From an optimization exercise on the open Yosys and OpenROAD flow, aimed at small area; shortcuts taken in it are not production practice. At most, simulation tests tie the RTL to the original design; equivalence was not proved. Some runs may be left out. An edit can pass the tests and still lose a function that they never use. For run 8, only the layout was checked, not whether the RTL still works. The clock port is modelled as an ideal driver; clocking choices that lean on that would not hold on a real chip.

**Run 1: wires at chosen ports, followed through buffers**

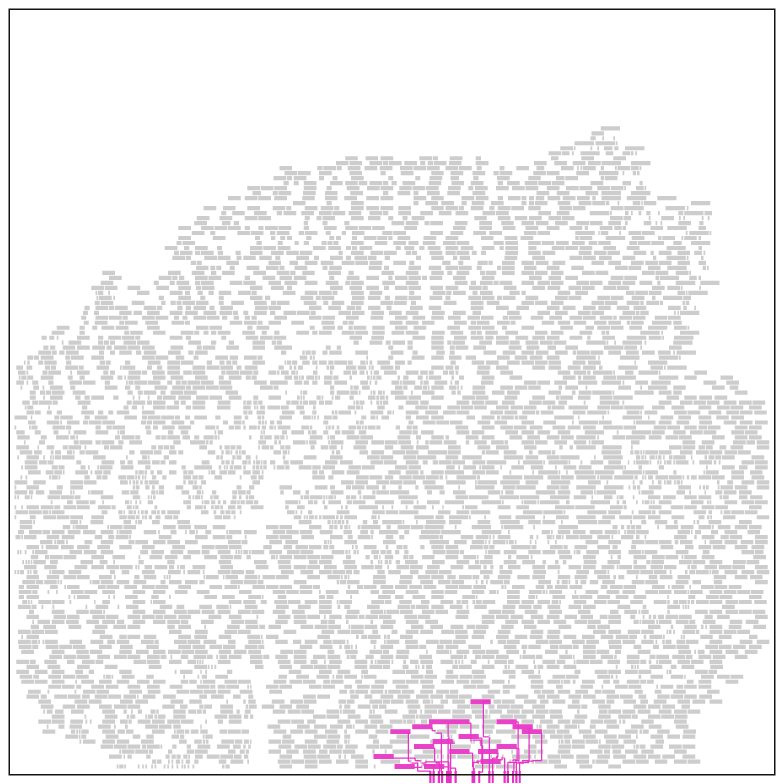
**Run 1: wiring by layer**

The bar under the picture is 100 um long. Only two layers are drawn.
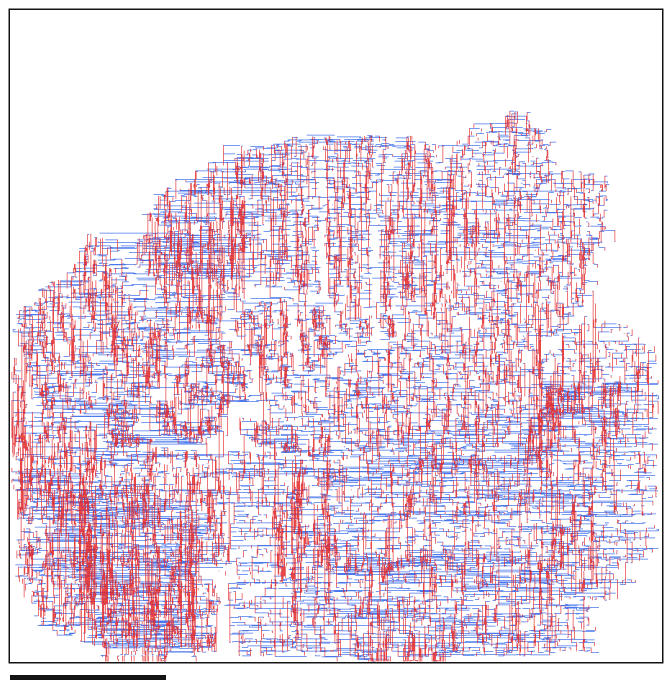
**Run 1: register map, names as in the netlist**

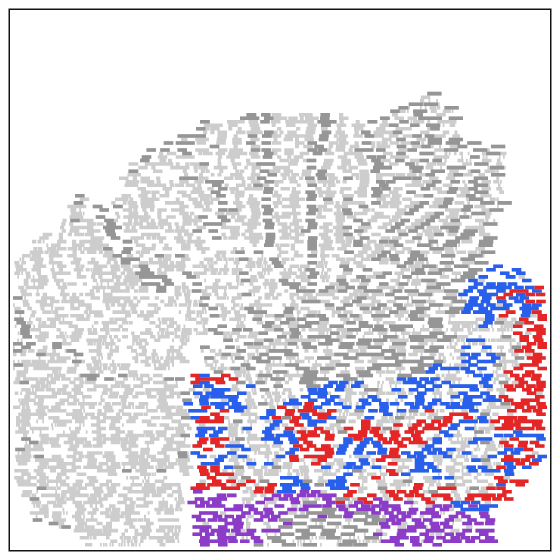
==> flow/design.v, too long to show whole: its modules and the start of the top module <==
// module rca: 17 lines
// module cordic_pipe: 68 lines
// module csa_add: 29 lines
// module cic1: 28 lines
// module cic2: 49 lines
// module nco_step: 954 lines
// module ddc_frontend: 68 lines
module ddc_frontend(
  input clock,                   
  input reset,                   
  input [31:0] frequency,        
  input signed [11:0] adc_data,  
  output out_strobe,             
  output signed [17:0] out_i,
  output signed [17:0] out_q
  );
  // ...
==> flow/flow/run.sh <==
#!/bin/bash
# Standard layout, with one netlist step between synthesis and floorplan: inverters
# around full adders are removed by flipping adders (a full adder commutes with
# complementing all its pins) and xor/xnor gates; registers are untouched.
set -euo pipefail
R=orfs/results/${FLOW_PLATFORM:-sky130hd}/ddc_frontend/base
bash standard.sh synth > synth.log 2>&1
cp "$R/1_2_yosys.v" "$R/1_2_yosys.std.v"
if python3 flow/invopt.py "$R/1_2_yosys.std.v" invopt.v > invopt.log 2>&1 &&
   python3 flow/simeq.py "$R/1_2_yosys.std.v" invopt.v > simeq.log 2>&1 &&
   grep -q ", 0 differ" simeq.log; then
  cp invopt.v "$R/1_2_yosys.v"
  echo "netlist step applied" >> invopt.log
else
  echo "netlist step skipped" >> invopt.log
fi
rm -f "$R/1_synth.odb" "$R/1_synth.sdc"
# ports buffered with the smallest buffer; the clock tree built as the standard flow
# builds it from config.mk's settings, without dummy loads
export BUFFER_PORTS_ARGS="-buffer_cell sky130_fd_sc_hd__buf_1"
export CTS_ARGS="-sink_clustering_enable -repair_clock_nets -sink_clustering_size 16 -sink_clustering_max_diameter 60 -buf_list sky130_fd_sc_hd__clkbuf_8 -dont_use_dummy_load"
bash standard.sh > layout.log 2>&1
==> flow/flow/invopt.py <==
#!/usr/bin/env python3
"""Removes inverters around sky130 full adders in a Yosys netlist.

A full adder commutes with complementing all its pins: FA(~a,~b,~c) = (~cout, ~sum).
Each inverter chain is collapsed to a base signal and a polarity; each full adder may be
flipped (fed the complements of its inputs, giving the complements of its outputs); a local
search picks the flips that need the fewest inverters; the netlist is written back with one
inverter per base signal and polarity that some pin needs and its driver does not give.
Usage: invopt.py IN.v OUT.v"""
import re, sys, collections

src = re.sub(r"\(\*.*?\*\)", "", open(sys.argv[1]).read())
INV = "sky130_fd_sc_hd__inv_1"
FA = "sky130_fd_sc_hd__fa_1"
OUTPINS = {"X", "Y", "Q", "Q_N", "SUM", "COUT", "HI", "LO"}

# split the module body into statements
m = re.search(r"module\s+(\S+)\s*\((.*?)\);(.*)endmodule", src, re.S)
top, ports, body = m.group(1), m.group(2), m.group(3)
stmts = [s.strip() for s in re.split(r";\s*\n", body) if s.strip()]
decls, cells, assigns = [], [], []
cell_re = re.compile(r"^(sky130_fd_sc_hd__\w+)\s+(\S+)\s*\((.*)\)$", re.S)
pin_re = re.compile(r"\.(\w+)\((.*?)\)\s*(?:,|$)", re.S)
for s in stmts:
    if s.startswith(("wire", "input", "output", "reg")):
        decls.append(s)
    elif s.startswith("assign"):
        assigns.append(s)
    else:
        mm = cell_re.match(s)
        if not mm:
            raise SystemExit("cannot parse: " + s[:200])
        pins = [(p, n.strip()) for p, n in pin_re.findall(mm.group(3))]
        cells.append([mm.group(1), mm.group(2), pins])

def norm(n):
    return re.sub(r"\s+", "", n)

# inverter collapse: net -> (base, pol)
inv_of = {}
for typ, name, pins in cells:
    if typ == INV:
        d = dict(pins)
        inv_of[norm(d["Y"])] = norm(d["A"])
def base(n):
    p = 0
    n = norm(n)
    while n in inv_of:
        n = inv_of[n]; p ^= 1
    return n, p

XORS = {"sky130_fd_sc_hd__xor2_1": "sky130_fd_sc_hd__xnor2_1", "sky130_fd_sc_hd__xnor2_1": "sky130_fd_sc_hd__xor2_1",
        "sky130_fd_sc_hd__xor2_2": "sky130_fd_sc_hd__xnor2_2", "sky130_fd_sc_hd__xnor2_2": "sky130_fd_sc_hd__xor2_2"}
fas = [c for c in cells if c[0] == FA or c[0] in XORS]
others = [c for c in cells if c[0] not in (FA, INV) and c[0] not in XORS]
OUTP = {"SUM", "COUT", "X", "Y"}
INP = {"A", "B", "CIN"}
# producers: base net -> fa index (if driven by a FA output)
prod = {}
for i, (typ, name, pins) in enumerate(fas):
    for p, n in pins:
        if p in OUTP:
            prod[norm(n)] = i
# consumers: list of (base, pol, fa index or None)
cons = collections.defaultdict(list)   # base -> list of (pol, fa or None)
isx = [c[0] in XORS for c in fas]
HA = "sky130_fd_sc_hd__ha_1"
has = [c for c in cells if c[0] == HA]
ha_sum, ha_cout = {}, {}
for j, (typ, name, pins) in enumerate(has):
    d = dict(pins)
    ha_sum[norm(d["SUM"])] = j
    ha_cout[norm(d["COUT"])] = j
hsplit = [0] * len(has)
for i, (typ, name, pins) in enumerate(fas):
    for p, n in pins:
        if p in INP:
            b, pol = base(n)
            cons[b].append((pol, -1 if isx[i] else i))
for typ, name, pins in others:
    for p, n in pins:
        if p not in OUTPINS:
            if n.startswith("1'") or n == "":
                continue
            b, pol = base(n)
            cons[b].append((pol, None))
# nets used by assigns / ports: need their own polarity as they are
outs_needed = set()
for a in assigns:
    mm = re.match(r"assign\s+(.*?)\s*=\s*(.*)$", a, re.S)
    for side in (mm.group(2),):
        b, pol = base(side)
        cons[b].append((pol, None))
portnames = set()
for d in decls:
    if d.startswith("output"):
        nm = d.split()[-1]
        portnames.add(nm)
for pn in portnames:
    b, pol = base(pn)
    if b != norm(pn) or pol:
        cons[b].append((pol, None))

flip = [0] * len(fas)
fa_inputs = collections.defaultdict(list)
for b, lst in cons.items():
    for pol, i in lst:
        if i is not None and i >= 0:
            fa_inputs[i].append(b)
fa_outputs = collections.defaultdict(list)
for b, i in prod.items():
    fa_outputs[i].append(b)

def cost_of(b):
    q = flip[prod[b]] if b in prod else 0
    if b in ha_cout:
        q = hsplit[ha_cout[b]]
    need = set()
    for pol, i in cons.get(b, []):
        if i == -1:
            continue
        need.add(pol ^ (flip[i] if i is not None else 0))
    if b in ha_sum and hsplit[ha_sum[b]]:
        return 1 if len(need) == 2 else 0
    return 1 if (1 - q) in need else 0

def local(i):
    bs = set(fa_inputs[i]) | set(fa_outputs[i])
    return sum(cost_of(b) for b in bs)

total0 = sum(cost_of(b) for b in set(cons) | set(prod))
improved = True
passes = 0
while improved and passes < 50:
    improved = False; passes += 1
    for i in range(len(fas)):
        before = local(i)
        flip[i] ^= 1
        after = local(i)
        if after < before:
            improved = True
        else:
            flip[i] ^= 1
import random, math
random.seed(1)
allb = list(set(cons) | set(prod))
cur = sum(cost_of(b) for b in allb)
best = cur; bestflip = flip[:]
T = 2.0
N = len(fas)
for it in range(400000):
    i = random.randrange(N)
    before = local(i)
    flip[i] ^= 1
    d = local(i) - before
    if d <= 0 or random.random() < math.exp(-d / T):
        cur += d
        if cur < best:
            best = cur; bestflip = flip[:]
    else:
        flip[i] ^= 1
    T = max(0.05, 2.0 * (1 - it / 350000.0))
flip[:] = bestflip
improved = True
while improved:
    improved = False
    for i in range(len(fas)):
        before = local(i)
        flip[i] ^= 1
        if local(i) < before:
            improved = True
        else:
            flip[i] ^= 1
for rnd in range(3):
    for j, (typ, name, pins) in enumerate(has):
        d = dict(pins)
        bs = [norm(d["SUM"]), norm(d["COUT"])]
        before = sum(cost_of(b) for b in bs)
        hsplit[j] ^= 1
        if sum(cost_of(b) for b in bs) < before:
            continue
        hsplit[j] ^= 1
    improved = True
    while improved:
        improved = False
        for i in range(len(fas)):
            before = local(i)
            flip[i] ^= 1
            if local(i) < before:
                improved = True
            else:
                flip[i] ^= 1
total1 = sum(cost_of(b) for b in set(cons) | set(prod))
ninv = sum(1 for c in cells if c[0] == INV)
sys.stderr.write("inverters: %d in netlist, %d needed before, %d after, %d full adders flipped, %d half adders split\n"
                 % (ninv, total0, total1, sum(flip), sum(hsplit)))

# rebuild: for each base b, net for polarity q (native) is b itself when not flipped;
# a flipped FA drives a fresh net carrying ~b, and b (the original name) becomes an
# inverter output if positive polarity is needed.
fresh = [0]
def newnet(hint):
    fresh[0] += 1
    return "_invopt_%d_" % fresh[0]
def need_of(b):
    need = set()
    for pol, i in cons.get(b, []):
        if i == -1:
            continue
        need.add(pol ^ (flip[i] if i is not None else 0))
    return need
native = {}          # base -> (net, pol)
for b in set(cons) | set(prod) | set(ha_sum) | set(ha_cout):
    if b in prod and flip[prod[b]]:
        native[b] = (newnet(b), 1)
    elif b in ha_cout and hsplit[ha_cout[b]]:
        native[b] = (newnet(b), 1)
    elif b in ha_sum and hsplit[ha_sum[b]] and need_of(b) == {1}:
        native[b] = (newnet(b), 1)
    else:
        native[b] = (b, 0)
other_net = {}       # base -> net of the other polarity
new_invs = []
def net_for(b, pol):
    n, q = native[b]
    if pol == q:
        return n
    if b not in other_net:
        if q == 1:
            o = b                      # original name carries the positive value
        else:
            o = newnet(b)
        other_net[b] = o
        new_invs.append((n, o))
    return other_net[b]
# rewrite pins
out_cells = []
for typ, name, pins in cells:
    if typ == INV:
        continue
    np_ = []
    if typ == FA:
        i = fas.index([typ, name, pins]) if False else None
    for p, n in pins:
        np_.append([p, n])
    out_cells.append([typ, name, np_])
fa_index = {id(c): k for k, c in enumerate(fas)}
fa_by_name = {c[1]: k for k, c in enumerate(fas)}
for c in out_cells:
    typ, name, pins = c
    if typ == FA:
        k = fa_by_name[name]
        for pp in pins:
            p, n = pp
            if p in ("A", "B", "CIN"):
                b, pol = base(n)
                pp[1] = net_for(b, pol ^ flip[k])
            else:
                b = norm(n)
                pp[1] = native[b][0]
    elif typ in XORS:
        k = fa_by_name[name]
        t = flip[k]
        for pp in pins:
            p, n = pp
            if p in INP:
                b, pol = base(n)
                nn, q = native[b]
                if q != pol:
                    t ^= 1
                pp[1] = nn
            else:
                pp[1] = native[norm(n)][0]
        if t:
            c[0] = XORS[typ]
            for pp in pins:
                if pp[0] in ("X", "Y"):
                    pp[0] = "Y" if "xnor" in c[0] else "X"
    else:
        for pp in pins:
            p, n = pp
            if p not in OUTPINS and not n.startswith("1'") and n != "":
                b, pol = base(n)
                pp[1] = net_for(b, pol)
            elif typ == HA and p in ("SUM", "COUT"):
                pp[1] = native[norm(n)][0]
new_assigns = []
for a in assigns:
    mm = re.match(r"assign\s+(.*?)\s*=\s*(.*)$", a, re.S)
    b, pol = base(mm.group(2))
    new_assigns.append("assign %s = %s" % (mm.group(1), net_for(b, pol)))
# ports driven through inverters in the original: make sure the port net exists with its value
for pn in portnames:
    b, pol = base(pn)
    if b != norm(pn) or pol:
        n = net_for(b, pol)
        if n != norm(pn):
            new_assigns.append("assign %s = %s" % (pn, n))
# drop declarations of nets that no longer exist? keep all; add new ones
newdecls = ["wire %s" % n for n in sorted(set([native[b][0] for b in native if native[b][1]] + list(other_net.values()))) if n.startswith("_invopt_")]
o = ["module %s(%s);" % (top, ports)]
for d in decls + newdecls:
    o.append("  " + d + ";")
k = 0
for a, y in new_invs:
    k += 1
    o.append("  %s _invopt_inv_%d_ (.A(%s), .Y(%s));" % (INV, k, a, y))
split_cells = []
for c in out_cells:
    typ, name, pins = c
    if typ == HA:
        d = dict((p, n) for p, n in pins)
        j = ha_cout.get(norm(dict(has[[h[1] for h in has].index(name)][2])["COUT"]))
        if hsplit[j]:
            sb = norm(dict(has[j][2])["SUM"])
            xt = "sky130_fd_sc_hd__xnor2_1" if native[sb][1] else "sky130_fd_sc_hd__xor2_1"
            xp = "Y" if "xnor" in xt else "X"
            split_cells.append((xt, "_invopt_hx_%d_" % j, [("A", d["A"]), ("B", d["B"]), (xp, d["SUM"])]))
            split_cells.append(("sky130_fd_sc_hd__nand2_1", "_invopt_hn_%d_" % j, [("A", d["A"]), ("B", d["B"]), ("Y", d["COUT"])]))
            c[0] = None
out_cells = [c for c in out_cells if c[0] is not None] + split_cells
for typ, name, pins in out_cells:
    o.append("  %s %s (%s);" % (typ, name, ", ".join(".%s(%s)" % (p, n) for p, n in pins)))
for a in new_assigns:
    o.append("  " + a + ";")
o.append("endmodule")
text = "\n".join(o) + "\n"
text = re.sub(r"(\\[^\s,;()]+)", r"\1 ", text)
open(sys.argv[2], "w").write(text)
sys.stderr.write("wrote %d inverters\n" % len(new_invs))
if len(sys.argv) > 3:
    cat = collections.Counter()
    for b in set(cons) | set(prod):
        if cost_of(b):
            drv = ("FA" if not isx[prod[b]] else "X") if b in prod else "other"
            kinds = collections.Counter()
            for pol, i in cons.get(b, []):
                if i is None: kinds["other"] += 1
                elif i >= 0: kinds["FA"] += 1
            cat[(drv, tuple(sorted(kinds)))] += 1
    for k, v in cat.most_common(): sys.stderr.write("%d %s\n" % (v, k))
==> flow/flow/simeq.py <==
#!/usr/bin/env python3
"""Random-vector combinational equivalence of two sky130 netlists with the same flops/ports:
flop outputs and inputs are free variables, flop D/DE pins and outputs are compared."""
import re, sys, random, collections
LIB = "/OpenROAD-flow-scripts/flow/platforms/sky130hd/lib/sky130_fd_sc_hd__tt_025C_1v80.lib"
lib = open(LIB).read()
funcs = {}
for blk in re.split(r"\n\s*cell\s*\(", lib)[1:]:
    name = re.match(r'\s*"?(\w+)"?', blk).group(1)
    f = {}
    for pm in re.finditer(r'pin\s*\(\s*"?(\w+)"?\s*\)\s*\{(.*?)\n\s{8}\}', blk, re.S):
        fm = re.search(r'function\s*:\s*"([^"]*)"', pm.group(2))
        dm = re.search(r'direction\s*:\s*"?(\w+)', pm.group(2))
        if fm and dm and dm.group(1) == "output":
            f[pm.group(1)] = fm.group(1)
    funcs[name] = f
def pyexpr(e):
    e = e.replace("!", "~").replace("*", "&").replace("+", "|").replace("^", "^")
    e = re.sub(r"\b([A-Z][A-Z0-9_]*)\b", r"v['\1']", e)
    return e
def load(fn):
    src = re.sub(r"\(\*.*?\*\)", "", open(fn).read())
    body = re.search(r"module\s+\S+\s*\(.*?\);(.*)endmodule", src, re.S).group(1)
    cells, assigns = [], []
    for s in re.split(r";\s*\n", body):
        s = s.strip()
        if not s or s.startswith(("wire", "input", "output", "reg")):
            continue
        if s.startswith("assign"):
            m = re.match(r"assign\s+(.*?)\s*=\s*(.*)$", s, re.S)
            assigns.append((re.sub(r"\s+", "", m.group(1)), re.sub(r"\s+", "", m.group(2))))
            continue
        m = re.match(r"^(sky130_fd_sc_hd__\w+)\s+(\S+)\s*\((.*)\)$", s, re.S)
        pins = {p: re.sub(r"\s+", "", n) for p, n in re.findall(r"\.(\w+)\((.*?)\)\s*(?:,|$)", m.group(3), re.S)}
        cells.append((m.group(1), m.group(2), pins))
    return cells, assigns
SEQ = ("df", "edf", "sdf", "dlx", "dlclkp", "sdlclkp")
def is_seq(t):
    t = t.replace("sky130_fd_sc_hd__", "")
    return t.startswith(SEQ)
def evaluate(cells, assigns, free, W):
    val = dict(free)
    val["1'b0"] = 0; val["1'b1"] = (1 << W) - 1
    drv = {}
    for c in cells:
        if is_seq(c[0]):
            continue
        for p, n in c[2].items():
            if p in funcs[c[0]]:
                drv[n] = (c, p)
    for a, b in assigns:
        drv[a] = ("assign", b)
    mask = (1 << W) - 1
    sys.setrecursionlimit(100000)
    def get(n):
        if n in val:
            return val[n]
        if n not in drv:
            raise KeyError(n)
        c, p = drv[n]
        if c == "assign":
            r = get(p)
        else:
            v = {q: get(m) for q, m in c[2].items() if q not in funcs[c[0]]}
            r = eval(pyexpr(funcs[c[0]][p])) & mask
        val[n] = r
        return r
    return get
def main():
    A = load(sys.argv[1]); B = load(sys.argv[2])
    W = 256
    random.seed(5)
    # free: all flop Q outputs and primary inputs (any net not driven in A)
    drivenA = set()
    for c in A[0]:
        if not is_seq(c[0]):
            for p, n in c[2].items():
                if p in funcs[c[0]]:
                    drivenA.add(n)
    for a, b in A[1]:
        drivenA.add(a)
    free = {}
    checks = []
    for c in A[0]:
        if is_seq(c[0]):
            for p, n in c[2].items():
                if p in ("Q", "Q_N"):
                    free[n] = random.getrandbits(W)
                elif p != "CLK":
                    checks.append(n)
    allnets = set()
    for c in A[0]:
        for p, n in c[2].items():
            allnets.add(n)
    for n in allnets:
        if n not in drivenA and n not in free and not n.startswith("1'"):
            free[n] = random.getrandbits(W)
    outs = [a for a, b in A[1]]
    for c in A[0]:
        pass
    ga = evaluate(A[0], A[1], free, W); gb = evaluate(B[0], B[1], free, W)
    # outputs: port nets = nets named like out_* plus flop inputs
    ports = re.findall(r"output\s+(?:\[\d+:\d+\]\s*)?(\w+)", open(sys.argv[1]).read())
    for n in list(allnets):
        if any(n == p or n.startswith(p + "[") for p in ports):
            checks.append(n)
    bad = 0
    seqB = {c[1]: c for c in B[0] if is_seq(c[0])}
    pairs = []
    for c in A[0]:
        if is_seq(c[0]):
            cb = seqB[c[1]]
            assert cb[0] == c[0]
            for p, n in c[2].items():
                if p not in ("Q", "Q_N", "CLK"):
                    pairs.append((n, cb[2][p]))
    for n in allnets:
        if any(n == p or n.startswith(p + "[") for p in ports):
            pairs.append((n, n))
    for a, b in A[1]:
        pairs.append((a, a))
    for na, nb in pairs:
        if na.startswith("1'") and nb == na:
            continue
        if ga(na) != gb(nb):
            bad += 1
            if bad < 5: print("DIFF", na, nb)
    print("checked", len(pairs), "pins,", bad, "differ")
main()
==> flow/standard.sh <==
#!/bin/bash
# synth_recipe.tcl (not shown) runs the flow's synth.tcl, then flattens the netlist and writes it again
# the make line also repeats each setting of config.mk as NAME=value (left out here)
make -C /OpenROAD-flow-scripts/flow DESIGN_CONFIG=/design/flow/config.mk WORK_HOME=/design/flow/orfs CLKGATE_MAP_FILE= SYNTH_SCRIPT=/design/flow/synth_recipe.tcl "${@:-finish}"
==> flow/config.mk <==
export PLATFORM = sky130hd
export DESIGN_NAME = ddc_frontend
export DESIGN_NICKNAME = ddc_frontend
export VERILOG_FILES = /design/flow/design.v
export SDC_FILE = /design/flow/constraint.sdc
export NUM_CORES = 4
export LEC_CHECK = 0
export CAP_MARGIN = 0
export CORE_MARGIN = 2
export CORE_UTILIZATION = 40
export CTS_BUF_LIST = sky130_fd_sc_hd__clkbuf_8
export CTS_CLUSTER_DIAMETER = 60
export CTS_CLUSTER_SIZE = 16
export SLEW_MARGIN = 0
==> flow/constraint.sdc <==
create_clock -name core_clock -period 16.0 [get_ports {clock}]
set_input_delay 3.2000 -clock core_clock [delete_from_list [all_inputs] [get_ports {clock}]]
set_output_delay 3.2000 -clock core_clock [all_outputs]
set_load 0.01 [all_outputs]
==> results.json, run 1 <==
{
  "ctsLongestPathBuffers": 3,
  "n_all_buffers": 150,
  "status": "complete, no violations",
  "nFillCells": 15300,
  "hold_violations": 0,
  "finalSetupViolCount": 0,
  "cts_num_sinks": 1463,
  "dieArea_mm2": 0.174,
  "grt_overflow": 0,
  "max_stage_delay_ns": 0.77,
  "r2r_cells": 35,
  "tightest_slew_ns": 1.27,
  "multi_input_area_share": 0.490,
  "ctsHoldBuffers": 0,
  "tns_ns": 0,
  "vias_per_cell": 4.51,
  "fin_crit_sh": 0.950,
  "htree_levels": 3,
  "seq-cell-share": 0.425,
  "layout.nonclk_buf_frac": 0.0112,
  "multi_input_gates": 2762,
  "end_kind": "register",
  "arrival_ns": 15.81,
  "die_h_um": 417,
  "first_global_vias": 35400,
  "clock_latency_ns": 0.87,
  "setup_ws_ns": 0.800,
  "cts.clk_slew.worst_paths_ns": 0.09,
  "diodes": 2,
  "syn_avg_cell_area_um2": 14.8,
  "worstPathRequired_ns": 16.61,
  "cts_tree": "yes",
  "multi_input_area_mm2": 0.0358,
  "tapCellCount": 2218,
  "syn_nets": 6007,
  "portBuffers": 82,
  "gr-usage-all-layers": 0.137,
  "cts_buffers": 113,
  "crit_path_frequent_cell": "fa_1",
  "fmax_mhz": 65.8,
  "critPathMaxFanout": 26,
  "syn_inst": 4598,
  "r2r_slack_ns": 0.80,
  "largest_register_ffs": 350,
  "grt_setup_unrepaired": "false",
  "routedWlPerCell_um": 16.1,
  "cts_resized": 0,
  "antenna_found_initial": 4,
  "nFlopsAndLatches": 1463,
  "rows": 151,
  "wl_um": 112000,
  "fin_crit_ns": 15.20,
  "critPathSlowestCell": "xor2_1",
  "whs_path_depth": 0,
  "cp_num_cells": 35,
  "vias": 31500,
  "setup.worst_path.class": "reg -> reg",
  "crit_buf_inv": 1,
  "start_util": 0.403,
  "clkCellAreaFrac": 0.0213,
  "finClkSkew_ns": 0.108,
  "inverters": 276,
  "seqCellArea_mm2": 0.0311,
  "syn_to_final_growth_pct": 7.29,
  "firstDrtPassIters": 5,
  "ant_nets": 0,
  "start_kind": "register",
  "gp_congestion": 0.842,
  "min_path_type": "reg -> reg",
  "root_buffer": "clkbuf_8",
  "grt_max_degree": 60,
  "slew_viol_final": 0,
  "core-area_mm2": 0.169,
  "postCtsSetupRepairBufs": 0,
  "drc": 0,
  "slew_headroom": 0.151,
  "nets": 6175,
  "chipWidth_um": 417,
  "pre_cts_slack_ns": 0.720,
  "syn_area_mm2": 0.0682,
  "clock_buffers": 113,
  "yosys_warnings": 4,
  "ios": 83,
  "cap_violations": 0,
  "grt_first_pass_wirelength_um": 189000,
  "dp_hpwl_um": 88500
}
## Picture notes: 'wires at chosen ports, followed through buffers'
Magenta stands for out_i, direction output, edge bottom, end cells 18, buffers 18, wire 454 um.

## Picture notes: 'wiring by layer'
Red stands for metal 2, wire length 52.4 mm. Blue stands for metal 1, wire length 53.6 mm.

## Picture notes: 'register map, names as in the netlist'
Red stands for cic2_iq.cr, sequential cells 280. Blue stands for cic2_iq.ir, sequential cells 350. Purple stands for cic2_iq.orr, sequential cells 180.

==> run 1: cell usage in the layout, fill, tap and decap left out, types with 9 or more instances in the layout <==
master	instances
nand2b_1	17
clkbuf_8	113
nor2b_1	11
a311oi_1	16
a21oi_1	95
mux2_2	48
dfxtp_1	1280
o21a_1	12
a21o_1	23
nor2_1	137
fa_1	1149
edfxtp_1	182
xnor2_2	9
mux2i_1	119
buf_4	68
xor2_1	224
and2_1	68
nand2_1	146
o21bai_1	26
nor3_1	12
xnor2_1	252
buf_1	81
inv_1	274
o21ai_0	87
ha_1	214
nand4_1	13
==> run 1: routing by layer <==
layer	GRT usage	vias up	routed length, um
met2	0.219	363	52400
met5	0	-	21
met4	0.0340	4	2550
li1	-	14800	-
met1	0.193	16100	53600
met3	0.0237	158	3820
==> run 1: stage by stage <==
stage / hold slack [ns] / instance area [um2] / cells / util
floorplan: 0.310 / 68200 / 4598 / -
global placement: 0.310 / 71600 / 6869 / 0.423
detailed placement: 0.312 / 71600 / 6869 / 0.423
CTS: 0.251 / 73100 / 6982 / 0.432
global route: 0.254 / 73100 / 6984 / 0.432
finish: 0.256 / 73100 / 6984 / 0.432
## Run 2: what changed since run 1
--- a/flow/config.mk
+++ b/flow/config.mk
@@ -5,10 +5,10 @@
 export SDC_FILE = /design/flow/constraint.sdc
 export NUM_CORES = 4
 export LEC_CHECK = 0
-export CAP_MARGIN = 0
+export CAP_MARGIN = 20
 export CORE_MARGIN = 2
 export CORE_UTILIZATION = 40
 export CTS_BUF_LIST = sky130_fd_sc_hd__clkbuf_8
 export CTS_CLUSTER_DIAMETER = 60
 export CTS_CLUSTER_SIZE = 16
-export SLEW_MARGIN = 0
+export SLEW_MARGIN = 20
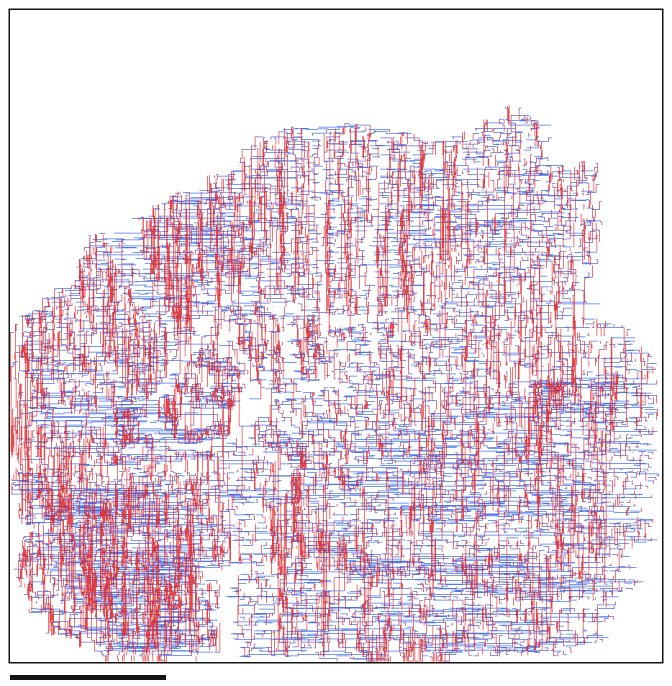
**Above:** run 2 (wiring by layer).
The bar under the picture is 100 um long. Only two layers are drawn.
Blue stands for metal 1, wire length 52.3 mm. Red stands for metal 2, wire length 53.4 mm.

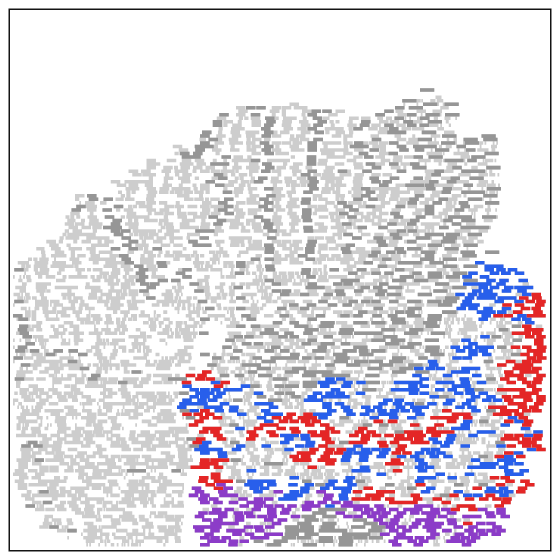
**Above:** run 2 (register map, names as in the netlist).
Purple stands for cic2_iq.orr, sequential cells 180. Blue stands for cic2_iq.ir, sequential cells 350. Red stands for cic2_iq.cr, sequential cells 280.
Another 653 sequential cells are not colored.

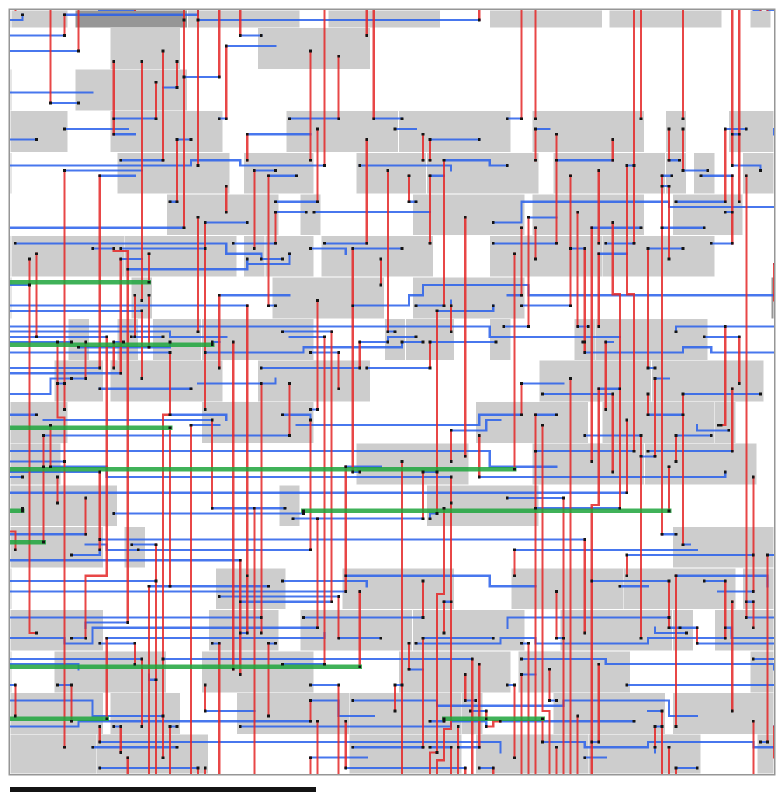
**Above:** run 2 (close-up of the layout).
The bar under the picture is 20 um long. Window x 79 to 129, y 79 to 129 um. Cells in gray, sequential cells in the stronger gray; small squares are vias.
Green stands for metal 3. Blue stands for metal 1. Red stands for metal 2.
Most frequent: fa_1 (58), inv_1 (11), ha_1 (8). 89 logic cells have their middle in the window. Sequential cells in the window: 0.

==> run 2 against run 1 <==
Effect of this change:
- still clean
- final cell count is essentially flat
- critical path depth did not move
- setup slack lost 0.092 ns
- area after synthesis is the same
- largest cell class unchanged
- highest routed layer is now met4
==> results.json, run 2 <==
{
  "status": "complete, no violations",
  "syn_avg_cell_area_um2": 14.8,
  "nets": 6177,
  "hold_violations": 0,
  "grt_overflow": 0,
  "drc": 0,
  "fin_crit_ns": 15.29,
  "drive_gt1_frac": 0.0558,
  "final_common_cell": "dfxtp_1",
  "start_kind": "register",
  "cts_num_sinks": 1463,
  "grt_first_pass_wirelength_um": 190000,
  "tightest_slew_ns": 1.01,
  "antenna_found_initial": 2,
  "firstDrtPassIters": 5,
  "syn_nets": 6007,
  "dp_hpwl_um": 88300,
  "grt_setup_unrepaired": "false",
  "max_stage_delay_ns": 0.82,
  "cts_resized": 0,
  "postCtsSetupRepairBufs": 0,
  "clock_latency_ns": 0.86,
  "hold_ws_ns": 0.252,
  "cts_buffers": 115,
  "finClkSkew_ns": 0.115,
  "root_buffer": "clkbuf_8",
  "largest_register_ffs": 350,
  "grt_max_degree": 58,
  "ant_nets": 0,
  "core-area_mm2": 0.169,
  "htree_levels": 3,
  "end_kind": "register",
  "ios": 83,
  "final_cell_mix": "dfxtp_1 (1280), fa_1 (1149), inv_1 (274)",
  "syn_inst": 4598,
  "dieArea_mm2": 0.174,
  "chipWidth_um": 417,
  "r2r_cells": 35,
  "wl_um": 112000,
  "cts.clk_slew.worst_paths_ns": 0.10,
  "worstPathRequired_ns": 16.64,
  "met1Wirelength_um": 52300,
  "dr_wl_met3_um": 4090,
  "rows": 151,
  "first_global_vias": 35600,
  "wl_met2_um": 53400,
  "min_path_type": "reg -> reg",
  "cts_tree": "yes",
  "critPathMaxFanout": 24,
  "r2r_slack_ns": 0.71,
  "critPathSlowestCell": "xor2_1",
  "start_util": 0.403,
  "yosys_warnings": 4,
  "syn_to_final_growth_pct": 7.37,
  "gr-usage-all-layers": 0.137,
  "ctsLongestPathBuffers": 3,
  "vias_per_cell": 4.51,
  "fin_crit_sh": 0.956,
  "slew_viol_final": 0,
  "fmax_mhz": 65.4,
  "routedWlPerCell_um": 16.0,
  "slew_headroom": 0.328,
  "crit_path_frequent_cell": "fa_1",
  "place_area_mm2": 0.0716,
  "tns_ns": 0,
  "portBuffers": 82,
  "arrival_ns": 15.93,
  "die_h_um": 417,
  "setup.worst_path.class": "reg -> reg",
  "cap_violations": 0,
  "top_layer": "met4",
  "stdcell_area_mm2": 0.0732,
  "whs_path_depth": 0,
  "vias": 31500,
  "gp_congestion": 0.835,
  "ctsHoldBuffers": 0,
  "drt_iter0_drc": 1189,
  "finalSetupViolCount": 0,
  "syn_area_mm2": 0.0682
}
==> run 2: final cells by class <==
cell class / instances / area, um2
Clock buffer: 115 / 1580
Timing Repair Buffer: 150 / 823
Fill cell: 15300 / 96100
Multi-Input combinational cell: 2762 / 35800
Antenna cell: 3 / 7.51
Inverter: 276 / 1040
Tap cell: 2218 / 2780
Sequential cell: 1463 / 31100
==> run 2: critical path: cells and delay by family, from the launching register on <==
family | cells | cell delay [ns]
fa+ha+maj | 30 | 12.98
xor+xnor | 4 | 1.34
flops | 1 | 0.49
buf+inv | 1 | 0.41
==> run 2: per-stage QoR <==
step	utilization	worst slack, ns	instances
2_1_floorplan	-	0.417	4598
3_3_place_gp	0.423	0.745	6868
3_5_place_dp	0.423	0.564	6868
4_1_cts	0.432	0.591	6983
5_1_grt	0.432	0.0891	6986
6_report	0.432	0.707	6987
==> run 2: metal layers <==
layer  global-route usage  up-vias
li1                     -    14900
met1                0.190    16100
met2                0.227      372
met3               0.0234      140
met4               0.0290        0
met5                    0        -
## Run 3: what changed since run 2
--- a/flow/flow/run.sh
+++ b/flow/flow/run.sh
@@ -18,5 +18,5 @@
 # ports buffered with the smallest buffer; the clock tree built as the standard flow
 # builds it from config.mk's settings, without dummy loads
 export BUFFER_PORTS_ARGS="-buffer_cell sky130_fd_sc_hd__buf_1"
-export CTS_ARGS="-sink_clustering_enable -repair_clock_nets -sink_clustering_size 16 -sink_clustering_max_diameter 60 -buf_list sky130_fd_sc_hd__clkbuf_8 -dont_use_dummy_load"
+export CTS_ARGS="-sink_clustering_enable -repair_clock_nets -sink_clustering_size 30 -sink_clustering_max_diameter 80 -buf_list sky130_fd_sc_hd__clkbuf_16 -dont_use_dummy_load"
 bash standard.sh > layout.log 2>&1
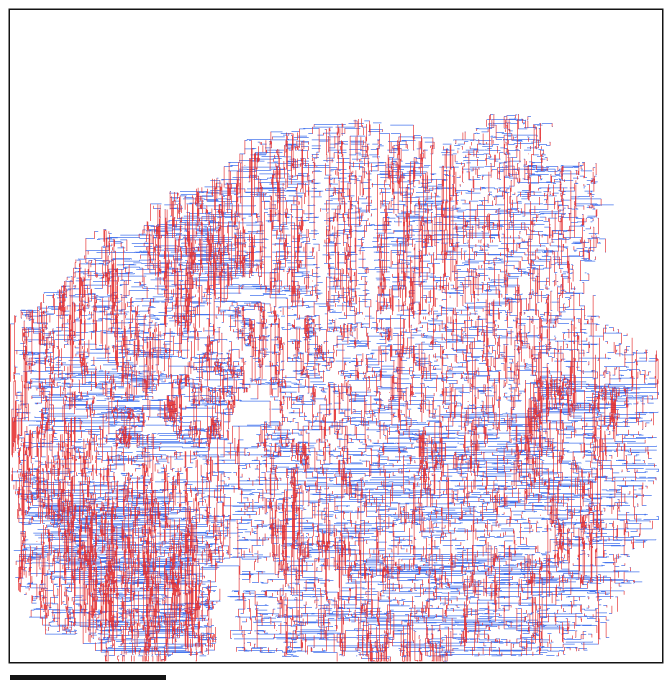
**Above:** run 3 (wiring by layer).
The bar under the picture is 100 um long. Only two layers are drawn.
Red stands for metal 2, wire length 53.1 mm. Blue stands for metal 1, wire length 52.4 mm.

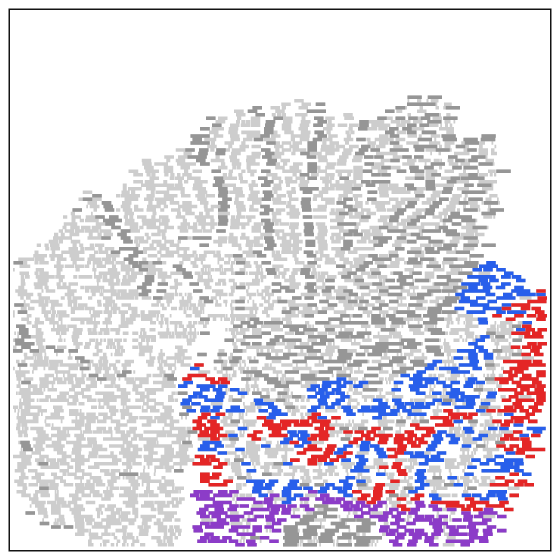
**Above:** run 3 (register map, names as in the netlist).
Blue stands for cic2_iq.ir, sequential cells 350. Purple stands for cic2_iq.orr, sequential cells 180. Red stands for cic2_iq.cr, sequential cells 280.
Another 653 sequential cells are not colored.

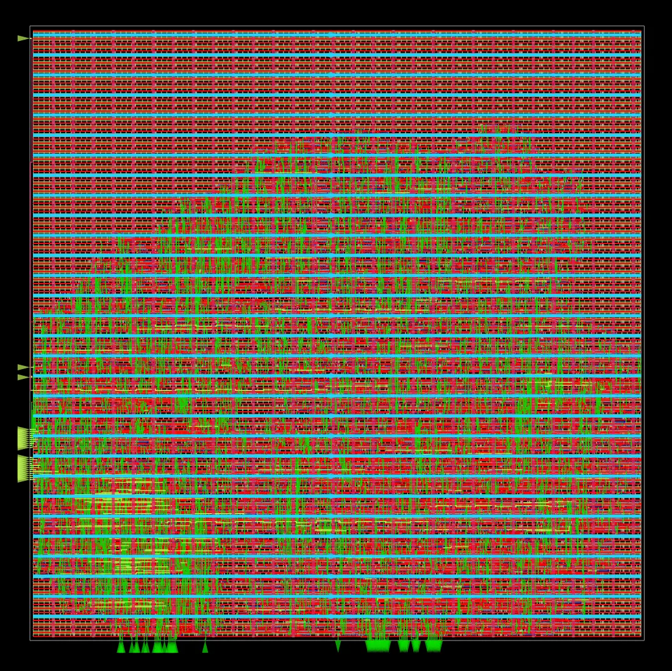
**Above:** run 3 (the whole layout, all layers).
number of cell rows: 151
Routed WL: 111000 um
post-route cell area: 0.0734 mm2
Die ar.: 0.174 mm2
Die Ht: 417 um

==> run 3 against run 2 <==
Effect of this change:
- die area did not move
- critical path depth stayed put
- sequential share of layout area shrank 0.12 points
- clock-buffer cell count fell by 44
- highest routed layer unchanged
- synthesized cell count unchanged
- via count shrank 1.2%
- register-to-register slack improved by 0.11 ns
- global-route usage shrank 0.12 points
==> results.json, run 3 <==
{
  "nFillCells": 15300,
  "final_cell_mix": "dfxtp_1 (1280), fa_1 (1149), inv_1 (274)",
  "gp_congestion": 0.842,
  "fin_crit_ns": 15.18,
  "vias_per_cell": 4.49,
  "largest_register_ffs": 350,
  "ctsLongestPathBuffers": 3,
  "dp_hpwl_um": 88100,
  "tightest_slew_ns": 1.05,
  "cts_resized": 0,
  "clock_latency_ns": 0.71,
  "cts.clk_slew.worst_paths_ns": 0.11,
  "chipWidth_um": 417,
  "whs_path_depth": 0,
  "utilization": 0.433,
  "postCtsSetupRepairBufs": 0,
  "start_util": 0.403,
  "drive_gt1_frac": 0.0468,
  "firstDrtPassIters": 5,
  "fin_crit_sh": 0.949,
  "grt_overflow": 0,
  "crit_path_frequent_cell": "fa_1",
  "syn_inst": 4598,
  "syn_avg_cell_area_um2": 14.8,
  "vias": 31100,
  "antenna_found_initial": 1,
  "ios": 83,
  "ctsHoldBuffers": 0,
  "grt_first_pass_wirelength_um": 188000,
  "start_kind": "register",
  "crit_family": "adder cells",
  "end_kind": "register",
  "cts_num_sinks": 1463,
  "gr-usage-all-layers": 0.136,
  "arrival_ns": 15.70,
  "slew_headroom": 0.302,
  "slew_viol_final": 0,
  "status": "complete, no violations",
  "portBuffers": 82,
  "grt_setup_unrepaired": "false",
  "seqCellArea_mm2": 0.0311,
  "grt_max_degree": 60,
  "multi_input_area_mm2": 0.0358,
  "finClkSkew_ns": 0.0802,
  "cp_num_cells": 35,
  "drc": 0,
  "grtUsageMet1": 0.191,
  "ant_nets": 0,
  "syn_nets": 6007,
  "first_global_vias": 35000,
  "min_path_type": "reg -> reg",
  "gr-usage-met3": 0.0235,
  "cts_buffers": 71,
  "max_stage_delay_ns": 0.81,
  "critPathSlowestCell": "xor2_1",
  "nets": 6133,
  "r2r_slack_ns": 0.82,
  "hold_violations": 0,
  "r2r_cells": 35,
  "finalSetupViolCount": 0,
  "tns_ns": 0,
  "cap_violations": 0,
  "crit_buf_inv": 1,
  "root_buffer": "clkbuf_16",
  "syn_to_final_growth_pct": 7.66,
  "htree_levels": 3,
  "routedWlPerCell_um": 16.0,
  "drt_iter0_drc": 1389,
  "critPathMaxFanout": 24,
  "grt-busiest-layer": "met2",
  "core-area_mm2": 0.169,
  "yosys_warnings": 4
}
-- run 3: area by class of cell --
class / instances / area share
sequential: 1463 / 0.424
timing repair buffer: 150 / 0.0112
antenna: 1 / 0.0000341
inverter: 276 / 0.0142
tap: 2218 / 0.0378
multi-input combinational: 2762 / 0.489
clock buffer: 71 / 0.0242
-- run 3: metal layers --
metal	part of all wire	wire, um
met1	0.47	52400
met2	0.48	53100
met3	0.034	3790
met4	0.018	1960
met5	0	0
-- run 3: stage by stage --
stage	worst slack (ns)	instance area (um2)	cells	hold WS [ns]
2_1_floorplan	0.417	68200	4598	0.310
3_3_place_gp	0.800	71600	6868	0.310
3_5_place_dp	0.674	71600	6868	0.312
4_1_cts	0.712	73300	6939	0.288
5_1_grt	0.142	73400	6941	0.301
6_report	0.819	73400	6941	0.296
## Run 4: what changed since run 3
--- a/flow/flow/run.sh
+++ b/flow/flow/run.sh
@@ -18,5 +18,5 @@
 # ports buffered with the smallest buffer; the clock tree built as the standard flow
 # builds it from config.mk's settings, without dummy loads
 export BUFFER_PORTS_ARGS="-buffer_cell sky130_fd_sc_hd__buf_1"
-export CTS_ARGS="-sink_clustering_enable -repair_clock_nets -sink_clustering_size 30 -sink_clustering_max_diameter 80 -buf_list sky130_fd_sc_hd__clkbuf_16 -dont_use_dummy_load"
+export CTS_ARGS='-sink_clustering_enable -repair_clock_nets -sink_clustering_size 24 -sink_clustering_max_diameter 60 -buf_list {sky130_fd_sc_hd__clkbuf_8 sky130_fd_sc_hd__clkbuf_16} -dont_use_dummy_load'
 bash standard.sh > layout.log 2>&1
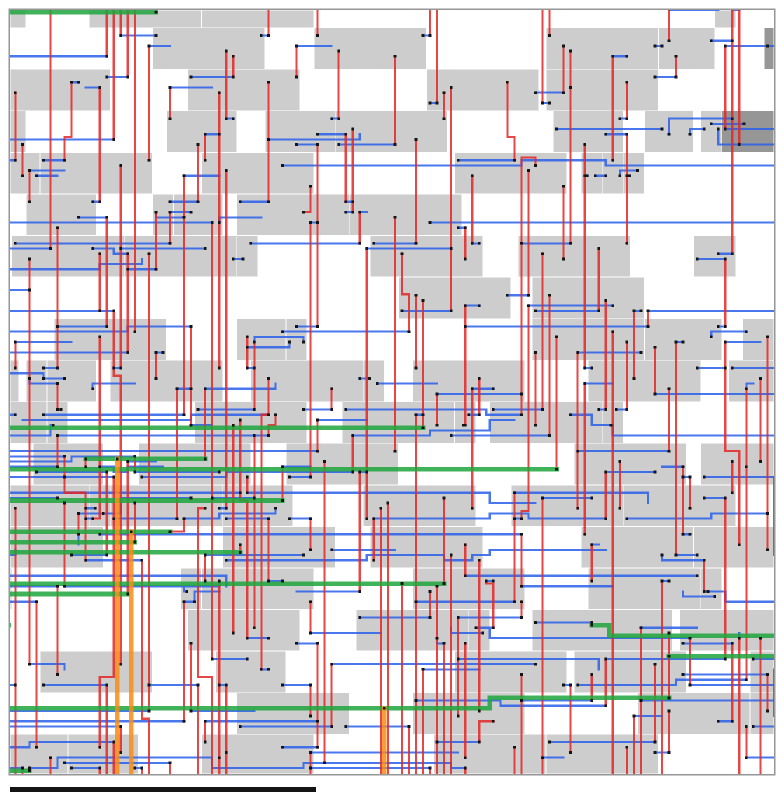
**Above:** run 4 (close-up of the layout).
The bar under the picture is 20 um long. Window x 79 to 129, y 79 to 129 um. Cells in gray, sequential cells in the stronger gray; small squares are vias.
Orange stands for metal 4. Red stands for metal 2. Green stands for metal 3. Blue stands for metal 1.
90 logic cells have their middle in the window. Sequential cells in the window: 0. Most frequent: fa_1 (58), inv_1 (11), ha_1 (8).

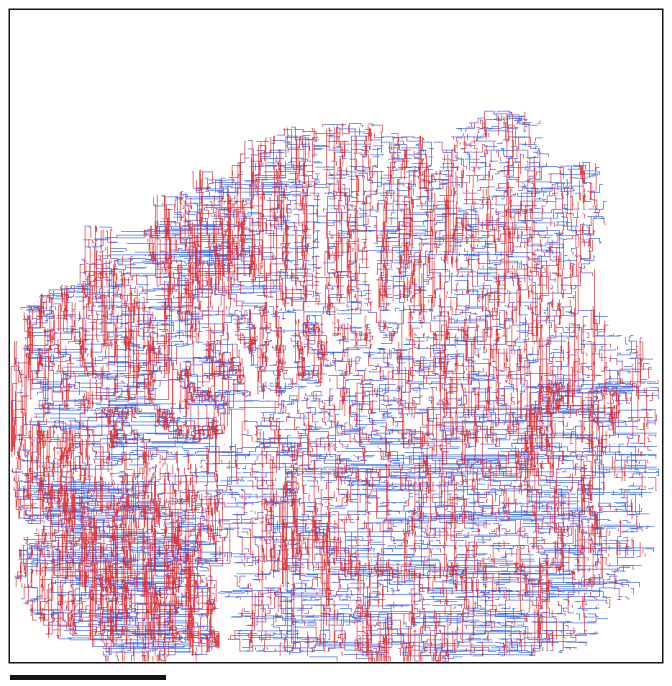
**Above:** run 4 (wiring by layer).
The bar under the picture is 100 um long. Only two layers are drawn.
Red stands for metal 2, wire length 54.0 mm. Blue stands for metal 1, wire length 52.2 mm.

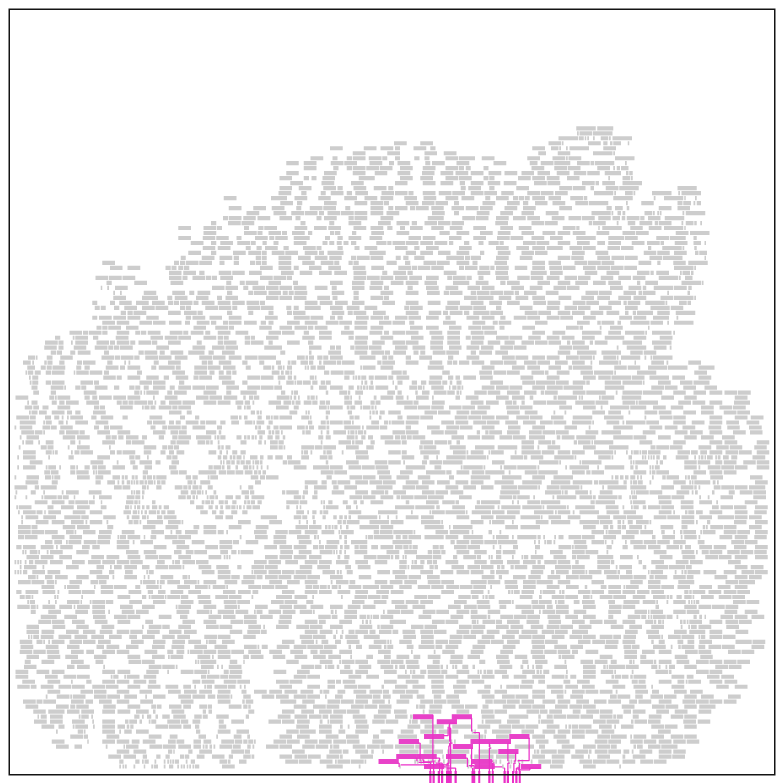
**Above:** run 4 (wires at chosen ports, followed through buffers).
Magenta stands for out_i, direction output, edge bottom, end cells 18, buffers 18, wire 359 um.

==> run 4 against run 3 <==
Effect of this change:
- register-to-register slack got worse by 0.04 ns
- critical endpoint unchanged
- critical path type unchanged
- wire length grew 1.2%
- hold slack got worse by 0.0048 ns
- first-iteration DRC count grew 8.4%
- clock skew up 0.035 ns
- area after synthesis stayed put
- core utilization is 0.36 points higher
==> results.json, run 4 <==
{
  "syn_avg_cell_area_um2": 14.8,
  "final_cell_mix": "dfxtp_1 (1280), fa_1 (1149), inv_1 (274)",
  "cap_violations": 0,
  "ant_nets": 0,
  "htree_levels": 3,
  "nets": 6158,
  "postCtsSetupRepairBufs": 0,
  "drive_gt1_frac": 0.0520,
  "finClkSkew_ns": 0.115,
  "multi_input_area_mm2": 0.0358,
  "wl_met2_um": 54000,
  "cts_resized": 0,
  "gr-usage-met3": 0.0228,
  "start_util": 0.403,
  "die_h_um": 417,
  "cp_num_cells": 35,
  "syn_to_final_growth_pct": 8.55,
  "top_layer": "met4",
  "cts_num_sinks": 1463,
  "max_stage_delay_ns": 0.78,
  "vias": 31500,
  "first_global_vias": 35400,
  "stdcell_area_mm2": 0.0740,
  "drc": 0,
  "min_path_type": "reg -> reg",
  "seqCellArea_mm2": 0.0311,
  "nFillCells": 15200,
  "portBuffers": 82,
  "routedWlPerCell_um": 16.2,
  "dp_hpwl_um": 88800,
  "gp_congestion": 0.836,
  "dr_wl_met3_um": 4140,
  "syn_inst": 4598,
  "cts_buffers": 95,
  "slew_headroom": 0.305,
  "whs_path_depth": 0,
  "gr-usage-all-layers": 0.137,
  "chipWidth_um": 417,
  "grt-busiest-layer": "met2",
  "arrival_ns": 15.73,
  "fin_crit_ns": 15.22,
  "critPathMaxFanout": 24,
  "tns_ns": 0,
  "antenna_found_initial": 1,
  "crit_path_frequent_cell": "fa_1",
  "grt_max_degree": 54,
  "syn_nets": 6007,
  "grtUsageMet1": 0.189,
  "ctsLongestPathBuffers": 3,
  "slew_viol_final": 0,
  "finalSetupViolCount": 0,
  "ctsHoldBuffers": 0,
  "crit_family": "adder cells",
  "r2r_slack_ns": 0.78,
  "status": "complete, no violations",
  "critPathSlowestCell": "xor2_1",
  "ios": 83,
  "root_buffer": "clkbuf_16",
  "crit_buf_inv": 1,
  "vias_per_cell": 4.52,
  "fin_crit_sh": 0.952,
  "core-area_mm2": 0.169,
  "grt_first_pass_wirelength_um": 189000,
  "largest_register_ffs": 350,
  "rows": 151,
  "grt_overflow": 0
}
[run 4: layout make-up]
type,count,share of cell area
Clock buffer,95,0.0321
Multi-Input combinational cell,2762,0.484
Tap cell,2218,0.0375
Sequential cell,1463,0.421
Timing Repair Buffer,151,0.0113
Antenna cell,1,0.0000338
Inverter,276,0.0141
[run 4: through the flow]
step / worst slack (ns) / utilization / std cells / hold slack, ns
finish: 0.775 / 0.437 / 6966 / 0.291
global route: 0.0421 / 0.437 / 6966 / 0.296
CTS: 0.632 / 0.437 / 6963 / 0.289
detailed placement: 0.642 / 0.423 / 6868 / 0.312
global placement: 0.828 / 0.423 / 6868 / 0.310
floorplan: 0.417 / - / 4598 / 0.310
## Run 5: what changed since run 4
--- a/flow/flow/run.sh
+++ b/flow/flow/run.sh
@@ -18,5 +18,7 @@
 # ports buffered with the smallest buffer; the clock tree built as the standard flow
 # builds it from config.mk's settings, without dummy loads
 export BUFFER_PORTS_ARGS="-buffer_cell sky130_fd_sc_hd__buf_1"
-export CTS_ARGS='-sink_clustering_enable -repair_clock_nets -sink_clustering_size 24 -sink_clustering_max_diameter 60 -buf_list {sky130_fd_sc_hd__clkbuf_8 sky130_fd_sc_hd__clkbuf_16} -dont_use_dummy_load'
+export CTS_ARGS="-sink_clustering_enable -repair_clock_nets -sink_clustering_size 16 -sink_clustering_max_diameter 60 -buf_list sky130_fd_sc_hd__clkbuf_8 -dont_use_dummy_load"
+# cells on paths with slack downsized after clock tree synthesis
+export POST_CTS_TCL="$(pwd)/flow/post_cts.tcl"
 bash standard.sh > layout.log 2>&1
==> flow/flow/post_cts.tcl (new file) <==
# After clock tree synthesis: downsize cells on paths that keep a slack margin, then
# legalize the placement again.
log_cmd estimate_parasitics -placement
log_cmd repair_timing -recover_power 100 -slack_margin 0.8
log_cmd detailed_placement
log_cmd check_placement -verbose
log_cmd estimate_parasitics -placement
report_worst_slack
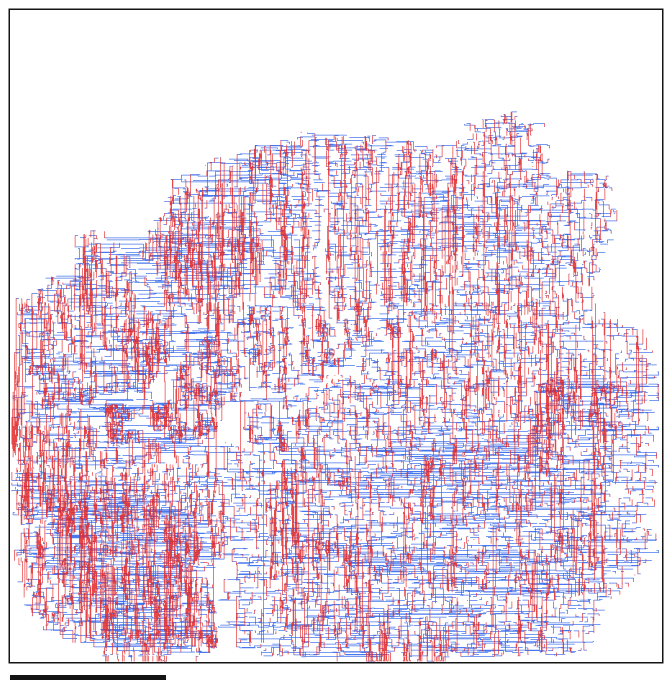
**Above:** run 5 (wiring by layer).
The bar under the picture is 100 um long. Only two layers are drawn.
Red stands for metal 2, wire length 54.0 mm. Blue stands for metal 1, wire length 53.0 mm.

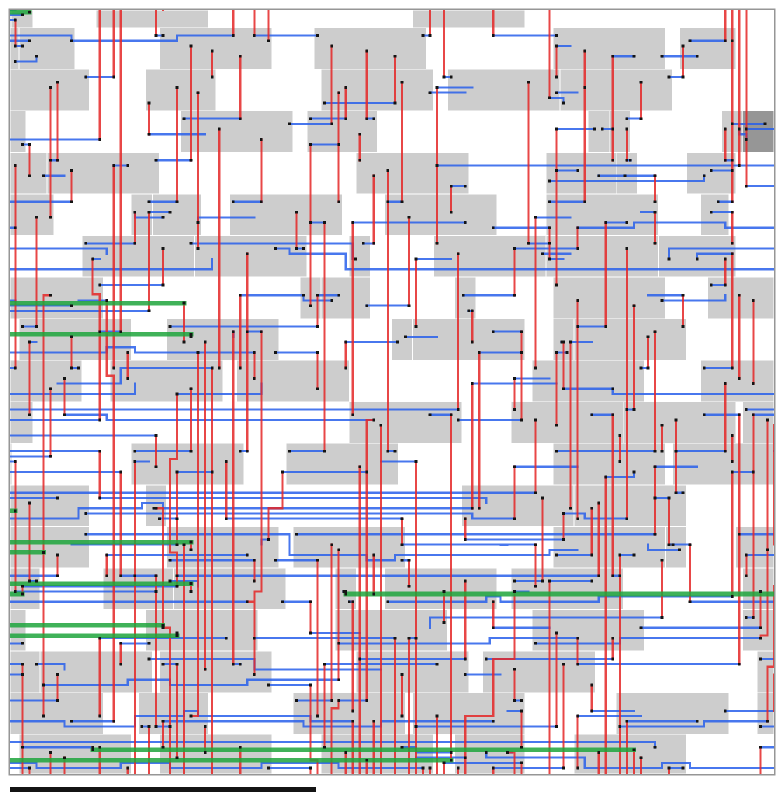
**Above:** run 5 (close-up of the layout).
The bar under the picture is 20 um long. Window x 79 to 129, y 79 to 129 um. Cells in gray, sequential cells in the stronger gray; small squares are vias.
Red stands for metal 2. Green stands for metal 3. Blue stands for metal 1.
88 logic cells have their middle in the window. Most frequent: fa_1 (61), inv_1 (9), ha_1 (7). Sequential cells in the window: 0.

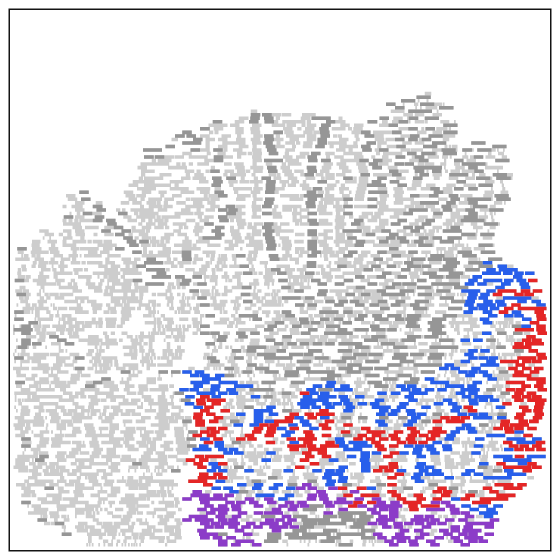
**Above:** run 5 (register map, names as in the netlist).
Purple stands for cic2_iq.orr, sequential cells 180. Blue stands for cic2_iq.ir, sequential cells 350. Red stands for cic2_iq.cr, sequential cells 280.

==> run 5 against run 4 <==
Effect of this change:
- clock skew grew 0.011 ns
- wire length increased by 0.98%
- sequential share of layout area up 0.34 points
- die area stayed put
- area after synthesis is the same
- core utilization shrank 0.35 points
- critical path depth did not move
- synthesized cell count unchanged
- setup slack gained 0.056 ns
- clock-buffer cell count is 16 higher
- critical endpoint unchanged
==> results.json, run 5 <==
{
  "portBuffers": 82,
  "cap_violations": 0,
  "core-area_mm2": 0.169,
  "finClkSkew_ns": 0.127,
  "nets": 6195,
  "crit_path_frequent_cell": "fa_1",
  "critPathMaxFanout": 31,
  "drive_gt1_frac": 0.0577,
  "dp_hpwl_um": 89900,
  "first_global_vias": 36000,
  "arrival_ns": 15.81,
  "chipWidth_um": 417,
  "utilization": 0.433,
  "multi_input_area_mm2": 0.0358,
  "grt_max_degree": 54,
  "min_path_type": "reg -> reg",
  "cts_tree": "yes",
  "syn_inst": 4598,
  "cts_num_sinks": 1463,
  "vias": 31800,
  "ant_nets": 0,
  "grt_overflow": 0,
  "grt_first_pass_wirelength_um": 192000,
  "slew_viol_final": 0,
  "slew_headroom": 0.305,
  "whs_path_depth": 0,
  "syn_to_final_growth_pct": 7.67,
  "max_stage_delay_ns": 0.80,
  "dpl.cell_count": 6872,
  "seqCellArea_mm2": 0.0311,
  "stdcell_area_mm2": 0.0734,
  "gr-usage-all-layers": 0.139,
  "finalSetupViolCount": 0,
  "vias_per_cell": 4.54,
  "tns_ns": 0,
  "hold_ws_ns": 0.250,
  "nFillCells": 15300,
  "gp_congestion": 0.848,
  "setup_ws_ns": 0.831,
  "final_cell_mix": "dfxtp_1 (1281), fa_1 (1149), inv_1 (274)",
  "rows": 151,
  "ios": 83,
  "r2r_slack_ns": 0.83,
  "syn_avg_cell_area_um2": 14.8,
  "status": "complete, no violations",
  "routedWlPerCell_um": 16.2,
  "pre_cts_slack_ns": 0.779,
  "largest_register_ffs": 350,
  "fin_crit_ns": 15.17,
  "fin_crit_sh": 0.948
}
-- run 5: critical path: cells and delay by family, from the launching register on --
family     cells  cell delay (ns)
xor+xnor       4             1.32
fa+ha+maj     30            12.87
buf+inv        1             0.46
flops          1             0.42
-- run 5: metal layers --
| layer | wire [um] | up-vias | GRT usage |
|---|---|---|---|
| met5 | 0 | - | 0 |
| met4 | 2330 | 0 | 0.0335 |
| met3 | 4400 | 146 | 0.0262 |
| met2 | 54000 | 366 | 0.226 |
| met1 | 53000 | 16400 | 0.192 |
| li1 | - | 14900 | - |
-- run 5: cell type report --
class,instances,area share
multi-input combinational,2762,0.488
sequential,1463,0.424
tap,2218,0.0378
clock buffer,111,0.0208
timing repair buffer,172,0.0150
inverter,276,0.0142
antenna,1,0.0000341
## Run 6: what changed since run 5
--- a/flow/flow/run.sh
+++ b/flow/flow/run.sh
@@ -19,6 +19,6 @@
 # builds it from config.mk's settings, without dummy loads
 export BUFFER_PORTS_ARGS="-buffer_cell sky130_fd_sc_hd__buf_1"
 export CTS_ARGS="-sink_clustering_enable -repair_clock_nets -sink_clustering_size 16 -sink_clustering_max_diameter 60 -buf_list sky130_fd_sc_hd__clkbuf_8 -dont_use_dummy_load"
-# cells on paths with slack downsized after clock tree synthesis
-export POST_CTS_TCL="$(pwd)/flow/post_cts.tcl"
+# synthesis buffers removed before the (not timing-driven) global placement
+export PRE_GLOBAL_PLACE_TCL="$(pwd)/flow/pre_gpl.tcl"
 bash standard.sh > layout.log 2>&1
==> flow/flow/pre_gpl.tcl (new file) <==
# Global placement runs without timing-driven buffering; remove the synthesis
# buffers first, as the timing-driven mode would (port buffers are added after).
log_cmd remove_buffers
--- a/flow/config.mk
+++ b/flow/config.mk
@@ -11,4 +11,5 @@
 export CTS_BUF_LIST = sky130_fd_sc_hd__clkbuf_8
 export CTS_CLUSTER_DIAMETER = 60
 export CTS_CLUSTER_SIZE = 16
+export GPL_TIMING_DRIVEN = 0
 export SLEW_MARGIN = 20
removed: flow/flow/post_cts.tcl
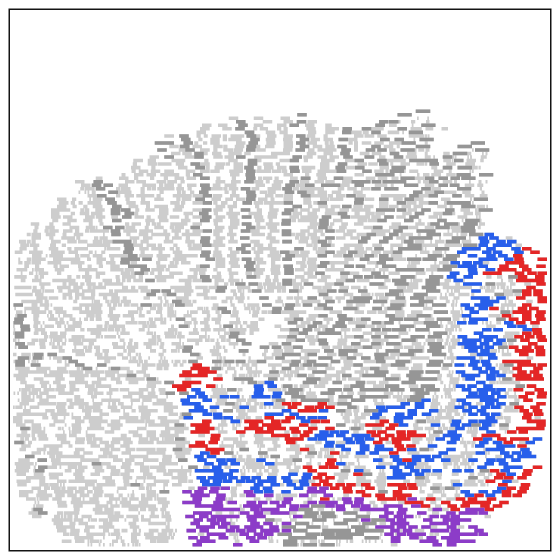
**Above:** run 6 (register map, names as in the netlist).
Red stands for cic2_iq.cr, sequential cells 280. Blue stands for cic2_iq.ir, sequential cells 350. Purple stands for cic2_iq.orr, sequential cells 180.
Another 653 sequential cells are not colored.

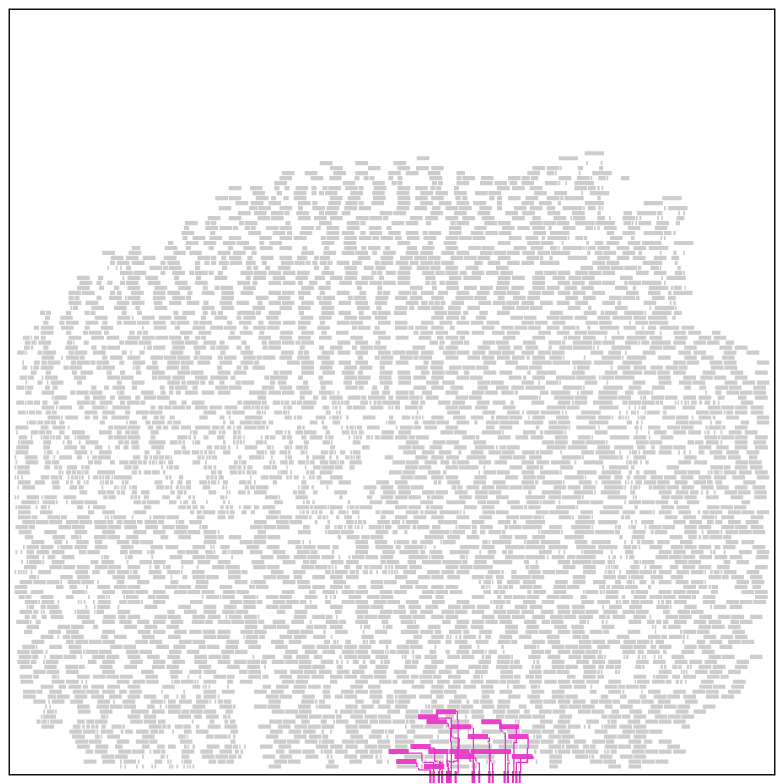
**Above:** run 6 (wires at chosen ports, followed through buffers).
Magenta stands for out_i, direction output, edge bottom, end cells 18, buffers 18, wire 383 um.

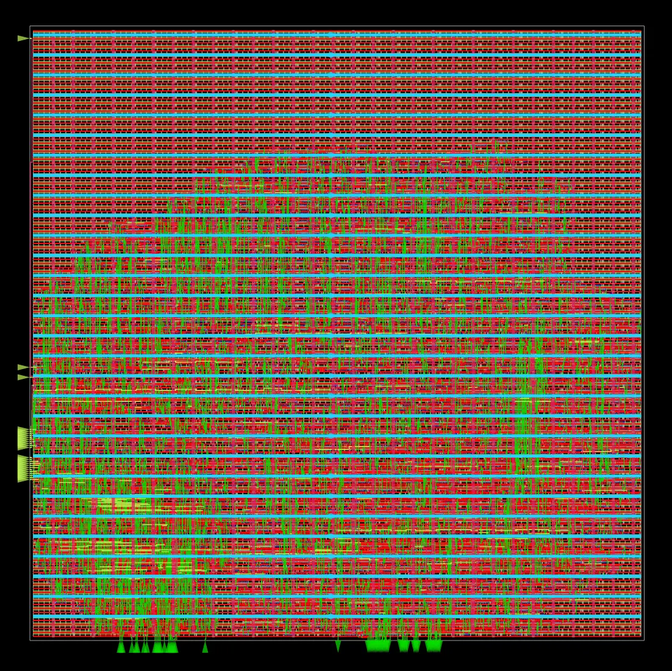
**Above:** run 6 (the whole layout, all layers).
Die Wd: 417 um
post-route cell area: 0.0736 mm2

==> run 6 against run 5 <==
Effect of this change:
- non-clock buffer count decreased by 38
- final cell count fell by 0.47%
- setup slack got worse by 0.17 ns
- synthesized cell count unchanged
- global-route usage shrank 0.51 points
- flip-flop and latch count unchanged
- clock-buffer cell count up 3
- hold slack better by 0.0098 ns
==> results.json, run 6 <==
{
  "fin_crit_sh": 0.959,
  "met2_usage": 0.221,
  "arrival_ns": 16.00,
  "r2r_slack_ns": 0.66,
  "crit_path_frequent_cell": "fa_1",
  "met1Wirelength_um": 51000,
  "largest_register_ffs": 350,
  "first_global_vias": 35400,
  "grt_max_degree": 98,
  "grt_first_pass_wirelength_um": 186000,
  "finClkSkew_ns": 0.140,
  "finalSetupViolCount": 0,
  "cts_tree": "yes",
  "status": "complete, no violations",
  "crit_family": "adder cells",
  "routedWlPerCell_um": 15.7,
  "dr_wl_met3_um": 3410,
  "top_layer": "met4",
  "syn_inst": 4598,
  "gp_congestion": 0.848,
  "cap_violations": 0,
  "ant_nets": 0,
  "gr-usage-met3": 0.0220,
  "grt_overflow": 0,
  "max_stage_delay_ns": 0.65,
  "start_kind": "register",
  "critPathMaxFanout": 20,
  "nets": 6160,
  "cts_num_sinks": 1463,
  "slew_headroom": 0.297,
  "dp_hpwl_um": 87000,
  "grtUsageMet1": 0.183,
  "fin_crit_ns": 15.34,
  "whs_path_depth": 0,
  "wl_met2_um": 52300,
  "tns_ns": 0,
  "critPathSlowestCell": "fa_1",
  "final_cell_mix": "dfxtp_1 (1277), fa_1 (1147), inv_1 (273)",
  "slew_viol_final": 0,
  "portBuffers": 82,
  "rows": 151,
  "core-area_mm2": 0.169,
  "syn_avg_cell_area_um2": 14.8,
  "vias_per_cell": 4.48,
  "grt-busiest-layer": "met2",
  "ios": 83,
  "vias": 31300,
  "min_path_type": "reg -> reg",
  "crit_buf_inv": 1,
  "drive_gt1_frac": 0.0562
}
## run 6: final cells by class
class | count | area [um2]
inverters | 276 | 1050
clock buffers | 114 | 1570
diodes | 3 | 7.51
fillers | 15200 | 95600
repair buffers | 134 | 1160
flip-flops and latches | 1463 | 31100
well taps | 2218 | 2780
multi-input cells | 2762 | 36000
## run 6: per-stage QoR
stage	instance area, um2	utilization	setup slack, ns	instances	hold WS (ns)
6_report	73600	0.435	0.657	6970	0.260
2_1_floorplan	68200	-	0.417	4598	0.310
3_5_place_dp	72000	0.425	-0.991	6849	0.312
5_1_grt	73600	0.435	0.0568	6970	0.263
4_1_cts	73600	0.435	0.0469	6963	0.246
3_3_place_gp	70900	0.419	-9.27	6801	0.310
## Run 7: what changed since run 6
--- a/flow/design.v
+++ b/flow/design.v
@@ -164,7 +164,7 @@
 wire [34:0] xin = {{17{xu}}, xs[18:1]};
 wire [34:0] op = (sel_i | sel_q) ? xin : iw1;
 wire [34:0] iw;
-csa_add #(35, 17) ai (.a(dump ? 35'd0 : iw0), .b(iact ? op : 35'd0),
+csa_add #(35, 24) ai (.a(dump ? 35'd0 : iw0), .b(iact ? op : 35'd0),
   .ci(iact & (sel_i | sel_q) & xs[0]), .s(iw));
 always @(posedge clock)
   ir <= {iw, ir[349:35]};
@@ -172,7 +172,7 @@
 wire [34:0] cw0 = cr[34:0];
 wire [34:0] src = (r10 == 4'd0) ? iw0 : (r10 == 4'd4) ? iw1 : t;
 wire [34:0] dif;
-csa_add #(35, 17) ac (.a(src), .b(cstep ? ~cw0 : 35'd0), .ci(cstep), .s(dif));
+csa_add #(35, 27) ac (.a(src), .b(cstep ? ~cw0 : 35'd0), .ci(cstep), .s(dif));
 wire [34:0] cn = cstep ? src : cw0;
 wire [17:0] rnd;
 rca #(18) ar (.a(t[34:17]), .b(18'd0), .ci(t[16]), .s(rnd));
--- a/flow/flow/run.sh
+++ b/flow/flow/run.sh
@@ -19,6 +19,4 @@
 # builds it from config.mk's settings, without dummy loads
 export BUFFER_PORTS_ARGS="-buffer_cell sky130_fd_sc_hd__buf_1"
 export CTS_ARGS="-sink_clustering_enable -repair_clock_nets -sink_clustering_size 16 -sink_clustering_max_diameter 60 -buf_list sky130_fd_sc_hd__clkbuf_8 -dont_use_dummy_load"
-# synthesis buffers removed before the (not timing-driven) global placement
-export PRE_GLOBAL_PLACE_TCL="$(pwd)/flow/pre_gpl.tcl"
 bash standard.sh > layout.log 2>&1
--- a/flow/config.mk
+++ b/flow/config.mk
@@ -11,5 +11,4 @@
 export CTS_BUF_LIST = sky130_fd_sc_hd__clkbuf_8
 export CTS_CLUSTER_DIAMETER = 60
 export CTS_CLUSTER_SIZE = 16
-export GPL_TIMING_DRIVEN = 0
 export SLEW_MARGIN = 20
removed: flow/flow/pre_gpl.tcl
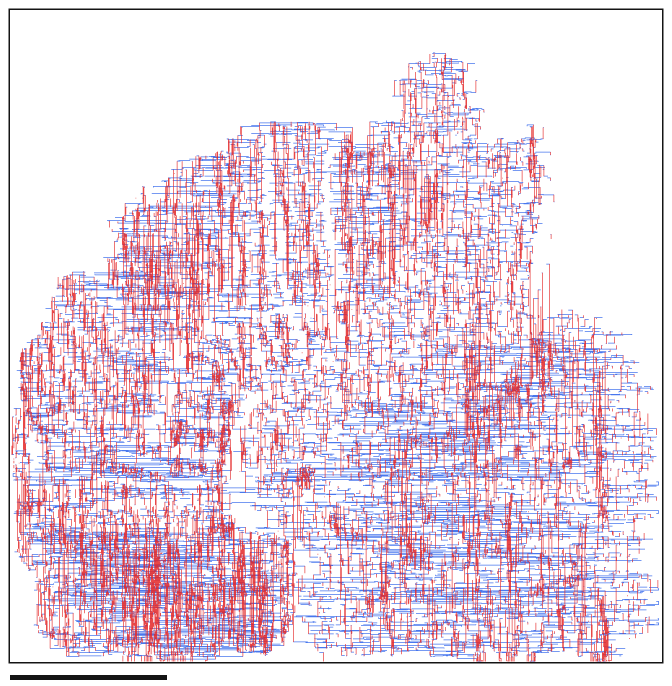
**Above:** run 7 (wiring by layer).
The bar under the picture is 100 um long. Only two layers are drawn.
Red stands for metal 2, wire length 52.7 mm. Blue stands for metal 1, wire length 53.5 mm.

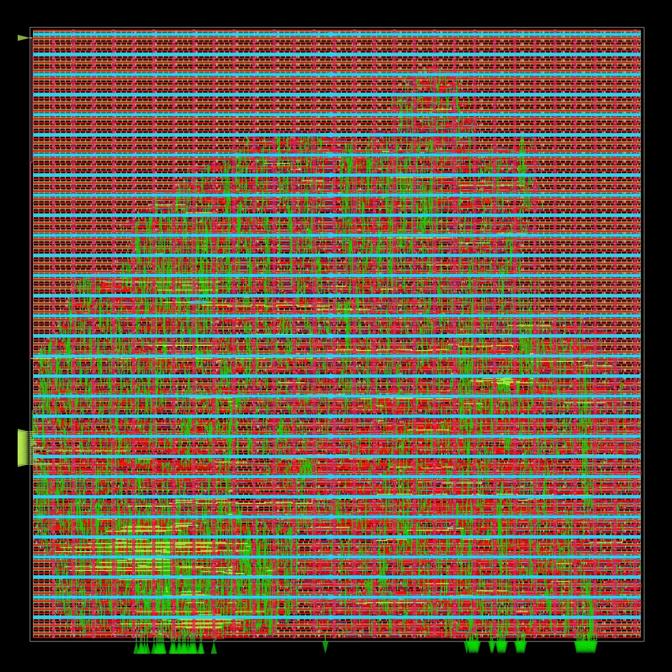
**Above:** run 7 (the whole layout, all layers).
Die Ht: 415 um
non-filler instance count after layout: 6977
Die Wd: 415 um
Die ar.: 0.173 mm2
post-route cell area: 0.0729 mm2

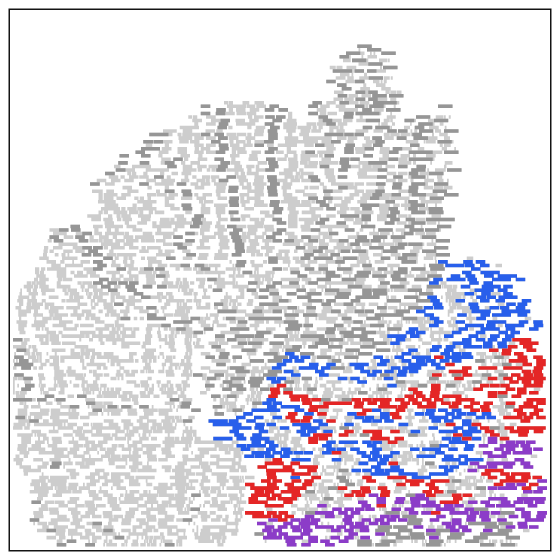
**Above:** run 7 (register map, names as in the netlist).
Blue stands for cic2_iq.ir, sequential cells 350. Red stands for cic2_iq.cr, sequential cells 280. Purple stands for cic2_iq.orr, sequential cells 180.

==> run 7 against run 6 <==
Effect of this change:
- critical path depth fell by 1
- register-to-register slack better by 0.25 ns
- synthesized cell count is 0.54% lower
- via count rose by 0.44%
- design area decreased by 1.1%
- first-iteration DRC count increased by 7.6%
- critical endpoint is now rx_cordic.stages[6].r.yr[17]$_DFF_P_
- largest cell class unchanged
- fmax is 1.7% higher
- sequential share of layout area is 0.44 points higher
- flip-flop and latch count is the same
- setup slack better by 0.25 ns
==> results.json, run 7 <==
{
  "slew_headroom": 0.267,
  "syn_avg_cell_area_um2": 14.8,
  "cts_num_sinks": 1463,
  "dp_hpwl_um": 89100,
  "gp_congestion": 0.859,
  "critPathMaxFanout": 26,
  "crit_path_frequent_cell": "fa_1",
  "grt_max_degree": 103,
  "slew_viol_final": 0,
  "ios": 83,
  "finalSetupViolCount": 0,
  "drive_gt1_frac": 0.0555,
  "ant_nets": 0,
  "dpl.cell_count": 6852,
  "syn_inst": 4573,
  "r2r_slack_ns": 0.91,
  "grt_first_pass_wirelength_um": 189000,
  "portBuffers": 82,
  "place_area_mm2": 0.0712,
  "fin_crit_sh": 0.943,
  "cap_violations": 0,
  "routedWlPerCell_um": 16.2,
  "start_kind": "register",
  "fin_crit_ns": 15.09,
  "largest_register_ffs": 350,
  "min_path_type": "reg -> reg",
  "finClkSkew_ns": 0.170,
  "setup_ws_ns": 0.910,
  "root_buffer": "clkbuf_8",
  "hold_ws_ns": 0.158,
  "gr-usage-met3": 0.0267,
  "critPathSlowestCell": "fa_1",
  "vias_per_cell": 4.50,
  "grtUsageMet1": 0.194,
  "arrival_ns": 15.70,
  "core-area_mm2": 0.169,
  "status": "complete, no violations",
  "whs_path_depth": 0,
  "grt_overflow": 0,
  "crit_family": "adder cells",
  "grt-busiest-layer": "met2"
}
-- run 7: changes by cell type in the layout (fill, tap and decap cells not counted), sizes merged, moves of 8 or more --
cell    previous run  this run
o21bai            26        18
fa              1149      1132
xor2             233       225
o21a              12        20
nand2            146       137
buf              134       154
mux2              48        36
nor2             139       153
mux2i            120       103
-- run 7: area by class of cell --
cell class / instances / area [um2]
Antenna cell: 4 / 10.0
Clock buffer: 120 / 1650
Fill cell: 15200 / 95900
Inverter: 274 / 1030
Multi-Input combinational cell: 2743 / 35400
Sequential cell: 1463 / 31100
Tap cell: 2218 / 2780
Timing Repair Buffer: 155 / 861
-- run 7: layer usage --
| metal | part of all wire | up-vias |
|---|---|---|
| met2 | 0.47 | 360 |
| met1 | 0.47 | 16100 |
| met4 | 0.021 | 2 |
| met5 | 0.000080 | - |
| li1 | - | 14800 |
| met3 | 0.039 | 152 |
## Run 8: what changed since run 7
--- a/flow/design.v
+++ b/flow/design.v
@@ -15,7 +15,8 @@
     end
 endgenerate
 endmodule
-module cordic_pipe #(parameter [13:0] CUT = 14'b00100100100100) (
+module cordic_pipe #(parameter [13:0] CUT = 14'b00100100100100,
+  parameter [13:0] ZFAST = 14'b11111111111111) (
   input         clock,
   input  [11:0] adc,
   input  [31:0] ph,
@@ -51,7 +52,15 @@
     if (n < 13)
       begin : zs
       wire [14-n:0] at = ATAN[n*15 +: 15-n];
-      wire [14-n:0] zs = Z[n][14-n:0] + (d ? at : ~at + 1'b1);
+      wire [14-n:0] zs;
+      if (ZFAST[n])
+        begin : f
+        assign zs = Z[n][14-n:0] + (d ? at : ~at + 1'b1);
+        end
+      else
+        begin : r
+        rca #(15-n) az (.a(Z[n][14-n:0]), .b(d ? at : ~at), .ci(~d), .s(zs));
+        end
       assign zn = zs;
       end
     else
@@ -1202,7 +1211,7 @@
   phase <= reset ? 32'd0 : phase_n;
   end
 wire [17:0] cordic_i, cordic_q;
-cordic_pipe #(.CUT(CUT)) rx_cordic (
+cordic_pipe #(.CUT(CUT), .ZFAST(14'b00000000110111)) rx_cordic (
   .clock(clock), .adc(adc_r), .ph(phase), .xo(cordic_i), .yo(cordic_q));
 wire [18:0] r1_i, r1_q;
 cic1 cic1_i (.clock(clock), .ev(ev1), .x(cordic_i), .r1(r1_i));
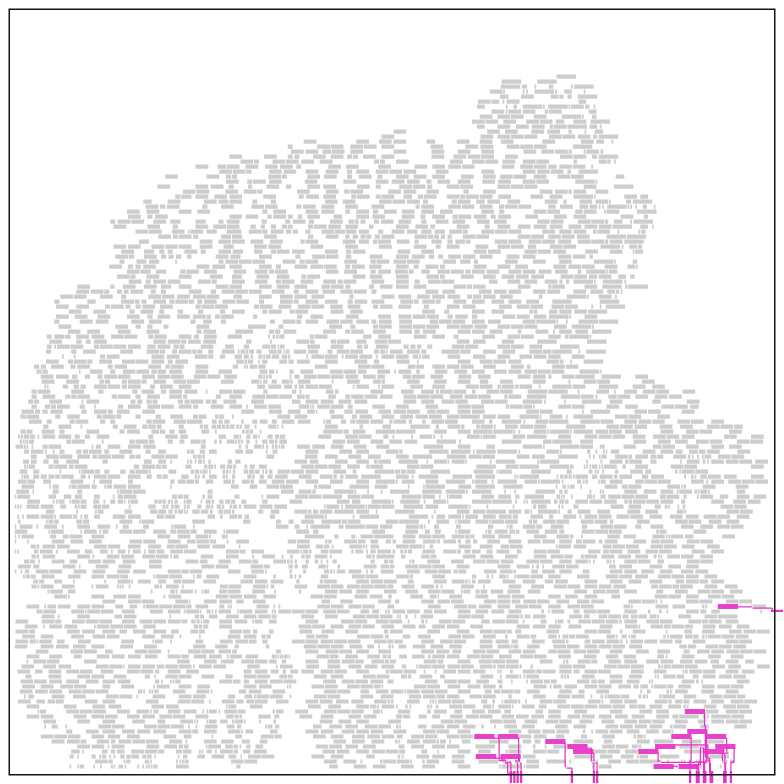
**Above:** run 8 (wires at chosen ports, followed through buffers).
Magenta stands for out_i, direction output, edge 17 bottom, 1 right, end cells 18, buffers 18, wire 383 um.

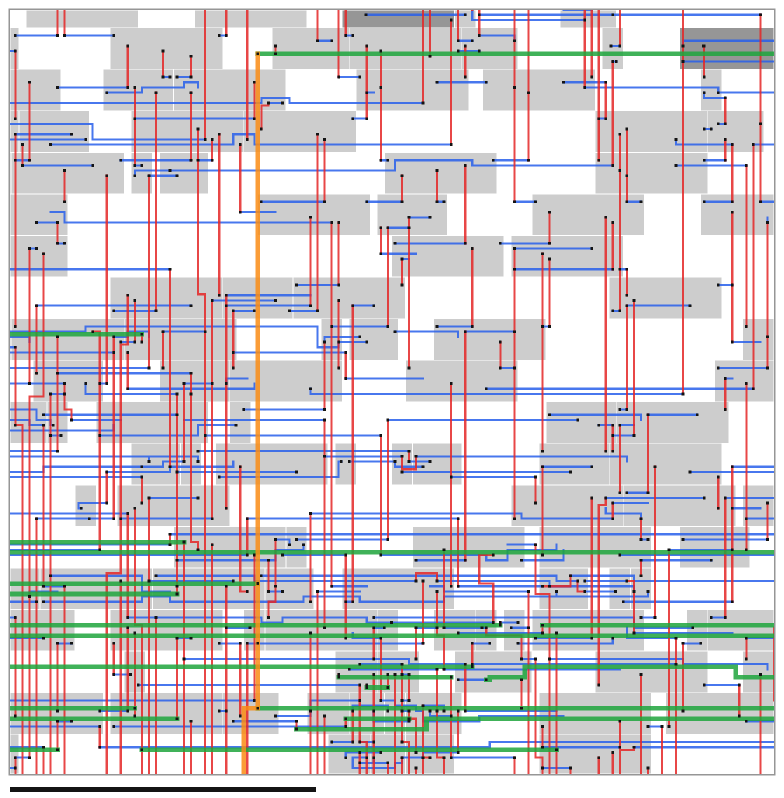
**Above:** run 8 (close-up of the layout).
The bar under the picture is 20 um long. Window x 79 to 129, y 79 to 129 um. Cells in gray, sequential cells in the stronger gray; small squares are vias.
Green stands for metal 3. Red stands for metal 2. Orange stands for metal 4. Blue stands for metal 1.
Sequential cells in the window: 1. Most frequent: fa_1 (51), inv_1 (12), ha_1 (9). 102 logic cells have their middle in the window.

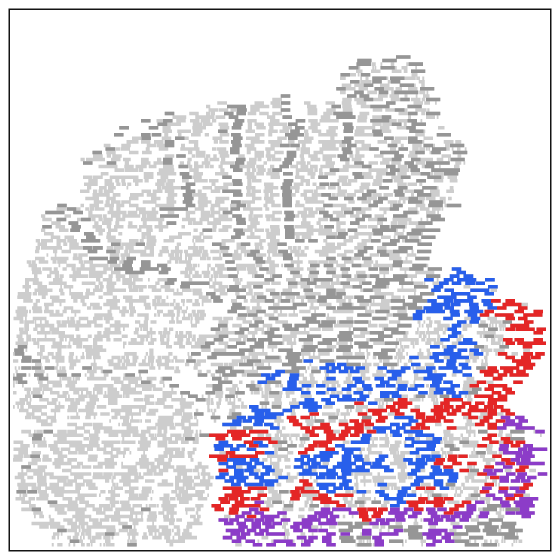
**Above:** run 8 (register map, names as in the netlist).
Red stands for cic2_iq.cr, sequential cells 280. Blue stands for cic2_iq.ir, sequential cells 350. Purple stands for cic2_iq.orr, sequential cells 180.
Another 653 sequential cells are not colored.

==> run 8 against run 7 <==
Effect of this change:
- still clean
- first-iteration DRC count decreased by 10%
- clock skew decreased by 0.047 ns
- critical path depth decreased by 1
- wire length decreased by 0.29%
- hold slack improved by 0.059 ns
- die area about the same
- critical endpoint is now rx_cordic.stages[6].r.xr[17]$_DFF_P_
==> results.json, run 8 <==
{
  "start_kind": "register",
  "crit_path_frequent_cell": "fa_1",
  "hold_ws_ns": 0.216,
  "dp_hpwl_um": 89000,
  "slew_headroom": 0.327,
  "core-area_mm2": 0.169,
  "arrival_ns": 15.75,
  "routedWlPerCell_um": 16.4,
  "multi_input_area_mm2": 0.0354,
  "fin_crit_sh": 0.945,
  "nFillCells": 15300,
  "crit_family": "adder cells",
  "finClkSkew_ns": 0.123,
  "gp_congestion": 0.866,
  "critPathMaxFanout": 14,
  "ant_nets": 0,
  "cts_num_sinks": 1463,
  "root_buffer": "clkbuf_8",
  "status": "complete, no violations",
  "portBuffers": 82,
  "finalSetupViolCount": 0,
  "min_path_type": "reg -> reg",
  "die_h_um": 416,
  "syn_avg_cell_area_um2": 15.1,
  "grt_first_pass_wirelength_um": 189000,
  "slew_viol_final": 0,
  "syn_inst": 4482,
  "ios": 83,
  "fin_crit_ns": 15.12,
  "grt_max_degree": 91,
  "critPathSlowestCell": "xor2_1"
}
## run 8: final cells by class
| cell class | instances | area share |
|---|---|---|
| tap | 2218 | 0.0381 |
| timing repair buffer | 157 | 0.0120 |
| multi-input combinational | 2662 | 0.487 |
| antenna | 2 | 0.0000687 |
| inverter | 266 | 0.0138 |
| clock buffer | 117 | 0.0221 |
| sequential | 1463 | 0.427 |
## run 8: worst reg2reg max path, delay by kind of cell (launching register included)
kind | cells | cell delay (ns)
flops | 1 | 0.55
fa+ha+maj | 31 | 13.16
xor+xnor | 4 | 1.27
## run 8: stage by stage
| stage | setup WS [ns] | cell area (um2) | instances |
|---|---|---|---|
| global placement | 0.823 | 71200 | 6766 |
| finish | 0.876 | 72800 | 6885 |
| global route | 0.171 | 72800 | 6885 |
| CTS | 0.705 | 72800 | 6883 |
| detailed placement | 0.754 | 71200 | 6766 |
| floorplan | 0.658 | 67800 | 4482 |
## run 8: routing by layer
metal	routed length (um)	vias to the layer above	GRT usage
li1	-	14500	-
met1	52900	15900	0.194
met2	52700	336	0.221
met3	4340	171	0.0261
met4	2630	0	0.0344
met5	0	-	0
## Run 9: what changed since run 8
--- a/flow/design.v
+++ b/flow/design.v
@@ -15,8 +15,7 @@
     end
 endgenerate
 endmodule
-module cordic_pipe #(parameter [13:0] CUT = 14'b00100100100100,
-  parameter [13:0] ZFAST = 14'b11111111111111) (
+module cordic_pipe #(parameter [13:0] CUT = 14'b00100100100100) (
   input         clock,
   input  [11:0] adc,
   input  [31:0] ph,
@@ -52,15 +51,7 @@
     if (n < 13)
       begin : zs
       wire [14-n:0] at = ATAN[n*15 +: 15-n];
-      wire [14-n:0] zs;
-      if (ZFAST[n])
-        begin : f
-        assign zs = Z[n][14-n:0] + (d ? at : ~at + 1'b1);
-        end
-      else
-        begin : r
-        rca #(15-n) az (.a(Z[n][14-n:0]), .b(d ? at : ~at), .ci(~d), .s(zs));
-        end
+      wire [14-n:0] zs = Z[n][14-n:0] + (d ? at : ~at + 1'b1);
       assign zn = zs;
       end
     else
@@ -1211,7 +1202,7 @@
   phase <= reset ? 32'd0 : phase_n;
   end
 wire [17:0] cordic_i, cordic_q;
-cordic_pipe #(.CUT(CUT), .ZFAST(14'b00000000110111)) rx_cordic (
+cordic_pipe #(.CUT(CUT)) rx_cordic (
   .clock(clock), .adc(adc_r), .ph(phase), .xo(cordic_i), .yo(cordic_q));
 wire [18:0] r1_i, r1_q;
 cic1 cic1_i (.clock(clock), .ev(ev1), .x(cordic_i), .r1(r1_i));
--- a/flow/flow/run.sh
+++ b/flow/flow/run.sh
@@ -18,5 +18,5 @@
 # ports buffered with the smallest buffer; the clock tree built as the standard flow
 # builds it from config.mk's settings, without dummy loads
 export BUFFER_PORTS_ARGS="-buffer_cell sky130_fd_sc_hd__buf_1"
-export CTS_ARGS="-sink_clustering_enable -repair_clock_nets -sink_clustering_size 16 -sink_clustering_max_diameter 60 -buf_list sky130_fd_sc_hd__clkbuf_8 -dont_use_dummy_load"
+export CTS_ARGS="-sink_clustering_enable -repair_clock_nets -sink_clustering_size 20 -sink_clustering_max_diameter 50 -buf_list sky130_fd_sc_hd__clkbuf_8 -dont_use_dummy_load"
 bash standard.sh > layout.log 2>&1
--- a/flow/config.mk
+++ b/flow/config.mk
@@ -9,6 +9,6 @@
 export CORE_MARGIN = 2
 export CORE_UTILIZATION = 40
 export CTS_BUF_LIST = sky130_fd_sc_hd__clkbuf_8
-export CTS_CLUSTER_DIAMETER = 60
-export CTS_CLUSTER_SIZE = 16
+export CTS_CLUSTER_DIAMETER = 50
+export CTS_CLUSTER_SIZE = 20
 export SLEW_MARGIN = 20
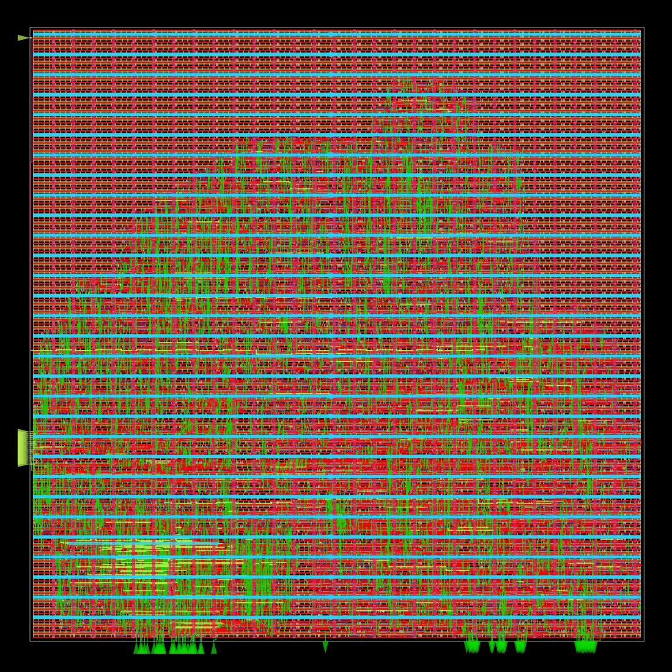
**Above:** run 9 (the whole layout, all layers).
I/O pin cnt: 83
non-filler instance count after layout: 6974
post-layout util: 0.432

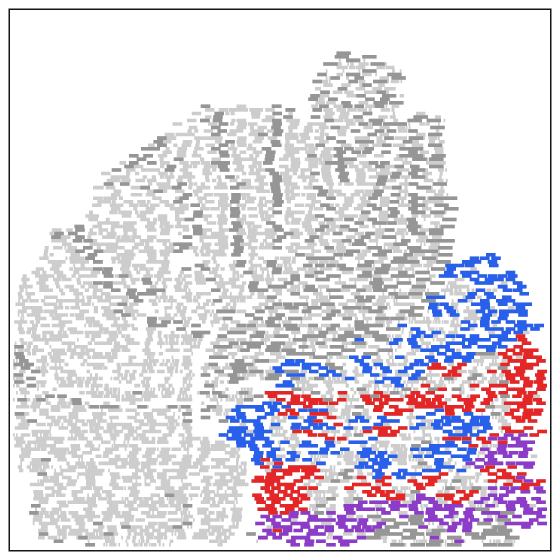
**Above:** run 9 (register map, names as in the netlist).
Purple stands for cic2_iq.orr, sequential cells 180. Red stands for cic2_iq.cr, sequential cells 280. Blue stands for cic2_iq.ir, sequential cells 350.
Another 653 sequential cells are not colored.

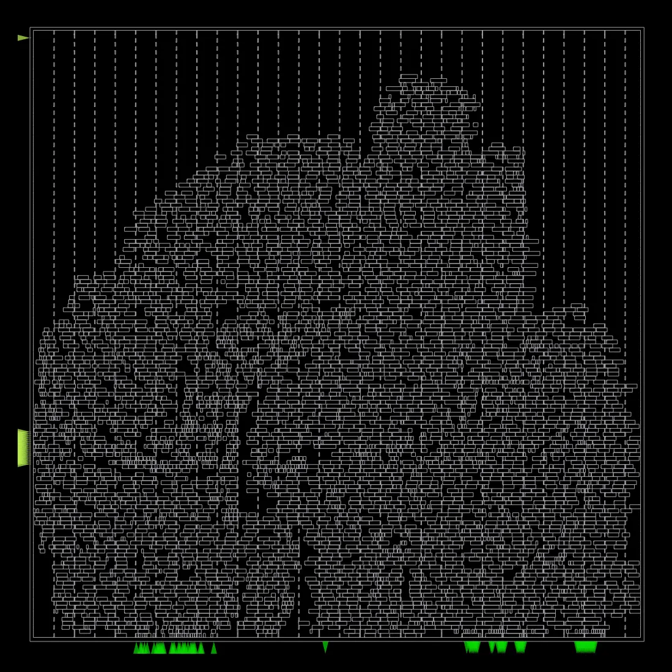
**Above:** run 9 (cell outlines without signal wires).
core area: 0.169 mm2
tapcell count: 2218
sequential cell area share: 0.427

==> run 9 against run 8 <==
Effect of this change:
- register-to-register slack improved by 0.05 ns
- wire length shrank 0.62%
==> results.json, run 9 <==
{
  "syn_avg_cell_area_um2": 14.8,
  "portBuffers": 82,
  "critPathSlowestCell": "fa_1",
  "ant_nets": 0,
  "grt_overflow": 0,
  "dp_hpwl_um": 88900,
  "vias": 31400,
  "cap_violations": 0,
  "cts_num_sinks": 1463,
  "status": "complete, no violations",
  "final_cell_mix": "dfxtp_1 (1279), fa_1 (1132), inv_1 (271)",
  "fin_crit_sh": 0.942,
  "grt_setup_unrepaired": "false",
  "root_buffer": "clkbuf_8",
  "syn_inst": 4573,
  "slew_headroom": 0.344,
  "ctsLongestPathBuffers": 3,
  "drive_gt1_frac": 0.0553,
  "crit_path_frequent_cell": "fa_1",
  "clock_latency_ns": 0.93,
  "grt_first_pass_wirelength_um": 187000,
  "wl_met2_um": 52000,
  "syn_nets": 5968,
  "first_global_vias": 35100,
  "worstPathRequired_ns": 16.61,
  "fin_crit_ns": 15.08,
  "cts_buffers": 119,
  "finClkSkew_ns": 0.210,
  "finalSetupViolCount": 0,
  "arrival_ns": 15.68,
  "chipWidth_um": 415,
  "firstDrtPassIters": 5,
  "pre_cts_slack_ns": 0.714,
  "hold_ws_ns": 0.169,
  "drc": 0,
  "gr-usage-met3": 0.0265,
  "antenna_found_initial": 2,
  "slew_viol_final": 0,
  "nFillCells": 15200,
  "setup_ws_ns": 0.924,
  "tightest_slew_ns": 0.983,
  "die_h_um": 415,
  "grt_max_degree": 75,
  "grt-busiest-layer": "met2",
  "wl_um": 112000,
  "grtUsageMet1": 0.192,
  "largest_register_ffs": 350,
  "met2_usage": 0.219,
  "nets": 6151,
  "dr_wl_met3_um": 4500,
  "met1Wirelength_um": 53000,
  "critPathMaxFanout": 26,
  "top_layer": "met5",
  "syn_to_final_growth_pct": 7.55,
  "syn_area_mm2": 0.0677,
  "start_kind": "register",
  "min_path_type": "reg -> reg",
  "routedWlPerCell_um": 16.0,
  "gp_congestion": 0.864
}
run 9: stage by stage:
stage	util	instance area [um2]	instances
after floorplan	-	67700	4573
after global placement	0.422	71200	6853
after detailed placement	0.422	71200	6853
after CTS	0.432	72800	6972
after global routing	0.432	72800	6974
final	0.432	72800	6974
run 9: area by class of cell:
type | count | area (um2) | share of cell area
antenna | 2 | 5.00 | 0.0000687
multi-input combinational | 2743 | 35400 | 0.486
clock buffer | 119 | 1640 | 0.0225
timing repair buffer | 155 | 857 | 0.0118
tap | 2218 | 2780 | 0.0381
sequential | 1463 | 31100 | 0.427
inverter | 274 | 1030 | 0.0142
run 9: critical path, delay by kind of cell (launching register included):
kind	cells	cell delay, ns
adder cells (fa/ha/maj)	31	12.52
XOR/XNOR	5	1.51
flip-flops	1	0.44
buffers and inverters	1	0.42

## what the ideal ports hide
No port has a modelled driver above. Below, the same layouts with a new extraction and two added sets of constraints.
Step 1 (the two cells are an assumption about what drives the block):
set clk [get_ports {clock}]
set_driving_cell -lib_cell sky130_fd_sc_hd__clkbuf_16 $clk
set_driving_cell -lib_cell sky130_fd_sc_hd__buf_2 [delete_from_list [all_inputs] $clk]
Step 2 times the ports against the registers' clock, not the clock port: input delays grow and output delays shrink by t, the midpoint of the rising clock arrivals with the driver on.
a / b / c = ideal / step 1 / step 2; a / b = the first two.
run | t, ns | setup slack, ns | slew at the worst register clock pin (ns)
run 1 | 0.869 | 0.800 / 0.800 / 0.800 | 0.10 / 0.10
run 2 | 0.856 | 0.707 / 0.707 / 0.707 | 0.10 / 0.10
run 3 | 0.726 | 0.819 / 0.819 / 0.819 | 0.11 / 0.11
run 4 | 0.758 | 0.775 / 0.775 / 0.775 | 0.09 / 0.09
run 5 | 0.875 | 0.831 / 0.831 / 0.831 | 0.10 / 0.10
run 6 | 0.878 | 0.657 / 0.657 / 0.657 | 0.10 / 0.10
run 7 | 0.889 | 0.910 / 0.910 / 0.910 | 0.11 / 0.11
run 8 | 0.873 | 0.876 / 0.876 / 0.876 | 0.10 / 0.10
run 9 | 0.894 | 0.924 / 0.924 / 0.924 | 0.12 / 0.12
After both steps every run listed still meets setup and hold.
